Source: an optimization exercise on an open RTL-to-GDS flow (aim: small area and a short achievable clock period). Production flows keep margins and buffers that such runs may drop. Where RTL was checked, it was by simulation tests only, not by an equivalence proof against the original. Some runs may be left out. An edit can pass the tests and still lose a function that they never use. Function not checked in runs 3 to 5: the RTL went through the layout flow alone. Power is estimated from default activity; no workload was simulated.

==> design/flow/design.v <==
module cache #(
    parameter DATA_WIDTH  = 32,
    parameter ADDR_WIDTH  = 16,
    parameter NUM_BLOCKS  = 64,
    parameter NUM_OPS     = 32
) (
    input  logic clk,
    input  logic reset,
    input  logic read_enable,
    input  logic write_enable,       
    input  logic write_fresh,        
    input  logic received_request,
    input  logic [$clog2(NUM_OPS)-1:0] w_op,
    input  logic [$clog2(NUM_OPS)-1:0] r_op,
    input  logic [ADDR_WIDTH-1:0] w_address,
    input  logic [ADDR_WIDTH-1:0] r_address,
    input  logic [DATA_WIDTH-1:0] write_data,
    input  logic mshr_stall_next,    
    output logic [$clog2(NUM_OPS)-1:0]                    req_op,
    output logic [(ADDR_WIDTH - $clog2(NUM_BLOCKS))-1: 0] req_tag,
    output logic [$clog2(NUM_BLOCKS)-1: 0]                req_index,
    output logic                                          valid_request,
    output logic [DATA_WIDTH-1:0]      data_out,
    output logic [$clog2(NUM_OPS)-1:0] op_out,
    output logic                       stall,
    output logic                       hit,
    output logic                       miss
);
    localparam IB = $clog2(NUM_BLOCKS);
    localparam TB = ADDR_WIDTH - IB;
    localparam OB = $clog2(NUM_OPS);
    localparam LW = DATA_WIDTH + TB + OB;
    logic [IB-1:0] w_index, r_index;
    logic [TB-1:0] w_tag, r_tag;
    assign w_index = w_address[IB-1:0];
    assign w_tag   = w_address[ADDR_WIDTH-1:IB];
    assign r_index = r_address[IB-1:0];
    assign r_tag   = r_address[ADDR_WIDTH-1:IB];
    logic [NUM_BLOCKS-1:0][LW-1:0] line;
    logic [NUM_BLOCKS-1:0]         valid;
    logic [TB-1:0] tag_q;
    logic [IB-1:0] index_q;
    logic [OB-1:0] op_q;
    logic rrr, sent_request, read_stall, stall_on_write;
    assign req_op    = op_q;
    assign req_tag   = tag_q;
    assign req_index = index_q;
    logic [NUM_BLOCKS-1:0] rsel;
    always_comb
        for (int i = 0; i < NUM_BLOCKS; i++) rsel[i] = (r_index == i);
    logic [OB+DATA_WIDTH-1:0] rline;
    always_comb begin
        rline = '0;
        for (int i = 0; i < NUM_BLOCKS; i++)
            rline = rline | (line[i][OB+DATA_WIDTH-1:0] & {(OB+DATA_WIDTH){rsel[i]}});
    end
    logic [OB-1:0]         rd_op;
    logic [DATA_WIDTH-1:0] rd_data;
    assign {rd_op, rd_data} = rline;
    localparam NL = 8;
    localparam NG = NUM_BLOCKS / NL;
    localparam LB = $clog2(NL);
    logic [NL-1:0] lo_sel;
    logic [NG-1:0] hi_sel;
    always_comb begin
        for (int j = 0; j < NL; j++) lo_sel[j] = (r_index[LB-1:0] == j);
        for (int g = 0; g < NG; g++) hi_sel[g] = (r_index[IB-1:LB] == g);
    end
    logic [NG-1:0][TB-1:0] gtag;
    logic [NG-1:0]         gvalid, ghit;
    always_comb begin
        for (int g = 0; g < NG; g++) begin
            gtag[g]   = '0;
            gvalid[g] = 1'b0;
            for (int j = 0; j < NL; j++) begin
                gtag[g]   = gtag[g]   | (line[g*NL+j][LW-1:LW-TB] & {TB{lo_sel[j]}});
                gvalid[g] = gvalid[g] | (valid[g*NL+j] & lo_sel[j]);
            end
            ghit[g] = gvalid[g] && (gtag[g] == r_tag);
        end
    end
    wire is_hit  = |(ghit & hi_sel);
    wire rrr_upd = rrr || received_request;
    always_ff @(posedge clk) begin
        for (int i = 0; i < NUM_BLOCKS; i++)
            if (write_fresh && w_index == i)
                line[i] <= {w_tag, w_op, write_data};
    end
    logic hit_n, miss_n, vr_n, rs_n, sow_n;
    always_comb begin
        hit_n  = 1'b0;
        miss_n = 1'b0;
        vr_n   = 1'b0;
        rs_n   = read_stall;
        sow_n  = write_enable;
        if (!write_enable && (read_enable || read_stall)) begin
            if (read_stall) begin
                if (rrr_upd) begin
                    rs_n = 1'b0;
                    vr_n = 1'b1;
                end
            end else if (is_hit) begin
                hit_n = 1'b1;
            end else begin
                miss_n = 1'b1;
                if (!rrr_upd && sent_request) rs_n = 1'b1;
                else                          vr_n = 1'b1;
            end
        end
    end
    always_ff @(posedge clk) begin
        if (reset) begin
            valid          <= '0;
            hit            <= 1'b0;
            miss           <= 1'b0;
            data_out       <= '0;
            op_out         <= '0;
            read_stall     <= 1'b0;
            stall_on_write <= 1'b0;
            stall          <= 1'b0;
            rrr            <= 1'b0;
            sent_request   <= 1'b0;
            valid_request  <= 1'b0;
        end else begin
            hit            <= hit_n;
            miss           <= miss_n;
            valid_request  <= vr_n;
            read_stall     <= rs_n;
            stall_on_write <= sow_n;
            stall          <= rs_n || sow_n || (mshr_stall_next && vr_n);
            rrr            <= rrr_upd && !vr_n;
            if (vr_n)                  sent_request <= 1'b1;
            else if (received_request) sent_request <= 1'b0;
            if (write_fresh) begin
                valid[w_index] <= 1'b1;
                data_out       <= write_data;
                op_out         <= w_op;
            end else if (!write_enable && hit_n) begin
                data_out       <= rd_data;
                op_out         <= rd_op;
            end
        end
    end
    always_ff @(posedge clk)
        if (!write_enable && read_enable && !read_stall) begin
            tag_q   <= r_tag;
            index_q <= r_index;
            op_q    <= r_op;
        end
endmodule
module mshr #(parameter TAG_WIDTH = 10, INDEX_WIDTH = 6, DATA_WIDTH = 32,
              NUM_OPS = 32, NUM_MISSES = 32)
(
    input  logic                             clk, rst, valid_request,
    input  logic [TAG_WIDTH-1:0]             requested_tag,
    input  logic [INDEX_WIDTH-1:0]           requested_index,
    input  logic [$clog2(NUM_OPS)-1:0]       requested_operation,
    input  logic [DATA_WIDTH-1:0]            mm_ret_data,
    input  logic [$clog2(NUM_OPS)-1:0]       mm_ret_operation,
    input  logic                             mm_ret_valid,
    output logic                             received_request,
    output logic                             miss_returned,
    output logic                             miss_fresh,
    output logic                             stall_next,
    output logic [DATA_WIDTH-1:0]            miss_data,
    output logic [TAG_WIDTH-1:0]             miss_tag,
    output logic [INDEX_WIDTH-1:0]           miss_index,
    output logic [$clog2(NUM_OPS)-1:0]       miss_operation,
    output logic [TAG_WIDTH+INDEX_WIDTH-1:0] mm_req,
    output logic [$clog2(NUM_OPS)-1:0]       mm_req_operation,
    output logic                             mm_req_valid
);
    localparam OB = $clog2(NUM_OPS);
    localparam NB = $clog2(NUM_MISSES);
    localparam AW = TAG_WIDTH + INDEX_WIDTH;
    logic [NUM_MISSES-1:0]          valid_r;
    logic [NUM_MISSES-1:0][AW-1:0]  addr_r;    
    logic [NUM_MISSES-1:0][OB-1:0]  op_r;
    logic [NB-1:0] avail_index, ret_index;
    logic          stall_on_next, clear_row, update_index;
    logic [NUM_MISSES-1:0] match;
    always_comb
        for (int i = 0; i < NUM_MISSES; i++)
            match[i] = valid_r[i] ? (op_r[i] == mm_ret_operation) : (mm_ret_operation == '0);
    logic [NUM_MISSES:0]   above;    
    logic [NUM_MISSES-1:0] hi_sel;
    logic                  any_match;
    assign above[NUM_MISSES] = 1'b0;
    generate
        for (genvar i = 0; i < NUM_MISSES; i++) begin : g_hi
            assign above[i]  = above[i+1] | match[i];
            assign hi_sel[i] = match[i] & ~above[i+1];
        end
    endgenerate
    assign any_match = above[0];
    logic [NB-1:0] hi_index;
    always_comb begin
        hi_index = '0;
        for (int i = 0; i < NUM_MISSES; i++)
            hi_index = hi_index | (NB'(i) & {NB{hi_sel[i]}});
    end
    logic          ret_valid;
    wire           hi_valid = |(hi_sel & valid_r);
    logic [AW-1:0] ret_addr;
    always_comb begin
        ret_addr = '0;
        for (int i = 0; i < NUM_MISSES; i++)
            ret_addr = ret_addr | (addr_r[i] & {AW{ret_valid && ret_index == i}});
    end
    assign {miss_tag, miss_index} = ret_addr;
    logic [NUM_MISSES:0]   below_valid;
    logic [NUM_MISSES-1:0] free_sel;
    assign below_valid[0] = 1'b1;
    generate
        for (genvar i = 0; i < NUM_MISSES; i++) begin : g_free
            assign below_valid[i+1] = below_valid[i] & valid_r[i];
            assign free_sel[i]      = below_valid[i] & ~valid_r[i];
        end
    endgenerate
    wire full = below_valid[NUM_MISSES];
    logic [NB-1:0] low_free;
    always_comb begin
        low_free = '0;
        for (int i = 0; i < NUM_MISSES; i++)
            low_free = low_free | (NB'(i) & {NB{free_sel[i]}});
    end
    wire                   use_free = update_index && !full;
    logic [NUM_MISSES-1:0] wr_sel;
    always_comb
        for (int i = 0; i < NUM_MISSES; i++)
            wr_sel[i] = use_free ? free_sel[i] : (avail_index == i);
    wire           ret_hit  = mm_ret_valid && any_match;
    wire           stall_n  = (full && (update_index || !clear_row)) || (stall_on_next && !clear_row);
    wire           accept   = valid_request && !stall_n && !mm_ret_valid;
    assign stall_next = stall_n;
    assign miss_fresh = clear_row;
    always_ff @(posedge clk) begin
        if (rst) begin
            valid_r          <= '0;
            avail_index      <= '0;
            update_index     <= 1'b0;
            clear_row        <= 1'b0;
            stall_on_next    <= 1'b0;
            miss_returned    <= 1'b0;
            mm_req_valid     <= 1'b0;
            mm_req           <= '0;
            mm_req_operation <= '0;
            received_request <= 1'b0;
        end else begin
            for (int i = 0; i < NUM_MISSES; i++) begin
                if (clear_row && ret_index == i) valid_r[i] <= 1'b0;
                if (accept && wr_sel[i])         valid_r[i] <= 1'b1;    
            end
            clear_row     <= ret_hit;
            stall_on_next <= stall_n;
            if (!mm_ret_valid)  miss_returned <= 1'b0;
            else if (any_match) miss_returned <= 1'b1;
            if (use_free)              avail_index <= low_free;
            else if (ret_hit)          avail_index <= hi_index;
            update_index     <= accept;
            received_request <= accept;
            mm_req_valid     <= accept;
            if (accept) begin
                mm_req           <= {requested_tag, requested_index};
                mm_req_operation <= requested_operation;
            end
        end
    end
    always_ff @(posedge clk) begin
        if (ret_hit) begin
            ret_index <= hi_index;
            ret_valid <= hi_valid;
        end
        miss_data      <= mm_ret_data;
        miss_operation <= mm_ret_operation;
        for (int i = 0; i < NUM_MISSES; i++)
            if (accept && wr_sel[i]) begin
                addr_r[i] <= {requested_tag, requested_index};
                op_r[i]   <= requested_operation;
            end
    end
endmodule
module non_blocking_cache #(
    parameter DATA_WIDTH  = 32,
    parameter ADDR_WIDTH  = 16,
    parameter NUM_BLOCKS  = 64,
    parameter NUM_OPS     = 32,
    parameter NUM_MISSES  = 32,
    parameter BLOCK_DEPTH = 64   
) (
    input  logic clk,
    input  logic reset,
    input  logic read_enable,
    input  logic [ADDR_WIDTH-1:0] read_address,
    input  logic [$clog2(NUM_OPS)-1:0] read_op,
    output logic [DATA_WIDTH-1:0]      data_out,
    output logic [$clog2(NUM_OPS)-1:0] op_out,
    output logic                       stall,  
    output logic                       hit,
    output logic                       miss,
    input  logic [DATA_WIDTH-1:0]            mm_ret_data,
    input  logic [$clog2(NUM_OPS)-1:0]       mm_ret_op,
    input  logic                             mm_ret_valid,
    output logic [ADDR_WIDTH-1:0]            mm_req,
    output logic [$clog2(NUM_OPS)-1:0]       mm_req_op,
    output logic                             mm_req_valid
);
    localparam IB = $clog2(NUM_BLOCKS);
    localparam TB = ADDR_WIDTH - IB;
    localparam OB = $clog2(NUM_OPS);
    logic            write_enable, write_fresh, received_request, valid_request, stall_next;
    logic [OB-1:0]   write_op, req_op;
    logic [DATA_WIDTH-1:0] write_data;
    logic [TB-1:0]   req_tag, miss_tag;
    logic [IB-1:0]   req_index, miss_index;
    cache #(.DATA_WIDTH(DATA_WIDTH), .ADDR_WIDTH(ADDR_WIDTH),
            .NUM_BLOCKS(NUM_BLOCKS), .NUM_OPS(NUM_OPS))
    DM_CACHE (
        .clk             (clk),
        .reset           (reset),
        .read_enable     (read_enable),
        .write_enable    (write_enable),
        .write_fresh     (write_fresh),
        .received_request(received_request),
        .w_op            (write_op),
        .r_op            (read_op),
        .w_address       ({miss_tag, miss_index}),
        .r_address       (read_address),
        .write_data      (write_data),
        .mshr_stall_next (stall_next),
        .req_op          (req_op),
        .req_tag         (req_tag),
        .req_index       (req_index),
        .valid_request   (valid_request),
        .data_out        (data_out),
        .op_out          (op_out),
        .stall           (stall),
        .hit             (hit),
        .miss            (miss)
    );
    mshr #(.TAG_WIDTH(TB), .INDEX_WIDTH(IB), .DATA_WIDTH(DATA_WIDTH),
           .NUM_OPS(NUM_OPS), .NUM_MISSES(NUM_MISSES))
    MSHR (
        .clk                (clk),
        .rst                (reset),
        .valid_request      (valid_request),
        .requested_tag      (req_tag),
        .requested_index    (req_index),
        .requested_operation(req_op),
        .mm_ret_data        (mm_ret_data),
        .mm_ret_operation   (mm_ret_op),
        .mm_ret_valid       (mm_ret_valid),
        .received_request   (received_request),
        .miss_returned      (write_enable),
        .miss_fresh         (write_fresh),
        .stall_next         (stall_next),
        .miss_data          (write_data),
        .miss_tag           (miss_tag),
        .miss_index         (miss_index),
        .miss_operation     (write_op),
        .mm_req             (mm_req),
        .mm_req_operation   (mm_req_op),
        .mm_req_valid       (mm_req_valid)
    );
endmodule
==> design/flow/run.sh <==
#!/bin/bash
# synth_recipe.tcl (not shown) runs the flow's synth.tcl, then flattens the netlist and writes it again
# the make line also repeats each setting of config.mk as NAME=value (left out here)
make -C /OpenROAD-flow-scripts/flow DESIGN_CONFIG=/design/flow/config.mk WORK_HOME=/design/flow/orfs CLKGATE_MAP_FILE= SYNTH_SCRIPT=/design/flow/synth_recipe.tcl finish
==> design/flow/config.mk <==
export PLATFORM = sky130hd
export DESIGN_NAME = non_blocking_cache
export DESIGN_NICKNAME = non_blocking_cache
export VERILOG_FILES = /design/flow/design.v
export SDC_FILE = /design/flow/constraint.sdc
export NUM_CORES = 4
export LEC_CHECK = 0
export CAP_MARGIN = 20
export CORE_MARGIN = 2
export CORE_UTILIZATION = 40
export SETUP_SLACK_MARGIN = 5
export SLEW_MARGIN = 20
==> design/flow/constraint.sdc <==
create_clock -name core_clock -period 10.0 [get_ports {clk}]
set_input_delay 2.0000 -clock core_clock [delete_from_list [all_inputs] [get_ports {clk}]]
set_output_delay 2.0000 -clock core_clock [all_outputs]
set_load 0.01 [all_outputs]
### A small window of the routed layout, run 1

Window x 443 to 468, y 443 to 468 um. Cells in grey, sequential cells in the stronger grey; small squares are vias.
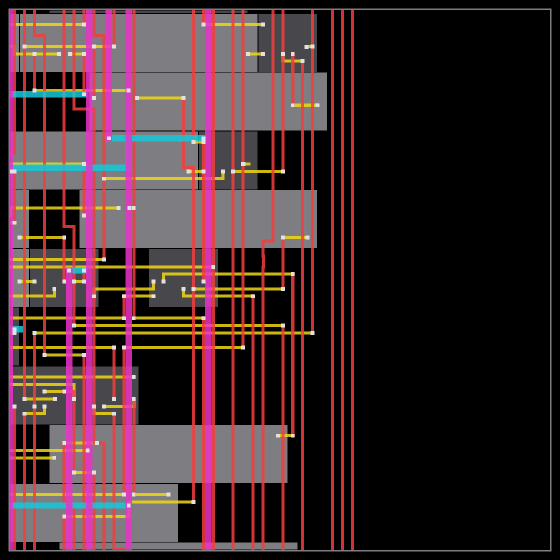
[cyan] met3
[red] met2
[magenta] met4
[yellow] met1
netlist names of flops here include: DM_CACHE.line (6)
most frequent: edfxtp_1 (6), a22oi_1 (3), a22o_1 (2)
cells with their middle in the window: 12
sequential cells in the window: 6

### I/O nets highlighted, run 1

The bar under the picture is 200 um long.
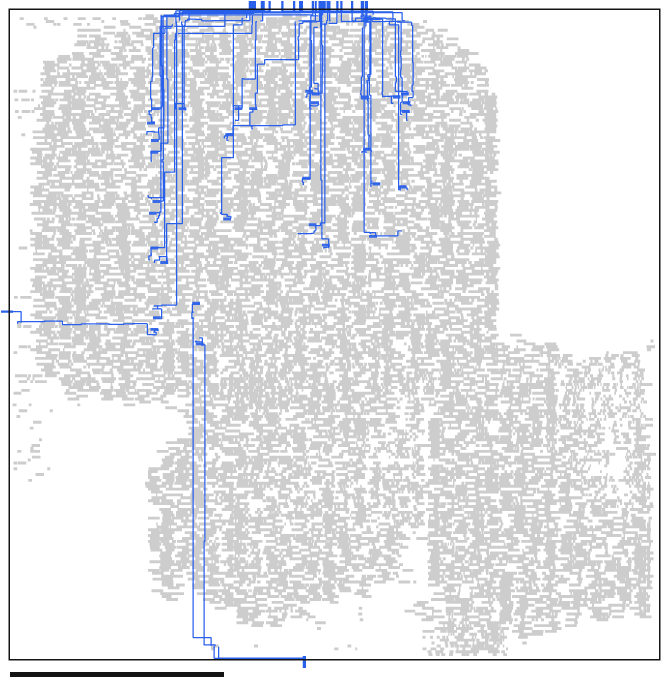
[blue] data_out | bits: 32 | direction: output | end cells: 32 | wire: 7,380 um

### Cell density map, run 1

The die is cut into 30 by 30 equal tiles; white is low, dark blue is high, 0 to 100% covered.
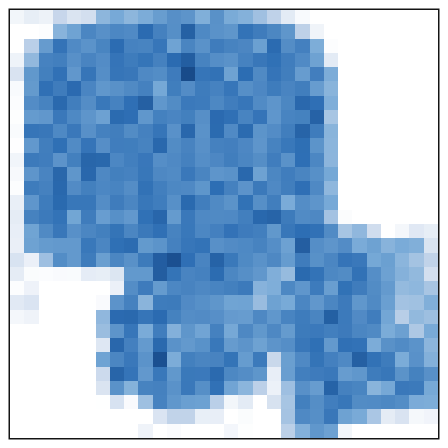
emptiest ninth of the die: upper right
nearly empty tiles: 23%
tiles over 75% full: 5.8%
fullest tile: 89%
mean over tiles: 45%

==> summary.txt, run 1 <==
Status - finished clean
Largest Pwr Group - registers
GR met1 Demand/Resource - 0.394
Pin count of the biggest net entering global routing - 90
Power per Cell Area - 204 nW/um^2
GRT met2 Usage - 0.475
Cts hold-fix bufs - 0
Register area share after synthesis - 0.792
GRT overflow - 0
Period minus WS final - 5250 ps
TritonCTS Buffers - 393
Biggest registers after layout - DM_CACHE.line (3008), MSHR.addr_r (512), MSHR.op_r (160)
Peak VDD IR - 0.000165 V
Int Pwr - 26.9 mW
Count leader, synth - edfxtp_1
Crit-path leading delay family - buffers and inverters
Seq pwr share - 0.526
Leak pwr - 53.3 nW
Syn_area_per_cell - 17.6 sq um
Post-synthesis register bit count - 3,914
RSZ-0062 raised after global routing - true
Achievable Freq - 191 MHz
DR WL met2 - 261,000 um
Post-Synth Simple-Gate Area - 0.0479
Vias per Instance - 6.87
First-pass GRT wire length - 791,000 um
Yosys synthesis warning count - 2
# placed instances - 13,100
Synth area leaders - edfxtp_1 (76%), a22oi_1 (4.0%), dfxtp_1 (2.8%), a221oi_1 (2.3%), a22o_1 (2.2%)
Hold crit path type - flop to flop
Setup CP Type - input port to flop
Max_slew headroom - 0.205
Fraction of layout cells with a size suffix above 1 - 0.164
DRC violations left - 0
# IOs - 124
Hold Fails Final Rpt - 0
Worst-case reg-to-reg path depth - 12
First-pass iteration count of the detailed router - 7
Top cells by count, synth - edfxtp_1 (3,707), a22oi_1 (786), a221oi_1 (381)
DP HPWL - 320,000 um
Synth Area in Compound Gates - 0.114
CP Launch Type - input port
Worst Path Arrival - 6110 ps
Ys flop type - edfxtp_1
Maximum clock path buffer count - 4
Clock group power - 14.6 mW
Max reg flops - 3,008
Period utilisation layout - 0.525
Reg-to-reg startpoint - MSHR.ret_valid
Worst path bufs/invs - 4
Synthesized instance count - 8,293
Vias in the first global route - 89,000
P&R area growth vs syn - 16.9%
Setup slack at placement - 2670 ps
M1 WL - 203,000 um
WP data required - 10,860 ps
Crit path from - read_address[5]
XOR/XNOR share of the synthesized area - 0.0142
Comb power - 1.95 mW
TritonCTS Sinks - 3,914
CTS tree - yes
# resized after CTS - 197
Placed cell area - 156,000 sq um
Hold WS - 461 ps
Iter 0 DRT Violations - 18,500
# Max-Cap Violations - 0
Initial Util - 0.402
DIE WIDTH - 608 um
Final antenna-violating net count - 0
Worst setup margin - 4750 ps
Util after Layout - 0.470
Crit path max-delay cell type - nor3_1
Most frequent cells in the layout - edfxtp_1 (3,707), a22oi_1 (786), clkbuf_16 (408)
Clock-pin slew on the worst setup and hold paths - 60 ps
Seq pwr - 18.3 mW
CP peak stage delay - 710 ps
Die height - 608 um
Initial antenna violation count - 36
Total power - 34.8 mW
Post-synthesis adder-cell area fraction - 0.000343
Cell mode on critical path - buf_4
GRT Total Usage - 0.314
Non-Filler Instances - 14,000
Post-synth top area cell - edfxtp_1
NetSw - 7.96 mW
Crit path depth - 13
Most Crowded Layer GR - met2
Comb power frac - 0.056
Main combinational cell family by area after synthesis - compound AO/OA/AOI/OAI gates
Setup crit end - DM_CACHE.data_out[4]
Highest Signal Layer - met5
Register-to-register setup slack - 4920 ps
GR Util met3 - 0.0949
H-tree depth - 5
Top reg by flops - DM_CACHE.line
Skew final - 148 ps
Crit-path cells - dlygate4sd2_1, nor2_1, nand2_1, buf_4, nor2_4, buf_4, buf_4, a22oi_1, nand4_1, nor3_1, nand4_1, o32ai_1, o32ai_2
Met3 wire len - 87,100 um
Rows - 221
Placer congestion estimate - 0.882
Final Setup Violations - 0
Port Buffers - 123
Core area - 363,000 sq um
Routed Wire Length - 601,000 um
Synth Cell Area - 146,000 sq um
Postcts setup bufs - 72
Actual slew at the worst max-slew pin - 1190 ps
FFs w/ async S/R, synth - 0
Final Cell Area - 170,000 sq um
Syn nets - 8,359
Clock power frac - 0.418
[run 1: final cells by class]
| type | count | area (sq um) |
|---|---|---|
| fillers | 30100 | 192000 |
| well taps | 4794 | 6000 |
| repair buffers | 621 | 6310 |
| diodes | 26 | 65.1 |
| flip-flops and latches | 3914 | 116000 |
| multi-input cells | 3858 | 29800 |
| clock buffers | 521 | 10700 |
| clock inverters | 213 | 1880 |
| inverters | 54 | 215 |
[run 1: worst register-to-register path, stage by stage, from the launching register on]
cell	delay (ps)
edfxtp_1	530
buf_4	210
and4b_2	390
nand3_1	170
nand4_1	130
nor4_2	490
nand2_1	340
inv_1	240
ha_1	450
nand3_1	450
nor2_4	240
buf_4	500
buf_8	520
[run 1: how the worst min path moves through the flow]
stage / endpoint / startpoint / cells after the start
2_1_floorplan: DM_CACHE.valid[23] / DM_CACHE.valid[23] / 1
5_1_grt: DM_CACHE.valid[23] / DM_CACHE.valid[23] / 1
6_report: MSHR.mm_req[8] / MSHR.mm_req[8] / 2
3_5_place_dp: DM_CACHE.valid[7] / DM_CACHE.valid[7] / 1
3_3_place_gp: DM_CACHE.valid[7] / DM_CACHE.valid[7] / 1
4_1_cts: MSHR.mm_req[8] / MSHR.mm_req[8] / 2
## Run 2: what changed since run 1
==> design/flow/flow/run.sh (new file) <==
#!/bin/bash
set -euo pipefail
bash standard.sh SETUP_SLACK_MARGIN=5.7 finish > standard_flow.log 2>&1
==> design/flow/standard.sh (new file) <==
#!/bin/bash
# synth_recipe.tcl (not shown) runs the flow's synth.tcl, then flattens the netlist and writes it again
# the make line also repeats each setting of config.mk as NAME=value (left out here)
make -C /OpenROAD-flow-scripts/flow DESIGN_CONFIG=/design/flow/config.mk WORK_HOME=/design/flow/orfs CLKGATE_MAP_FILE= SYNTH_SCRIPT=/design/flow/synth_recipe.tcl "${@:-finish}"
--- a/design/flow/config.mk
+++ b/design/flow/config.mk
@@ -9,4 +9,3 @@
 export CORE_MARGIN = 2
 export CORE_UTILIZATION = 40
-export SETUP_SLACK_MARGIN = 5
 export SLEW_MARGIN = 20
removed: design/flow/run.sh
==> summary.txt, run 2 <==
Crit-path leading delay family - simple AND/OR/NAND/NOR gates
Non-Filler Instances - 14,300 (+2.0%)
Multi-input gate count - 3,859 (+0.026%)
Placed cell area - 156,000 sq um (+0.32%)
Total number of vias - 99,500
FFs w/ async S/R, synth - 0 (unchanged)
Seq pwr - 18.3 mW (about the same)
Multi-input combinational area share - 0.175 (about the same)
Cts hold-fix bufs - 0 (unchanged)
Main combinational cell family by area after synthesis - compound AO/OA/AOI/OAI gates
Reg-to-reg startpoint - MSHR.ret_index[2]
Max reg flops - 3,008 (unchanged)
Fillers - 29,500 (-2.1%)
Multiplexer area fraction after synthesis - 0.0174
GR met1 Demand/Resource - 0.414 (+0.0209)
EDFF count, synth - 3,707
Setup crit end kind - flop
Synthesized instance count - 8,293 (unchanged)
Clock group power - 14.9 mW (about the same)
Post-Synth Simple-Gate Area - 0.0479 (unchanged)
P&R area growth vs syn - 21.3%
Buffers excl. clock - 903 (+45%)
Crit path max-delay cell type - nor4_1
Achievable Freq - 209 MHz (+9.7%)
Slew Limit Fails - 0
CP Launch Type - input port
Area share of the largest cell type after synthesis - 0.763
Syn nets - 8,359 (unchanged)
GRT overflow - 0 (unchanged)
Pin count of the biggest net entering global routing - 91 (+1.1%)
Period utilisation layout - 0.479 (-0.0463)
First-pass iteration count of the detailed router - 7 (unchanged)
Largest Pwr Group - registers
Placer congestion estimate - 0.884 (+0.18%)
# resized after CTS - 497 (+150%)
Cell type taking the most area - registers
Clk root buf - clkbuf_16
Yosys synthesis warning count - 2 (unchanged)
# Taps - 4,794 (unchanged)
Synth Cell Area - 146,000 sq um (unchanged)
NetSw - 8.15 mW (+2.5%)
Count leader, synth - edfxtp_1
Peak VDD IR - 0.000143 V (-13%)
Top cells by count, synth - edfxtp_1 (3,707), a22oi_1 (786), a221oi_1 (381)
Crit-path cells - buf_16, buf_12, buf_16, inv_2, nand2_4, nor2_4, buf_4, buf_12, a22o_1, a221oi_1, nand4_1, nor4_1, nand4_1, o21ai_0, o32ai_4
Ys flop type - edfxtp_1
Setup crit end - DM_CACHE.op_out[3]
Routed Wire Length - 631,000 um (+5.1%)
Setup CP Type - input port to flop
DRC violations left - 0 (unchanged)
Skew final - 102 ps (-45.7 ps)
Biggest registers after layout - DM_CACHE.line (3008), MSHR.addr_r (512), MSHR.op_r (160)
Maximum clock path buffer count - 4 (unchanged)
Actual slew at the worst max-slew pin - 1230 ps (+33.0 ps)
Reg2reg end - DM_CACHE.line[1281]
Vias per Instance - 6.97 (+1.4%)
Most common cell after layout, fill and taps aside - edfxtp_1
Die Area - 369,000 sq um
Most frequent cells in the layout - edfxtp_1 (3,707), a22oi_1 (785), buf_4 (459)
Register-to-register setup slack - 5630 ps (+710 ps)
Power per Cell Area - 200 nW/um^2 (-1.9%)
Crit path depth - 15 (+2)
Top reg by flops - DM_CACHE.line
H-tree depth - 5 (unchanged)
Clock latency on the worst-skew pair - 1010 ps
Fin Setup TNS - 0 ps
Final Setup Violations - 0 (unchanged)
Synth Area in Compound Gates - 0.114 (unchanged)
First-pass GRT wire length - 824,000 um (+4.2%)
Leak pwr - 56.1 nW (+5.2%)
Clock power frac - 0.419 (about the same)
Rows - 221 (unchanged)
# placed instances - 13,100 (-0.084%)
Buffer share of cell area - 0.0634 (+0.0264)
Worst-case reg-to-reg path depth - 15 (+3)
Fraction of layout cells with a size suffix above 1 - 0.209 (+0.0442)
Clkbuf count - 520 (-0.19%)
Post-synthesis register bit count - 3,914 (unchanged)
Worst Path Arrival - 5570 ps (-540 ps)
Clock-pin slew on the worst setup and hold paths - 60 ps (about the same)
Unique masters post-synth - 84
DP HPWL - 319,000 um (-0.29%)
Final antenna-violating net count - 0 (unchanged)
Initial antenna violation count - 31 (-14%)
Sequential cell area share - 0.653 (-0.0242)
GRT met2 Usage - 0.490 (+0.0150)
Synth area leaders - edfxtp_1 (76%), a22oi_1 (4.0%), dfxtp_1 (2.8%), a221oi_1 (2.3%), a22o_1 (2.2%)
Vias in the first global route - 90,800 (+2.0%)
Seq_cells - 3,914 (unchanged)
ClkCell Share - 0.0727 (-0.000940)
Worst setup margin - 5210 ps (+463 ps)
Worst path bufs/invs - 6 (+2)
Max_slew headroom - 0.183 (-0.0220)
TritonCTS Sinks - 3,914 (unchanged)
Setup slack at placement - 2630 ps (-47.6 ps)
Hold WS - 457 ps (-4.30 ps)
# Max-Cap Violations - 0 (unchanged)
N_diodes - 27 (+3.8%)
Post-synth top area cell - edfxtp_1
Multi-input gate area - 30,900 sq um (+3.7%)
WP data required - 10,780 ps (-80 ps)
Status - finished clean
Comb power - 2.25 mW (+15%)
CTS tree - yes
Period minus WS final - 4790 ps (-463 ps)
Drt wl/cell - 44.2 um
XOR/XNOR share of the synthesized area - 0.0142 (unchanged)
GR Util met3 - 0.106 (+0.0107)
Syn_area_per_cell - 17.6 sq um (unchanged)
Post-synthesis adder-cell area fraction - 0.000343 (unchanged)
Comb power frac - 0.064 (+0.008)
Hold crit path type - flop to flop
Total power - 35.5 mW (+1.7%)
Sequential cell area - 116,000 sq um (about the same)
Register area share after synthesis - 0.792 (unchanged)
Final Cell Area - 177,000 sq um (+3.7%)
Layout Nets - 9,190
Most Crowded Layer GR - met2
Seq pwr share - 0.517 (-0.009)
TritonCTS Buffers - 392 (-0.25%)
Hold Fails Final Rpt - 0 (unchanged)
Crit path from - read_address[2]
Sw frac - 0.230
Iter 0 DRT Violations - 19,600 (+6.3%)
Logic inverters - 54 (unchanged)
GRT Total Usage - 0.329 (+0.0153)
Critical-path maximum fanout - 24
Postcts setup bufs - 253 (+250%)
Int Pwr - 27.3 mW (+1.5%)
RSZ-0062 raised after global routing - true
CP peak stage delay - 490 ps (-220 ps)
-- run 2: cell types whose count changed in the layout (fill, tap and decap cells not counted), moves of 16 or more --
cell and change:
dfxtp_2 +18, dfxtp_1 -17, buf_12 +87, clkinv_1 -22
buf_16 +44, buf_4 +92, nor4_1 -16, bufbuf_16 +26
clkinv_2 +16, buf_6 +39
-- run 2: how the worst min path moves through the flow --
stage,start,to,slack (ps),cells after the start
after floorplan,DM_CACHE.valid[23],DM_CACHE.valid[23],430,1
after global placement,DM_CACHE.valid[39],DM_CACHE.valid[39],440,1
after detailed placement,DM_CACHE.valid[51],DM_CACHE.valid[51],440,1
after CTS,MSHR.mm_req[7],MSHR.mm_req[7],460,2
after global routing,MSHR.mm_req[7],MSHR.mm_req[7],470,2
final,MSHR.mm_req[7],MSHR.mm_req[7],460,2
-- run 2: routing by layer --
| layer | vias to the layer above | wire length (um) |
|---|---|---|
| met5 | - | 99 |
| met4 | 14 | 53900 |
| met3 | 2665 | 99900 |
| met2 | 10200 | 270000 |
| met1 | 50300 | 208000 |
| li1 | 36300 | - |
-- run 2: worst min-delay path, stage by stage (launching register included) --
cell and delay, ps:
dfxtp_1 310, nand2_1 50, a21oi_1 50
### I/O nets highlighted, run 2

The bar under the picture is 200 um long.
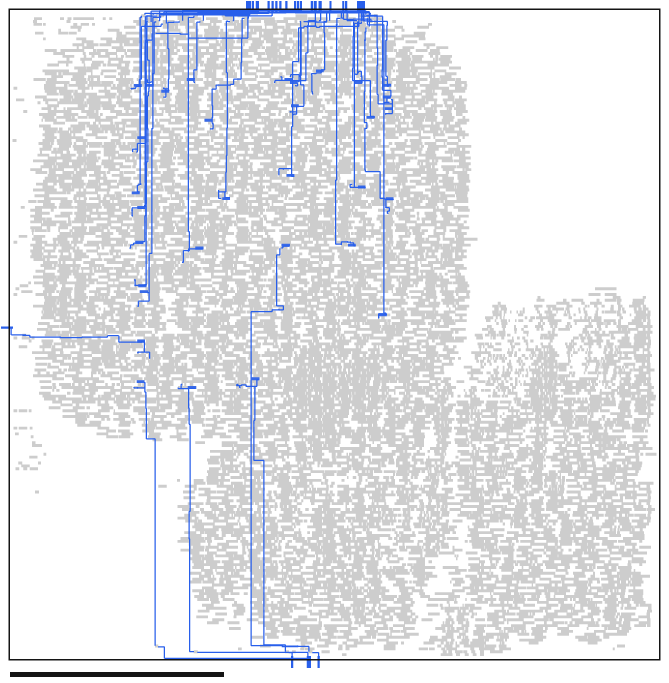
[blue] data_out | bits: 32 | direction: output | end cells: 32 | wire: 7,850 um
Port Buffers: 123
# IOs: 124

### Pin map, run 2

The bar under the picture is 200 um long. Pins as bars across the die edge, other pins in grey.
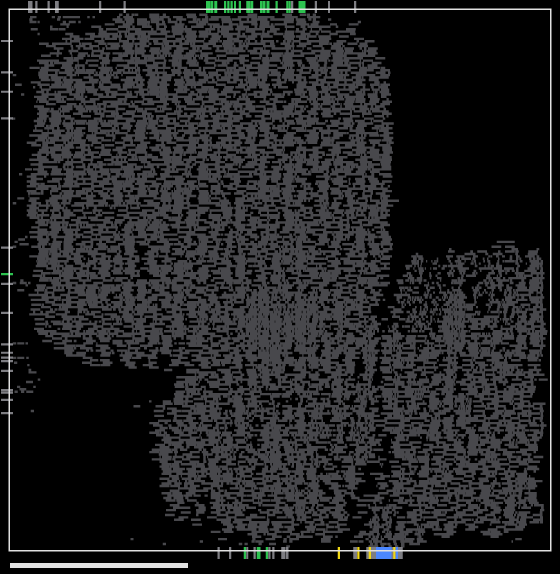
[blue] mm_req | pins: 16 | direction: output | edge: bottom
[green] data_out | pins: 32 | direction: output | edge: 27 top, 4 bottom, 1 left
[yellow] mm_ret_op | pins: 5 | direction: input | edge: bottom
all pins by edge: 63 bottom, 44 top, 17 left
die height: 608 um
DIE WIDTH: 608 um

### Cell density map, run 2

The die is cut into 30 by 30 equal tiles; white is low, dark blue is high, 0 to 100% covered.
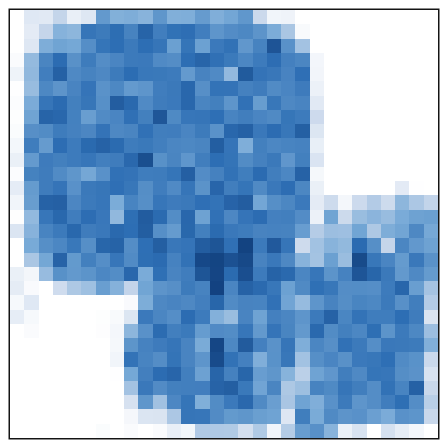
nearly empty tiles: 21%
densest ninth of the die: centre
tiles over 75% full: 10%
emptiest ninth of the die: upper right
fullest tile: 93%
Initial Util: 0.402
core area: 363,000 sq um
Util after Layout: 0.488

## Run 3: files that changed since run 2, shown whole
removed: design/flow/flow/run.sh
removed: design/flow/standard.sh
==> design/flow/design.v <==
module cache #(
    parameter DATA_WIDTH  = 32,
    parameter ADDR_WIDTH  = 16,
    parameter NUM_BLOCKS  = 64,
    parameter NUM_OPS     = 32
) (
    input  logic clk,
    input  logic reset,
    input  logic read_enable,
    input  logic write_enable,
    input  logic received_request,
    input  logic [$clog2(NUM_OPS)-1:0] w_op,
    input  logic [$clog2(NUM_OPS)-1:0] r_op,
    input  logic [ADDR_WIDTH-1:0] w_address,
    input  logic [ADDR_WIDTH-1:0] r_address,
    input  logic [DATA_WIDTH-1:0] write_data,
    input  logic mshr_stall_next,    
    output logic [$clog2(NUM_OPS)-1:0]                    req_op,
    output logic [(ADDR_WIDTH - $clog2(NUM_BLOCKS))-1: 0] req_tag,
    output logic [$clog2(NUM_BLOCKS)-1: 0]                req_index,
    output logic                                          valid_request,
    output logic [DATA_WIDTH-1:0]      data_out,
    output logic [$clog2(NUM_OPS)-1:0] op_out,
    output logic                       stall,
    output logic                       hit,
    output logic                       miss
);
    localparam IB = $clog2(NUM_BLOCKS);
    localparam TB = ADDR_WIDTH - IB;
    localparam OB = $clog2(NUM_OPS);
    localparam LW = DATA_WIDTH + TB + OB;
    logic [IB-1:0] w_index, r_index;
    logic [TB-1:0] w_tag, r_tag;
    assign w_index = w_address[IB-1:0];
    assign w_tag   = w_address[ADDR_WIDTH-1:IB];
    assign r_index = r_address[IB-1:0];
    assign r_tag   = r_address[ADDR_WIDTH-1:IB];
    logic [NUM_BLOCKS-1:0][LW-1:0] line;
    logic [NUM_BLOCKS-1:0]         valid;
    logic [TB-1:0] tag_q;
    logic [IB-1:0] index_q;
    logic [OB-1:0] op_q;
    logic rrr, sent_request, read_stall, stall_on_write;
    assign req_op    = op_q;
    assign req_tag   = tag_q;
    assign req_index = index_q;
    logic [NUM_BLOCKS-1:0] rsel;
    always_comb
        for (int i = 0; i < NUM_BLOCKS; i++) rsel[i] = (r_index == i);
    logic [LW-1:0] rline;
    logic          rvalid;
    always_comb begin
        rline  = '0;
        rvalid = 1'b0;
        for (int i = 0; i < NUM_BLOCKS; i++) begin
            rline  = rline  | (line[i] & {LW{rsel[i]}});
            rvalid = rvalid | (valid[i] & rsel[i]);
        end
    end
    logic [TB-1:0]         rd_tag;
    logic [OB-1:0]         rd_op;
    logic [DATA_WIDTH-1:0] rd_data;
    assign {rd_tag, rd_op, rd_data} = rline;
    wire is_hit  = rvalid && (rd_tag == r_tag);
    wire rrr_upd = rrr || received_request;
    always_ff @(posedge clk) begin
        for (int i = 0; i < NUM_BLOCKS; i++)
            if (write_enable && w_index == i)
                line[i] <= {w_tag, w_op, write_data};
    end
    logic hit_n, miss_n, vr_n, rs_n, sow_n;
    always_comb begin
        hit_n  = 1'b0;
        miss_n = 1'b0;
        vr_n   = 1'b0;
        rs_n   = read_stall;
        sow_n  = write_enable;
        if (!write_enable && (read_enable || read_stall)) begin
            if (read_stall) begin
                if (rrr_upd) begin
                    rs_n = 1'b0;
                    vr_n = 1'b1;
                end
            end else if (is_hit) begin
                hit_n = 1'b1;
            end else begin
                miss_n = 1'b1;
                if (!rrr_upd && sent_request) rs_n = 1'b1;
                else                          vr_n = 1'b1;
            end
        end
    end
    always_ff @(posedge clk) begin
        if (reset) begin
            valid          <= '0;
            hit            <= 1'b0;
            miss           <= 1'b0;
            data_out       <= '0;
            op_out         <= '0;
            read_stall     <= 1'b0;
            stall_on_write <= 1'b0;
            stall          <= 1'b0;
            rrr            <= 1'b0;
            sent_request   <= 1'b0;
            valid_request  <= 1'b0;
        end else begin
            hit            <= hit_n;
            miss           <= miss_n;
            valid_request  <= vr_n;
            read_stall     <= rs_n;
            stall_on_write <= sow_n;
            stall          <= rs_n || sow_n || (mshr_stall_next && vr_n);
            rrr            <= rrr_upd && !vr_n;
            if (vr_n)                  sent_request <= 1'b1;
            else if (received_request) sent_request <= 1'b0;
            if (write_enable) begin
                valid[w_index] <= 1'b1;
                data_out       <= write_data;
                op_out         <= w_op;
            end else if (hit_n) begin
                data_out       <= rd_data;
                op_out         <= rd_op;
            end
        end
    end
    always_ff @(posedge clk)
        if (!write_enable && read_enable && !read_stall) begin
            tag_q   <= r_tag;
            index_q <= r_index;
            op_q    <= r_op;
        end
endmodule
module mshr #(parameter TAG_WIDTH = 10, INDEX_WIDTH = 6, DATA_WIDTH = 32,
              NUM_OPS = 32, NUM_MISSES = 32)
(
    input  logic                             clk, rst, valid_request,
    input  logic [TAG_WIDTH-1:0]             requested_tag,
    input  logic [INDEX_WIDTH-1:0]           requested_index,
    input  logic [$clog2(NUM_OPS)-1:0]       requested_operation,
    input  logic [DATA_WIDTH-1:0]            mm_ret_data,
    input  logic [$clog2(NUM_OPS)-1:0]       mm_ret_operation,
    input  logic                             mm_ret_valid,
    output logic                             received_request,
    output logic                             miss_returned,
    output logic                             stall_next,
    output logic [DATA_WIDTH-1:0]            miss_data,
    output logic [TAG_WIDTH-1:0]             miss_tag,
    output logic [INDEX_WIDTH-1:0]           miss_index,
    output logic [$clog2(NUM_OPS)-1:0]       miss_operation,
    output logic [TAG_WIDTH+INDEX_WIDTH-1:0] mm_req,
    output logic [$clog2(NUM_OPS)-1:0]       mm_req_operation,
    output logic                             mm_req_valid
);
    localparam OB = $clog2(NUM_OPS);
    localparam NB = $clog2(NUM_MISSES);
    localparam AW = TAG_WIDTH + INDEX_WIDTH;
    logic [NUM_MISSES-1:0]          valid_r;
    logic [NUM_MISSES-1:0][AW-1:0]  addr_r;    
    logic [NUM_MISSES-1:0][OB-1:0]  op_r;
    logic [NB-1:0] avail_index, ret_index;
    logic          stall_on_next, clear_row, update_index;
    wire full = &valid_r;
    logic [NUM_MISSES-1:0] match;
    always_comb
        for (int i = 0; i < NUM_MISSES; i++)
            match[i] = valid_r[i] ? (op_r[i] == mm_ret_operation) : (mm_ret_operation == '0);
    logic [NUM_MISSES-1:0] hi_sel;
    logic                  any_match;
    always_comb begin
        logic above;
        above = 1'b0;
        for (int i = NUM_MISSES-1; i >= 0; i--) begin
            hi_sel[i] = match[i] && !above;
            above     = above || match[i];
        end
        any_match = above;
    end
    logic [NB-1:0] hi_index;
    logic [AW-1:0] hi_addr;
    always_comb begin
        hi_index = '0;
        hi_addr  = '0;
        for (int i = 0; i < NUM_MISSES; i++) begin
            hi_index = hi_index | (NB'(i) & {NB{hi_sel[i]}});
            hi_addr  = hi_addr  | (addr_r[i] & {AW{hi_sel[i] && valid_r[i]}});
        end
    end
    logic [NB-1:0] low_free;
    always_comb begin
        low_free = '0;
        for (int i = NUM_MISSES-1; i >= 0; i--)
            if (!valid_r[i]) low_free = NB'(i);
    end
    wire           ret_hit  = mm_ret_valid && any_match;
    wire           stall_n  = (full && (update_index || !clear_row)) || (stall_on_next && !clear_row);
    wire [NB-1:0]  wr_index = (update_index && !full) ? low_free : avail_index;
    wire           accept   = valid_request && !stall_n && !mm_ret_valid;
    assign stall_next = stall_n;
    always_ff @(posedge clk) begin
        if (rst) begin
            valid_r          <= '0;
            avail_index      <= '0;
            update_index     <= 1'b0;
            clear_row        <= 1'b0;
            stall_on_next    <= 1'b0;
            miss_returned    <= 1'b0;
            mm_req_valid     <= 1'b0;
            mm_req           <= '0;
            mm_req_operation <= '0;
            received_request <= 1'b0;
        end else begin
            if (clear_row) valid_r[ret_index] <= 1'b0;
            if (accept)    valid_r[wr_index]  <= 1'b1;
            clear_row     <= ret_hit;
            stall_on_next <= stall_n;
            if (!mm_ret_valid)  miss_returned <= 1'b0;
            else if (any_match) miss_returned <= 1'b1;
            if (update_index && !full) avail_index <= low_free;
            else if (ret_hit)          avail_index <= hi_index;
            update_index     <= accept;
            received_request <= accept;
            mm_req_valid     <= accept;
            if (accept) begin
                mm_req           <= {requested_tag, requested_index};
                mm_req_operation <= requested_operation;
            end
        end
    end
    always_ff @(posedge clk) begin
        if (ret_hit) begin
            ret_index      <= hi_index;
            miss_data      <= mm_ret_data;
            miss_operation <= mm_ret_operation;
            {miss_tag, miss_index} <= hi_addr;
        end
        for (int i = 0; i < NUM_MISSES; i++)
            if (accept && wr_index == i) begin
                addr_r[i] <= {requested_tag, requested_index};
                op_r[i]   <= requested_operation;
            end
    end
endmodule
module non_blocking_cache #(
    parameter DATA_WIDTH  = 32,
    parameter ADDR_WIDTH  = 16,
    parameter NUM_BLOCKS  = 64,
    parameter NUM_OPS     = 32,
    parameter NUM_MISSES  = 32,
    parameter BLOCK_DEPTH = 64   
) (
    input  logic clk,
    input  logic reset,
    input  logic read_enable,
    input  logic [ADDR_WIDTH-1:0] read_address,
    input  logic [$clog2(NUM_OPS)-1:0] read_op,
    output logic [DATA_WIDTH-1:0]      data_out,
    output logic [$clog2(NUM_OPS)-1:0] op_out,
    output logic                       stall,  
    output logic                       hit,
    output logic                       miss,
    input  logic [DATA_WIDTH-1:0]            mm_ret_data,
    input  logic [$clog2(NUM_OPS)-1:0]       mm_ret_op,
    input  logic                             mm_ret_valid,
    output logic [ADDR_WIDTH-1:0]            mm_req,
    output logic [$clog2(NUM_OPS)-1:0]       mm_req_op,
    output logic                             mm_req_valid
);
    localparam IB = $clog2(NUM_BLOCKS);
    localparam TB = ADDR_WIDTH - IB;
    localparam OB = $clog2(NUM_OPS);
    logic            write_enable, received_request, valid_request, stall_next;
    logic [OB-1:0]   write_op, req_op;
    logic [DATA_WIDTH-1:0] write_data;
    logic [TB-1:0]   req_tag, miss_tag;
    logic [IB-1:0]   req_index, miss_index;
    cache #(.DATA_WIDTH(DATA_WIDTH), .ADDR_WIDTH(ADDR_WIDTH),
            .NUM_BLOCKS(NUM_BLOCKS), .NUM_OPS(NUM_OPS))
    DM_CACHE (
        .clk             (clk),
        .reset           (reset),
        .read_enable     (read_enable),
        .write_enable    (write_enable),
        .received_request(received_request),
        .w_op            (write_op),
        .r_op            (read_op),
        .w_address       ({miss_tag, miss_index}),
        .r_address       (read_address),
        .write_data      (write_data),
        .mshr_stall_next (stall_next),
        .req_op          (req_op),
        .req_tag         (req_tag),
        .req_index       (req_index),
        .valid_request   (valid_request),
        .data_out        (data_out),
        .op_out          (op_out),
        .stall           (stall),
        .hit             (hit),
        .miss            (miss)
    );
    mshr #(.TAG_WIDTH(TB), .INDEX_WIDTH(IB), .DATA_WIDTH(DATA_WIDTH),
           .NUM_OPS(NUM_OPS), .NUM_MISSES(NUM_MISSES))
    MSHR (
        .clk                (clk),
        .rst                (reset),
        .valid_request      (valid_request),
        .requested_tag      (req_tag),
        .requested_index    (req_index),
        .requested_operation(req_op),
        .mm_ret_data        (mm_ret_data),
        .mm_ret_operation   (mm_ret_op),
        .mm_ret_valid       (mm_ret_valid),
        .received_request   (received_request),
        .miss_returned      (write_enable),
        .stall_next         (stall_next),
        .miss_data          (write_data),
        .miss_tag           (miss_tag),
        .miss_index         (miss_index),
        .miss_operation     (write_op),
        .mm_req             (mm_req),
        .mm_req_operation   (mm_req_op),
        .mm_req_valid       (mm_req_valid)
    );
endmodule
==> design/flow/run.sh <==
#!/bin/bash
# synth_recipe.tcl (not shown) runs the flow's synth.tcl, then flattens the netlist and writes it again
# the make line also repeats each setting of config.mk as NAME=value (left out here)
make -C /OpenROAD-flow-scripts/flow DESIGN_CONFIG=/design/flow/config.mk WORK_HOME=/design/flow/orfs CLKGATE_MAP_FILE= SYNTH_SCRIPT=/design/flow/synth_recipe.tcl finish
==> summary.txt, run 3 <==
Register area share after synthesis - 0.794 (+0.00261)
Sw frac - 0.221 (-0.00874)
# IOs - 124 (unchanged)
Clock group power - 15.0 mW (about the same)
Min-Delay Path Depth - 2 (unchanged)
Post-synth top area cell - edfxtp_1
Most common cell after layout, fill and taps aside - edfxtp_1
Placed cell area - 156,000 sq um (-0.35%)
Actual slew at the worst max-slew pin - 1290 ps (+60.0 ps)
Max_slew headroom - 0.143 (-0.0400)
GR met1 Demand/Resource - 0.426 (+0.0119)
DP HPWL - 323,000 um (+1.2%)
Post-Synth Simple-Gate Area - 0.0799 (+0.0320)
Logic inverters - 27 (-50%)
Peak VDD IR - 0.000148 V (+3.0%)
Achievable Freq - 148 MHz (-29%)
Top cells by count, synth - edfxtp_1 (3,759), a22oi_1 (1,336), nand2_1 (777)
Synth Area in Compound Gates - 0.0957 (-0.0181)
Buffer share of cell area - 0.0255 (-0.0379)
TritonCTS Buffers - 395 (+0.77%)
Sequential cell area - 116,000 sq um (+0.65%)
Non-Filler Instances - 14,400 (+1.2%)
Crit path depth - 13 (-2)
Layout Nets - 9,356 (+1.8%)
Multi-input gate area - 29,000 sq um (-6.2%)
Final Setup Violations - 0 (unchanged)
RSZ-0062 raised after global routing - false
Status - finished clean
FFs w/ async S/R, synth - 0 (unchanged)
GR Util met3 - 0.0914 (-0.0142)
CP peak stage delay - 820 ps (+330 ps)
Drt wl/cell - 41.9 um (-5.1%)
Total number of vias - 97,900 (-1.6%)
Seq_cells - 3,929 (+0.38%)
Skew final - 92.1 ps (-10.3 ps)
Port Buffers - 123 (unchanged)
TritonCTS Sinks - 3,929 (+0.38%)
Crit-path leading delay family - simple AND/OR/NAND/NOR gates
Hold WS - 460 ps (+2.99 ps)
Die height - 609 um (+0.19%)
Cell mode on critical path - buf_4
ClkCell Share - 0.0768 (+0.00412)
Worst path bufs/invs - 3 (-3)
Vias per Instance - 6.78 (-2.8%)
HP Start - MSHR.mm_req_operation[1]
Die Area - 371,000 sq um (+0.38%)
Clock latency on the worst-skew pair - 1020 ps (about the same)
Final antenna-violating net count - 0 (unchanged)
Setup slack at placement - 2250 ps (-372 ps)
Largest Pwr Group - registers
Ys flop type - edfxtp_1
Unique masters post-synth - 99 (+18%)
DIE WIDTH - 609 um (+0.19%)
XOR/XNOR share of the synthesized area - 0.0108 (-0.00340)
Seq pwr - 18.3 mW (about the same)
Main combinational cell family by area after synthesis - compound AO/OA/AOI/OAI gates
Crit-path cells - buf_2, buf_4, nand2b_2, nor2_4, a2111oi_0, nand4_1, or4_1, xor2_1, nor4_2, nand3_1, or2_4, buf_4, a211oi_1
Initial antenna violation count - 39 (+26%)
Total power - 34.7 mW (-2.2%)
Pin count of the biggest net entering global routing - 80 (-12%)
GRT Total Usage - 0.318 (-0.0113)
First-pass iteration count of the detailed router - 8 (+1)
Sequential cell area share - 0.689 (+0.0357)
CTS tree - yes
Synth Cell Area - 146,000 sq um (+0.38%)
Hold crit path type - flop to flop
Int Pwr - 27.0 mW (-1.1%)
Setup CP Type - input port to flop
CP Launch Type - input port
Yosys synthesis warning count - 2 (unchanged)
First-pass GRT wire length - 801,000 um (-2.7%)
Top reg by flops - DM_CACHE.line
Maximum clock path buffer count - 4 (unchanged)
Area share of the largest cell type after synthesis - 0.771 (+0.00778)
Biggest registers after layout - DM_CACHE.line (3008), MSHR.addr_r (512), MSHR.op_r (160)
Clk root buf - clkbuf_16
Most Crowded Layer GR - met2
Slew Limit Fails - 0 (unchanged)
Clkbuf count - 496 (-4.6%)
Buffers excl. clock - 530 (-41%)
Cell type taking the most area - registers
Seq pwr share - 0.528 (+0.011)
NetSw - 7.67 mW (-5.9%)
DRC violations left - 0 (unchanged)
Max reg flops - 3,008 (unchanged)
Fillers - 31,000 (+5.0%)
Fin Setup TNS - 0 ps (unchanged)
Hold Fails Final Rpt - 0 (unchanged)
Rows - 222 (+0.45%)
# resized after CTS - 0 (-100%)
Reg-to-reg startpoint - MSHR.valid_r[25]
Worst Path Arrival - 7640 ps (+2070 ps)
Power per Cell Area - 205 nW/um^2 (+2.5%)
Routed Wire Length - 606,000 um (-4.0%)
GRT met2 Usage - 0.465 (-0.0243)
Vias in the first global route - 89,700 (-1.2%)
Crit path from - read_address[0]
Most frequent cells in the layout - edfxtp_1 (3,759), a22oi_1 (1,336), nand2_1 (777)
Critical-path maximum fanout - 33 (+38%)
Fraction of layout cells with a size suffix above 1 - 0.132 (-0.0769)
Postcts setup bufs - 0 (-100%)
Count leader, synth - edfxtp_1
Period utilisation layout - 0.677 (+0.199)
Comb power frac - 0.040 (-0.024)
Clock power frac - 0.432 (+0.013)
Synthesized instance count - 8,881 (+7.1%)
N_diodes - 22 (-19%)
Synth area leaders - edfxtp_1 (77%), a22oi_1 (6.9%), dfxtp_1 (2.3%), nand2_1 (2.0%), and3_1 (1.2%)
Multi-input gate count - 4,396 (+14%)
WP data required - 10,870 ps (+90 ps)
Iter 0 DRT Violations - 20,000 (+1.8%)
Leak pwr - 55.3 nW (-1.5%)
Post-synthesis register bit count - 3,929 (+0.38%)
Period minus WS final - 6770 ps (+1990 ps)
Clock-pin slew on the worst setup and hold paths - 60 ps (about the same)
Placer congestion estimate - 0.948 (+7.2%)
Post-synthesis adder-cell area fraction - 0.00128 (+0.000939)
# Max-Cap Violations - 0 (unchanged)
Cts hold-fix bufs - 0 (unchanged)
EDFF count, synth - 3,759 (+1.4%)
Setup crit end kind - flop
Syn nets - 8,958 (+7.2%)
Final Cell Area - 169,000 sq um (-4.6%)
Multiplexer area fraction after synthesis - 0.00178 (-0.0156)
Multi-input combinational area share - 0.172 (-0.00300)
GRT overflow - 0 (unchanged)
Worst-case reg-to-reg path depth - 15 (unchanged)
Worst setup margin - 3230 ps (-1990 ps)
H-tree depth - 5 (unchanged)
Crit path max-delay cell type - nand2b_2
Syn_area_per_cell - 16.5 sq um (-6.3%)
P&R area growth vs syn - 15.3%
# Taps - 4,816 (+0.46%)
# placed instances - 13,700 (+4.3%)
Comb power - 1.37 mW (-39%)
==> run 3: changes by cell type in the layout (fill, tap and decap cells not counted), sizes merged, moves of 55 or more <==
| cell | before | now |
|---|---|---|
| a2111oi | 10 | 85 |
| a221oi | 381 | 42 |
| a22o | 368 | 26 |
| a22oi | 786 | 1336 |
| and3 | 34 | 291 |
| buf | 745 | 419 |
| mux2i | 98 | 8 |
| nand2 | 179 | 777 |
| nand3 | 200 | 277 |
| nand4 | 286 | 202 |
| nor4 | 52 | 178 |
| o2bb2ai | 55 | 0 |
==> run 3: per-layer routing <==
| metal | share of wire | routed length (um) |
|---|---|---|
| met1 | 0.35 | 212000 |
| met2 | 0.43 | 258000 |
| met3 | 0.16 | 94800 |
| met4 | 0.068 | 41100 |
| met5 | 0.00017 | 104 |
==> run 3: path summary, 6_finish.rpt <==
kind / slack [ps] / to
setup / recovery: 3230 / DM_CACHE.data_out[0]
hold reg to reg: 460 / MSHR.mm_req_operation[1]
setup reg to reg: 4310 / MSHR.valid_r[28]
hold / removal: 460 / MSHR.mm_req_operation[1]
### A small window of the routed layout, run 3

Window x 444 to 469, y 444 to 469 um. Cells in grey, sequential cells in the stronger grey; small squares are vias.
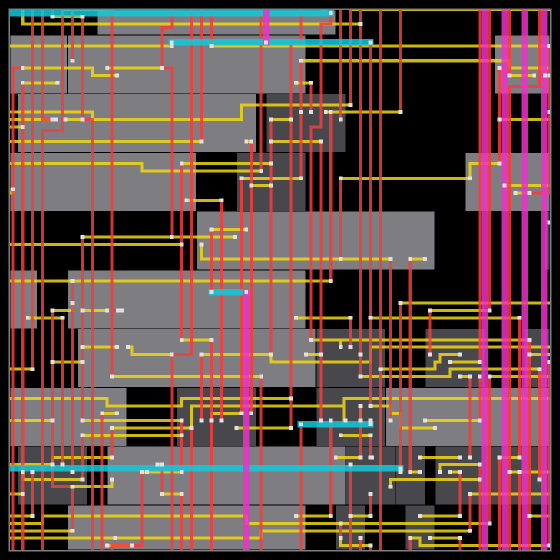
[red] met2
[cyan] met3
[magenta] met4
[yellow] met1
most frequent: edfxtp_1 (9), nand2_1 (3)
sequential cells in the window: 9
cells with their middle in the window: 22
netlist names of flops here include: MSHR.addr_r (8), MSHR.miss_tag (1)

### I/O nets highlighted, run 3

The bar under the picture is 200 um long.
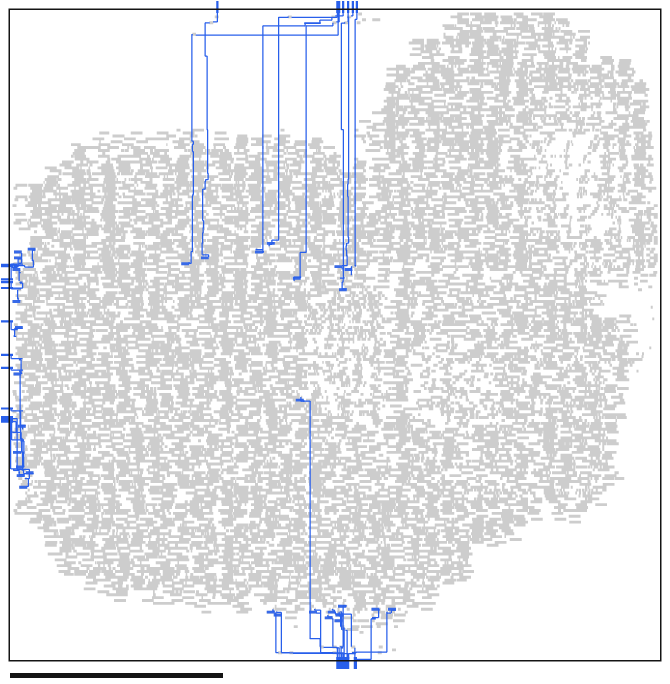
[blue] data_out | bits: 32 | direction: output | end cells: 32 | wire: 3,950 um

### Cell density map, run 3

The die is cut into 30 by 30 equal tiles; white is low, dark blue is high, 0 to 100% covered.
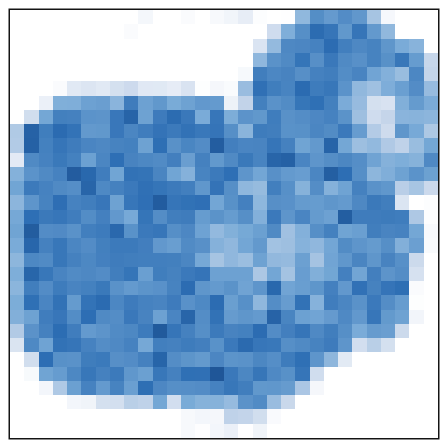
tiles over 75% full: 4.1%
mean over tiles: 44%
fullest tile: 85%
densest ninth of the die: middle left
Initial Util: 0.401
core area: 365,000 sq um
Util after Layout: 0.462

## Run 4: what changed since run 3
--- a/design/flow/config.mk
+++ b/design/flow/config.mk
@@ -9,3 +9,4 @@
 export CORE_MARGIN = 2
 export CORE_UTILIZATION = 40
+export SETUP_SLACK_MARGIN = 5
 export SLEW_MARGIN = 20
==> summary.txt, run 4 <==
Register area share after synthesis - 0.794 (unchanged)
GRT met2 Usage - 0.477 (+0.0116)
Hold crit path type - flop to flop
M1 WL - 212,000 um (+0.12%)
Clock-pin slew on the worst setup and hold paths - 70 ps (about the same)
Peak VDD IR - 0.000143 V (-3.5%)
Actual slew at the worst max-slew pin - 1270 ps (-13.5 ps)
Worst-case reg-to-reg path depth - 13 (-2)
Comb power frac - 0.043 (+0.003)
Clk root buf - clkbuf_16
Port Buffers - 123 (unchanged)
Int Pwr - 26.9 mW (-0.50%)
Min-Delay Path Depth - 2 (unchanged)
Layout Nets - 9,505 (+1.6%)
GR Util met3 - 0.0948 (+0.00339)
WHS Endpoint - MSHR.mm_req[0]
Comb power - 1.49 mW (+9%)
EDFF count, synth - 3,759 (unchanged)
RSZ-0062 raised after global routing - true
Slew Limit Fails - 0 (unchanged)
# IOs - 124 (unchanged)
Drt wl/cell - 42.5 um (+1.3%)
Reg-to-reg startpoint - MSHR.valid_r[19]
Synthesized instance count - 8,881 (unchanged)
Most Crowded Layer GR - met2
Fraction of layout cells with a size suffix above 1 - 0.156 (+0.0243)
Max reg flops - 3,008 (unchanged)
Vias per Instance - 6.77 (-0.13%)
Setup crit end - DM_CACHE.op_out[0]
Post-synthesis register bit count - 3,929 (unchanged)
Yosys synthesis warning count - 2 (unchanged)
Setup slack at placement - 2050 ps (-206 ps)
Top cells by count, synth - edfxtp_1 (3,759), a22oi_1 (1,336), nand2_1 (777)
Sw frac - 0.222 (+0.000855)
Worst Path Arrival - 5980 ps (-1660 ps)
Worst setup margin - 4910 ps (+1680 ps)
Cell mode on critical path - buf_6
Syn nets - 8,958 (unchanged)
Area share of the largest cell type after synthesis - 0.771 (unchanged)
DP HPWL - 328,000 um (+1.7%)
Crit-path cells - buf_16, nor4b_2, buf_4, buf_6, and3_1, a2111oi_0, nand4_1, nor4_4, xnor2_1, nor3_1, nand3_2, buf_12, or2_4, buf_6, a211oi_2
CP Launch Type - input port
Multiplexer area fraction after synthesis - 0.00178 (unchanged)
Die height - 609 um (unchanged)
Initial Util - 0.401 (unchanged)
Total number of vias - 98,800 (+0.94%)
Core area - 365,000 sq um (unchanged)
Cts hold-fix bufs - 0 (unchanged)
Maximum clock path buffer count - 4 (unchanged)
Skew final - 74.9 ps (-17.2 ps)
Max_slew headroom - 0.152 (+0.00903)
Clock latency on the worst-skew pair - 1000 ps (-20 ps)
GRT overflow - 0 (unchanged)
Rows - 222 (unchanged)
Most frequent cells in the layout - edfxtp_1 (3,759), a22oi_1 (1,333), nand2_1 (776)
Die Area - 371,000 sq um (unchanged)
Biggest registers after layout - DM_CACHE.line (3008), MSHR.addr_r (512), MSHR.op_r (160)
Post-Synth Simple-Gate Area - 0.0799 (unchanged)
Post-synthesis adder-cell area fraction - 0.00128 (unchanged)
H-tree depth - 5 (unchanged)
Ys flop type - edfxtp_1
Met3 wire len - 98,600 um (+4.0%)
Crit path from - read_address[2]
Placer congestion estimate - 0.934 (-1.4%)
Crit path max-delay cell type - a2111oi_0
Routed Wire Length - 620,000 um (+2.3%)
CP peak stage delay - 490 ps (-330 ps)
XOR/XNOR share of the synthesized area - 0.0108 (unchanged)
Status - finished clean
Crit-path leading delay family - simple AND/OR/NAND/NOR gates
Post-synth top area cell - edfxtp_1
-- run 4: cell counts after synthesis --
No cell type changed its count.
-- run 4: timing repair --
item                                    CTS  global route
endpoints found under the setup margin  818            88
gates cloned                             11            14
pin swaps                                48            40
resized for setup                       219           143
buffers inserted                         78            49
-- run 4: through the flow --
stage | total power [mW] | instances | hold WS (ps) | area, sq um | utilization
floorplan | 19.3 | 8881 | 437 | 147000 | -
detailed placement | 20.0 | 13700 | 450 | 156000 | 0.427
global placement | 20.0 | 13700 | 443 | 156000 | 0.427
CTS | 34.4 | 14500 | 458 | 170000 | 0.467
global route | 35.2 | 14600 | 489 | 172000 | 0.471
finish | 34.5 | 14600 | 456 | 172000 | 0.471
-- run 4: final cells by class --
class,count,area [sq um],area share
Inverter,27,109,0.000634
Clock buffer,498,10500,0.0610
Clock inverter,227,2160,0.0126
Multi-Input combinational cell,4405,30200,0.176
Tap cell,4816,6030,0.0351
Antenna cell,29,72.6,0.000422
Sequential cell,3929,116000,0.677
Timing Repair Buffer,672,6460,0.0376
### Cell density map, run 4

The die is cut into 30 by 30 equal tiles; white is low, dark blue is high, 0 to 100% covered.
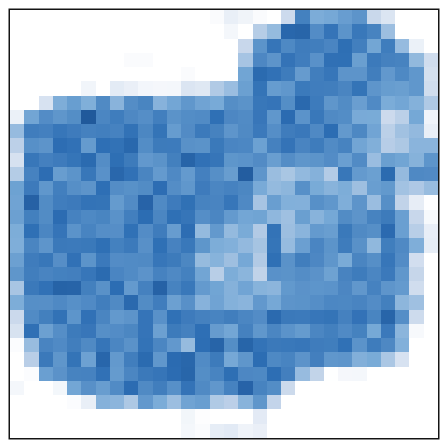
tiles over 75% full: 4.7%
mean over tiles: 45%
emptiest ninth of the die: upper left
nearly empty tiles: 21%
densest ninth of the die: middle left
Util after Layout: 0.471

### Sequential cells grouped by signal name, run 4

The bar under the picture is 200 um long. Other sequential cells in the stronger grey, the rest of the logic in the fainter grey.
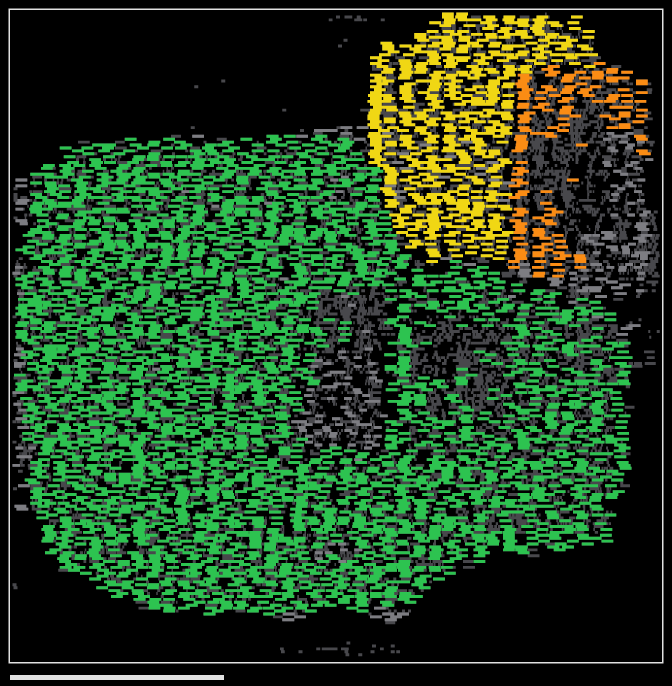
[yellow] MSHR.addr_r | sequential cells: 512
[orange] MSHR.op_r | sequential cells: 160 | where: upper right
[green] DM_CACHE.line | sequential cells: 3,008
Sequential cell area: 116,000 sq um
sequential cell area share: 0.677

### I/O nets highlighted, run 4

The bar under the picture is 200 um long.
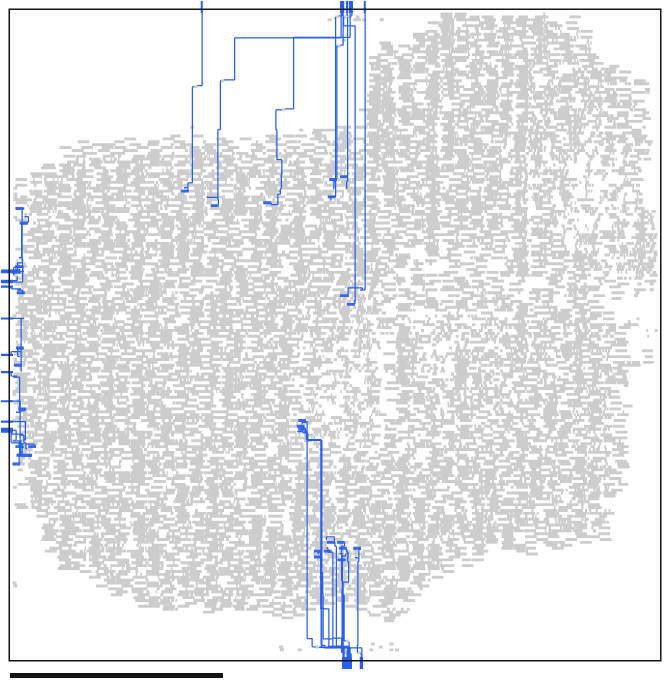
[blue] data_out | bits: 32 | direction: output | end cells: 32 | wire: 4,220 um

## Run 5: files that changed since run 4, shown whole
==> design/flow/design.v <==
module cache #(
    parameter DATA_WIDTH  = 32,
    parameter ADDR_WIDTH  = 16,
    parameter NUM_BLOCKS  = 8,
	parameter NUM_OPS     = 32,
    parameter BLOCK_DEPTH = 64   
) (
    input  logic clk,
    input  logic reset,
    input  logic read_enable,
    input  logic write_enable,
	input  logic received_request,
	input  logic [$clog2(NUM_OPS)-1:0] w_op,
	input  logic [$clog2(NUM_OPS)-1:0] r_op,
    input  logic [ADDR_WIDTH-1:0] w_address,
	input  logic [ADDR_WIDTH-1:0] r_address,
    input  logic [DATA_WIDTH-1:0] write_data,
	output logic [$clog2(NUM_OPS)-1:0]                    req_op,
	output logic [(ADDR_WIDTH - $clog2(NUM_BLOCKS))-1: 0] req_tag,
	output logic [$clog2(NUM_BLOCKS)-1: 0]                req_index,
	output logic                                          valid_request,
	output logic [DATA_WIDTH-1:0]      data_out,
	output logic [$clog2(NUM_OPS)-1:0] op_out,
	output logic                       stall_out,  
    output logic                       hit,
	output logic                       miss
);
    localparam BLOCK_INDEX_BITS = $clog2(NUM_BLOCKS);
    localparam TAG_BITS = ADDR_WIDTH - BLOCK_INDEX_BITS;
    logic [BLOCK_INDEX_BITS-1:0] w_index, r_index;
    logic [TAG_BITS-1:0] w_tag, r_tag;
    assign w_index = w_address[BLOCK_INDEX_BITS-1:0];
    assign w_tag = w_address[ADDR_WIDTH-1:ADDR_WIDTH-TAG_BITS];
	assign r_index = r_address[BLOCK_INDEX_BITS-1:0];
    assign r_tag = r_address[ADDR_WIDTH-1:ADDR_WIDTH-TAG_BITS];
    logic [DATA_WIDTH-1:0]        BLOCK_data[NUM_BLOCKS-1:0];
    logic [TAG_BITS-1:0]          BLOCK_tags[NUM_BLOCKS-1:0];
	logic [$clog2(NUM_OPS)-1:0]   BLOCK_ops [NUM_BLOCKS-1:0];
    logic valid[NUM_BLOCKS-1:0];  
	logic [BLOCK_INDEX_BITS-1:0] index_r;
    logic [TAG_BITS-1:0]         tag_r;
	logic [$clog2(NUM_OPS)-1:0]  op_r;
	logic received_request_r;
	logic sent_request;
	logic read_stall;
	logic stall_on_write;
	assign stall_out = read_stall || stall_on_write;
    always_ff @(posedge clk) begin
        if (reset) begin
            for (int i = 0; i < NUM_BLOCKS; i++) begin
                valid[i] <= 0;
            end
			hit           <= 1'b0;
            miss          <= 1'b0;
			index_r       <= '0;
			op_r          <= '0;
			tag_r         <= '0;
			data_out      <= '0;
			op_out        <= '0;
			read_stall    <= '0;
			stall_on_write <= '0;
			req_index     <= '0;
			req_op        <= '0;
			req_tag       <= '0;
			received_request_r = 1'b0;
			sent_request  <= 1'b0;
			valid_request <= 1'b0;
        end 
		else begin
            hit <= 0;
            miss <= 0;
			valid_request <= 0;
			stall_on_write <= 0;
			if (received_request) begin
				sent_request <= 1'b0;
				received_request_r = 1'b1;
			end
            if (write_enable) begin
				stall_on_write <= 1'b1;
                BLOCK_data[w_index%NUM_BLOCKS] <= write_data;
                BLOCK_tags[w_index%NUM_BLOCKS] <= w_tag;
				BLOCK_ops [w_index%NUM_BLOCKS] <= w_op;
                valid[w_index] <= 1;
				data_out <= write_data;
				op_out   <= w_op;
            end 
			else if (read_enable || read_stall) begin
				if (read_stall) begin
					if (received_request_r) begin
						read_stall    <= 1'b0;
						req_index     <= index_r;
						req_op        <= op_r;
						req_tag       <= tag_r;
						sent_request  <= 1'b1;
						valid_request <= 1'b1;
						received_request_r  = 1'b0;
					end
				end
				else begin
					tag_r   <= r_tag;
					op_r    <= r_op;
					index_r <= r_index;
					if (valid[r_index%NUM_BLOCKS] && BLOCK_tags[r_index%NUM_BLOCKS] == r_tag) begin
						hit <= 1;
						data_out <= BLOCK_data[r_index%NUM_BLOCKS];
						op_out   <= BLOCK_ops [r_index%NUM_BLOCKS];
					end 
					else begin
						miss <= 1;
						if (!received_request_r && sent_request)
							read_stall <= 1'b1;
						else begin
							req_index     <= r_index;
							req_op        <= r_op;
							req_tag       <= r_tag;
							sent_request  <= 1'b1;
							valid_request <= 1'b1;
							received_request_r  = 1'b0;
						end
					end
				end
            end
        end
    end
endmodule
module mshr #(parameter TAG_WIDTH = 8, INDEX_WIDTH = 4, DATA_WIDTH = 16, 
					    NUM_OPS = 32, NUM_MISSES = 4) 
	(
	input  logic                             clk, rst, valid_request,
	input  logic [TAG_WIDTH-1:0]             requested_tag,
	input  logic [INDEX_WIDTH-1:0]           requested_index,
	input  logic [$clog2(NUM_OPS)-1:0]       requested_operation,
	input  logic [DATA_WIDTH-1:0]            mm_ret_data,
	input  logic [$clog2(NUM_OPS)-1:0]       mm_ret_operation,
	input  logic 							 mm_ret_valid,
	output logic 							 received_request,
	output logic                             miss_returned,              
	output logic                             stall,                      
	output logic [DATA_WIDTH-1:0]            miss_data,
	output logic [TAG_WIDTH-1:0]             miss_tag,
	output logic [INDEX_WIDTH-1:0]           miss_index,
	output logic [$clog2(NUM_OPS)-1:0]       miss_operation,
	output logic [TAG_WIDTH+INDEX_WIDTH-1:0] mm_req,
	output logic [$clog2(NUM_OPS)-1:0]       mm_req_operation,
	output logic 							 mm_req_valid
	);
	logic [NUM_MISSES-1:0]                      valid_r;
	logic [NUM_MISSES-1:0][TAG_WIDTH-1:0]       tag_r;
	logic [NUM_MISSES-1:0][INDEX_WIDTH-1:0]     index_r;
	logic [NUM_MISSES-1:0][$clog2(NUM_OPS)-1:0] op_r;
	logic [$clog2(NUM_MISSES)-1:0]              avail_index;
	logic [$clog2(NUM_MISSES)-1:0]              ret_index;
	logic                                       stall_on_next;
	logic                                       clear_row;
	logic                                       update_index;
	logic [$clog2(NUM_MISSES)-1:0]              avail_n;
	logic [$clog2(NUM_MISSES)-1:0]              ret_n;
	logic                                       stall_n;
	logic                                       found;
	always_ff @(posedge clk) begin
		if (rst) begin
			valid_r          <= '0;
			tag_r            <= '0;
			index_r          <= '0;
			op_r             <= '0;
			avail_index      <= '0;
			update_index     <= 1'b0;
			ret_index        <= 'd0;
			clear_row 		 <= 1'b0;
			stall_on_next	 <= 1'b0;
			miss_returned    <= 1'b0;
			miss_data        <= 'd0;
			miss_tag	     <= 'd0;
			miss_index       <= 'd0;
			miss_operation   <= 'd0;
			mm_req_valid     <= '0;
			mm_req	         <= '0;
			mm_req_operation <= '0;
			received_request <= 1'b0;
		end
		else begin
			avail_n = avail_index;
			ret_n   = ret_index;
			stall_n = stall_on_next;
			if (clear_row) begin
				valid_r [ret_index] <= '0;
				tag_r   [ret_index] <= '0;
				index_r [ret_index] <= '0;
				op_r    [ret_index] <= '0;
			end
			if (clear_row) begin
				clear_row <= 1'b0;
				stall_n = 1'b0;
			end
			if (mm_ret_valid) begin
				for (int i=0; i < NUM_MISSES; i++) begin
					if (mm_ret_operation == op_r[i]) begin
						ret_n = i;
						clear_row <= 1'b1;
						avail_n = i;
						miss_returned <= 1'b1;
						miss_data <= mm_ret_data;
						miss_operation <= op_r[i];
						miss_index <= index_r[i];
						miss_tag <= tag_r[i];
					end
				end
			end
			else begin
				miss_returned <= 1'b0;
				clear_row <= 1'b0;
			end
			if (update_index) begin
				if (valid_r == '1)
					stall_n = 1'b1;
				else begin
					found = 1'b0;
					for (int i=0; i<NUM_MISSES; i++) begin
						if (valid_r[i] == 1'b0 && !found) begin
							avail_n = i;
							found = 1'b1;
						end
					end
				end
			end
			if (valid_r == '1 && !clear_row)
				stall_n = 1'b1;
			if (valid_request && !stall_n && !mm_ret_valid) begin
				valid_r[avail_n] <= 1'b1;
				tag_r  [avail_n] <= requested_tag;
				index_r[avail_n] <= requested_index;
				op_r   [avail_n] <= requested_operation;
				update_index     <= 1'b1;
				received_request <= 1'b1;
				mm_req_valid <= 1'b1;
				mm_req_operation <= requested_operation;
				mm_req[TAG_WIDTH+INDEX_WIDTH-1:INDEX_WIDTH] <= requested_tag;
				mm_req[INDEX_WIDTH-1:0] <= requested_index;
			end
			else begin
				received_request <= 1'b0;
				mm_req_valid     <= 1'b0;
				update_index     <= 1'b0;
			end
			avail_index   <= avail_n;
			ret_index     <= ret_n;
			stall_on_next <= stall_n;
		end
	end	
	assign stall = stall_on_next && valid_request;
endmodule
module non_blocking_cache #(
    parameter DATA_WIDTH  = 32,
    parameter ADDR_WIDTH  = 16,
    parameter NUM_BLOCKS  = 64,
	parameter NUM_OPS     = 32,
	parameter NUM_MISSES  = 32,
    parameter BLOCK_DEPTH = 64   
) (
    input  logic clk,
    input  logic reset,
    input  logic read_enable,
	input  logic [ADDR_WIDTH-1:0] read_address,
	input  logic [$clog2(NUM_OPS)-1:0] read_op,
	output logic [DATA_WIDTH-1:0]      data_out,
	output logic [$clog2(NUM_OPS)-1:0] op_out,
	output logic                       stall,  
    output logic                       hit,
	output logic                       miss,
	input  logic [DATA_WIDTH-1:0]            mm_ret_data,
	input  logic [$clog2(NUM_OPS)-1:0]       mm_ret_op,
	input  logic 							 mm_ret_valid,
	output logic [ADDR_WIDTH-1:0] mm_req,
	output logic [$clog2(NUM_OPS)-1:0]       mm_req_op,
	output logic 							 mm_req_valid
);
	localparam BLOCK_INDEX_BITS = $clog2(NUM_BLOCKS);
    localparam TAG_BITS = ADDR_WIDTH - BLOCK_INDEX_BITS;
	logic cache_write_enable, cache_stall, mshr_stall;
    logic [$clog2(NUM_OPS)-1:0] write_op;
    logic [ADDR_WIDTH-1:0] write_address;
	logic [DATA_WIDTH-1:0] write_data;
	logic [$clog2(NUM_OPS)-1:0]                    req_op;
	logic [(ADDR_WIDTH - $clog2(NUM_BLOCKS))-1: 0] req_tag;
	logic [$clog2(NUM_BLOCKS)-1: 0]                req_index;
	logic [(ADDR_WIDTH - $clog2(NUM_BLOCKS))-1: 0] miss_tag;
	logic [$clog2(NUM_BLOCKS)-1: 0]                miss_index;
	logic                                          valid_request;
	logic                                          received_request;
	assign write_address[BLOCK_INDEX_BITS-1:0]             = miss_index;
	assign write_address[ADDR_WIDTH-1:ADDR_WIDTH-TAG_BITS] = miss_tag;
	assign stall 										   = cache_stall || mshr_stall;
	cache #(.DATA_WIDTH(DATA_WIDTH),
		    .ADDR_WIDTH(ADDR_WIDTH),
		    .NUM_BLOCKS(NUM_BLOCKS),
		    .NUM_OPS(NUM_OPS),
		    .BLOCK_DEPTH(BLOCK_DEPTH))
	DM_CACHE
    (.clk             (clk),
	 .reset           (reset),
	 .read_enable     (read_enable),
	 .write_enable    (cache_write_enable),
	 .received_request(received_request),
	 .w_op            (write_op),
	 .r_op			  (read_op),
	 .w_address       (write_address),
	 .r_address       (read_address),
	 .write_data      (write_data),
	 .req_op          (req_op),
	 .req_tag         (req_tag),
	 .req_index       (req_index),
	 .valid_request   (valid_request),
	 .data_out        (data_out),
	 .op_out          (op_out),
	 .stall_out      (cache_stall),
	 .hit             (hit),
	 .miss            (miss)
    );
	mshr #(.TAG_WIDTH(ADDR_WIDTH - $clog2(NUM_BLOCKS)),
		   .INDEX_WIDTH($clog2(NUM_BLOCKS)),
		   .DATA_WIDTH(DATA_WIDTH),
		   .NUM_OPS(NUM_OPS),
		   .NUM_MISSES(NUM_MISSES)) 
	MSHR
	(.clk(clk),
	 .rst(reset),
	 .valid_request(valid_request),
	 .requested_tag(req_tag),
	 .requested_index(req_index),
	 .requested_operation(req_op),
	 .mm_ret_data(mm_ret_data),
	 .mm_ret_operation(mm_ret_op),
	 .mm_ret_valid(mm_ret_valid),
	 .mm_req(mm_req),
	 .mm_req_operation(mm_req_op),
	 .mm_req_valid(mm_req_valid),
	 .received_request(received_request),
	 .miss_returned(cache_write_enable),
	 .miss_data(write_data),
	 .miss_tag(miss_tag),
	 .miss_index(miss_index),
	 .miss_operation(write_op),
	 .stall(mshr_stall)
	);
endmodule
==> design/flow/config.mk <==
export PLATFORM = sky130hd
export DESIGN_NAME = non_blocking_cache
export DESIGN_NICKNAME = non_blocking_cache
export VERILOG_FILES = /design/flow/design.v
export SDC_FILE = /design/flow/constraint.sdc
export NUM_CORES = 4
export LEC_CHECK = 0
export CAP_MARGIN = 20
export CORE_MARGIN = 2
export CORE_UTILIZATION = 40
export SLEW_MARGIN = 20
==> summary.txt, run 5 <==
Worst Path Arrival - 9450 ps (+3470 ps)
Drt wl/cell - 38.0 um (-11%)
# resized after CTS - 0 (-100%)
CTS tree - yes
Max reg flops - 2,048 (-32%)
Peak VDD IR - 0.000164 V (+15%)
Slew Limit Fails - 0 (unchanged)
GR Util met3 - 0.0613 (-0.0335)
TritonCTS Buffers - 411
Reg-to-reg startpoint - MSHR.valid_r[4]
Fraction of layout cells with a size suffix above 1 - 0.237 (+0.0810)
Cell mode on critical path - buf_4
Multi-input gate area - 53,300 sq um (+76%)
# IOs - 124 (unchanged)
M1 WL - 260,000 um (+23%)
Maximum clock path buffer count - 4 (unchanged)
Register area share after synthesis - 0.660 (-0.134)
GRT met2 Usage - 0.476 (-0.00118)
CP peak stage delay - 710 ps (+220 ps)
Status - finished clean
EDFF count, synth - 3,008 (-20%)
Clock-pin slew on the worst setup and hold paths - 60 ps (about the same)
Hold crit path type - flop to flop
Min-Delay Path Depth - 1 (-1)
Port Buffers - 123 (unchanged)
Final Cell Area - 192,000 sq um (+12%)
Top reg by flops - DM_CACHE.BLOCK_data
CP Launch Type - input port
Worst-case reg-to-reg path depth - 25 (+12)
FFs w/ async S/R, synth - 0
Vias per Instance - 6.45 (-4.6%)
Layout Nets - 11,500 (+21%)
Most Crowded Layer GR - met2
Met3 wire len - 61,600 um (-38%)
Top cells by count, synth - edfxtp_1 (3,008), mux4_2 (1,001), dfxtp_1 (942)
Post-synthesis register bit count - 3,950 (+0.53%)
Routed Wire Length - 656,000 um (+5.7%)
Die Area - 418,000 sq um (+13%)
Crit-path leading delay family - compound AO/OA/AOI/OAI gates
Worst setup margin - 1450 ps (-3460 ps)
DP HPWL - 427,000 um (+30%)
Total number of vias - 111,000 (+13%)
WHS Endpoint - DM_CACHE.valid[5]
Synthesized instance count - 10,700 (+20%)
Syn nets - 10,800 (+21%)
Setup crit end kind - flop
Max_slew headroom - 0.190 (+0.0383)
Total power - 40.3 mW (+17%)
Area share of the largest cell type after synthesis - 0.546 (-0.225)
Initial antenna violation count - 50
Register-to-register setup slack - 2490 ps
P&R area growth vs syn - 16.2%
Rows - 236 (+6.3%)
Setup crit end - MSHR.index_r[81]
Placer congestion estimate - 1.02 (+9.6%)
GRT overflow - 0 (unchanged)
Post-synth top area cell - edfxtp_1
Placed cell area - 178,000 sq um (+15%)
Cts hold-fix bufs - 0 (unchanged)
Crit path max-delay cell type - a211oi_1
Syn_area_per_cell - 15.4 sq um
Crit path from - mm_ret_op[1]
Setup CP Type - input port to flop
Setup slack at placement - 759 ps (-1290 ps)
Die height - 647 um (+6.2%)
Most frequent cells in the layout - edfxtp_1 (3,008), mux4_2 (1,001), dfxtp_1 (907)
Clk root buf - clkbuf_16
H-tree depth - 5 (unchanged)
Biggest registers after layout - DM_CACHE.BLOCK_data (2048), DM_CACHE.BLOCK_tags (640)
Clock latency on the worst-skew pair - 1020 ps (+20 ps)
Hold Fails Final Rpt - 0
Actual slew at the worst max-slew pin - 1210 ps (-60.3 ps)
RSZ-0062 raised after global routing - false
Ys flop type - edfxtp_1
Postcts setup bufs - 0 (-100%)
Skew final - 91.1 ps (+16.2 ps)
## run 5: kinds of logic (layout without fill, tap and decap cells)
kind of cell | count (synthesis) | count (layout) | share of synthesized area
other | 0 | 37 | 0
AOI/OAI and AO/OA | 2289 | 2289 | 0.0989
xor gates and xnor gates | 215 | 215 | 0.0114
buffers and inverters | 870 | 1914 | 0.0216
muxes | 1112 | 1112 | 0.143
and+or+nand+nor | 2220 | 2220 | 0.0606
adders and majority gates | 45 | 45 | 0.00359
DFF | 3950 | 3950 | 0.660
## run 5: final cells by class
type,instances,area share
sequential,3950,0.569
multi-input combinational,5881,0.277
clock buffer,562,0.0595
timing repair buffer,1002,0.0446
tap,5474,0.0356
clock inverter,201,0.0109
inverter,149,0.00295
antenna,37,0.000482
## run 5: stage by stage
step                instances  hold slack (ps)
global route            17200              459
detailed placement      16500              437
CTS                     17200              451
finish                  17300              451
floorplan               10700              421
global placement        16500              427
## run 5: power breakdown
part / total, mW / switching, mW / internal [mW]
Combinational: 6.67 / 4.73 / 1.94
Sequential: 18.2 / 0.273 / 17.9
Clock: 15.5 / 6.62 / 8.90
### A small window of the routed layout, run 5

Window x 473 to 498, y 473 to 498 um. Cells in grey, sequential cells in the stronger grey; small squares are vias.
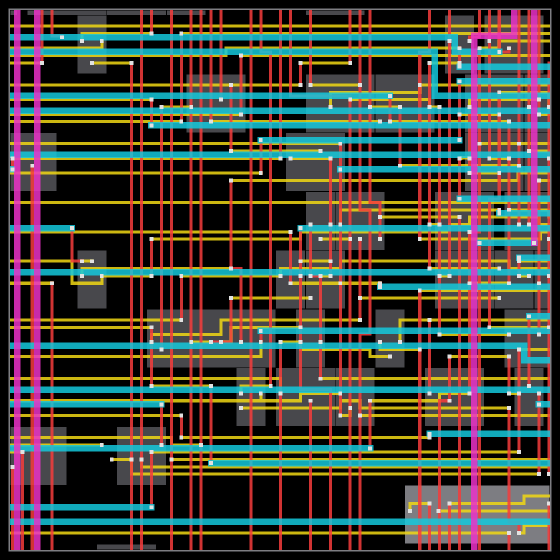
[magenta] met4
[yellow] met1
[red] met2
[cyan] met3
cells with their middle in the window: 32
netlist names of flops here include: MSHR.miss_operation (1)
most frequent: buf_4 (9), nor2_1 (7), nand2_1 (3)
sequential cells in the window: 1

### Sequential cells grouped by signal name, run 5

The bar under the picture is 200 um long. Other sequential cells in the stronger grey, the rest of the logic in the fainter grey.
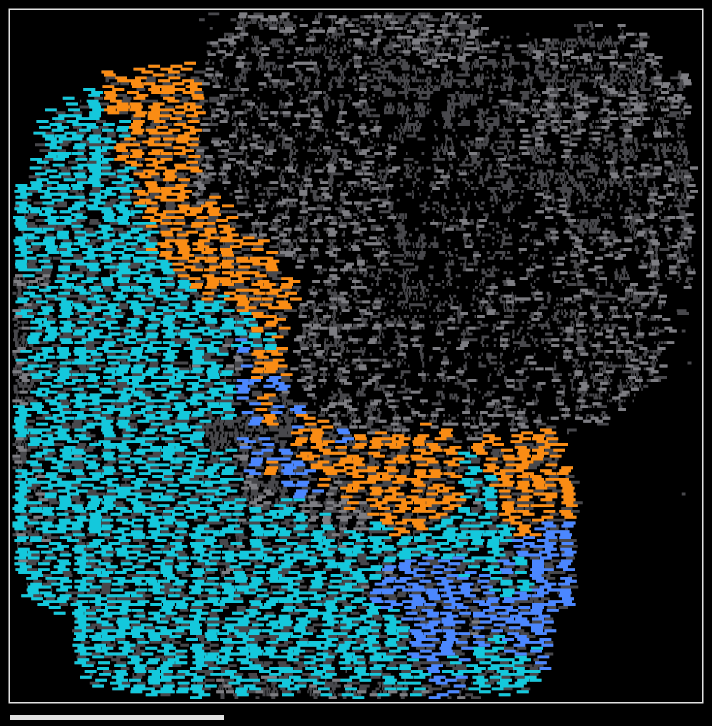
[blue] DM_CACHE.BLOCK_ops | sequential cells: 320
[cyan] DM_CACHE.BLOCK_data | sequential cells: 2,048
[orange] DM_CACHE.BLOCK_tags | sequential cells: 640
sequential cell area share: 0.569
Sequential cell area: 109,000 sq um
Util after Layout: 0.466
seq pwr: 18.2 mW

### Cell density map, run 5

The die is cut into 32 by 32 equal tiles; white is low, dark blue is high, 0 to 100% covered.
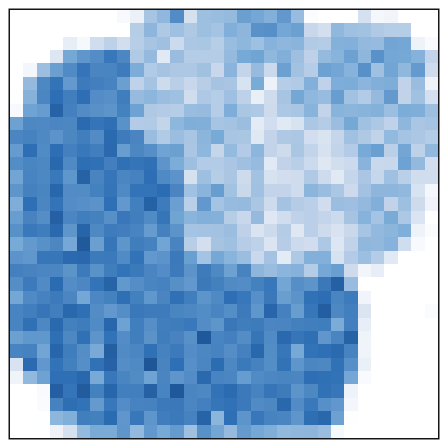
mean over tiles: 44%
fullest tile: 85%
nearly empty tiles: 12%
tiles over 75% full: 4.8%
Initial Util: 0.401
core area: 412,000 sq um

## separate check: timing with driven ports
How much do the figures lean on ideal ports? The routed layouts below were timed once more, with nothing changed but the port constraints.
Step 1 assumes that a clkbuf_16 drives the clock port and a buf_2 every other input.
Step 2 moves the port delays by t, midway between the first and last clock arrival at a register: inputs arrive t later, outputs are due t later. That takes back most of the time a late clock gives input paths.
Three values: no drivers, after step 1, after step 2; two values: the first two.
| run | shift t [ns] | setup WS [ns] | clock arrival spread, ns | worst register clock-pin slew, ns | cell pins on the clock port's net |
|---|---|---|---|---|---|
| run 1 | 1.059 | 4.751 / 4.770 / 3.711 | 0.151 / 0.151 | 0.07 / 0.07 | 1 |
| run 2 | 1.080 | 5.215 / 4.984 / 3.904 | 0.103 / 0.102 | 0.07 / 0.07 | 1 |
| run 3 | 1.091 | 3.229 / 3.308 / 2.217 | 0.099 / 0.099 | 0.07 / 0.07 | 1 |
| run 4 | 1.075 | 4.910 / 4.862 / 3.787 | 0.077 / 0.077 | 0.07 / 0.07 | 1 |
| run 5 | 1.082 | 1.454 / 1.462 / 0.380 | 0.096 / 0.096 | 0.07 / 0.07 | 1 |
After both steps setup and hold are still met in every run listed. For run 2, which loses most, drivers alone change the setup slack by -0.231 ns; drivers and shift together by -1.311 ns.
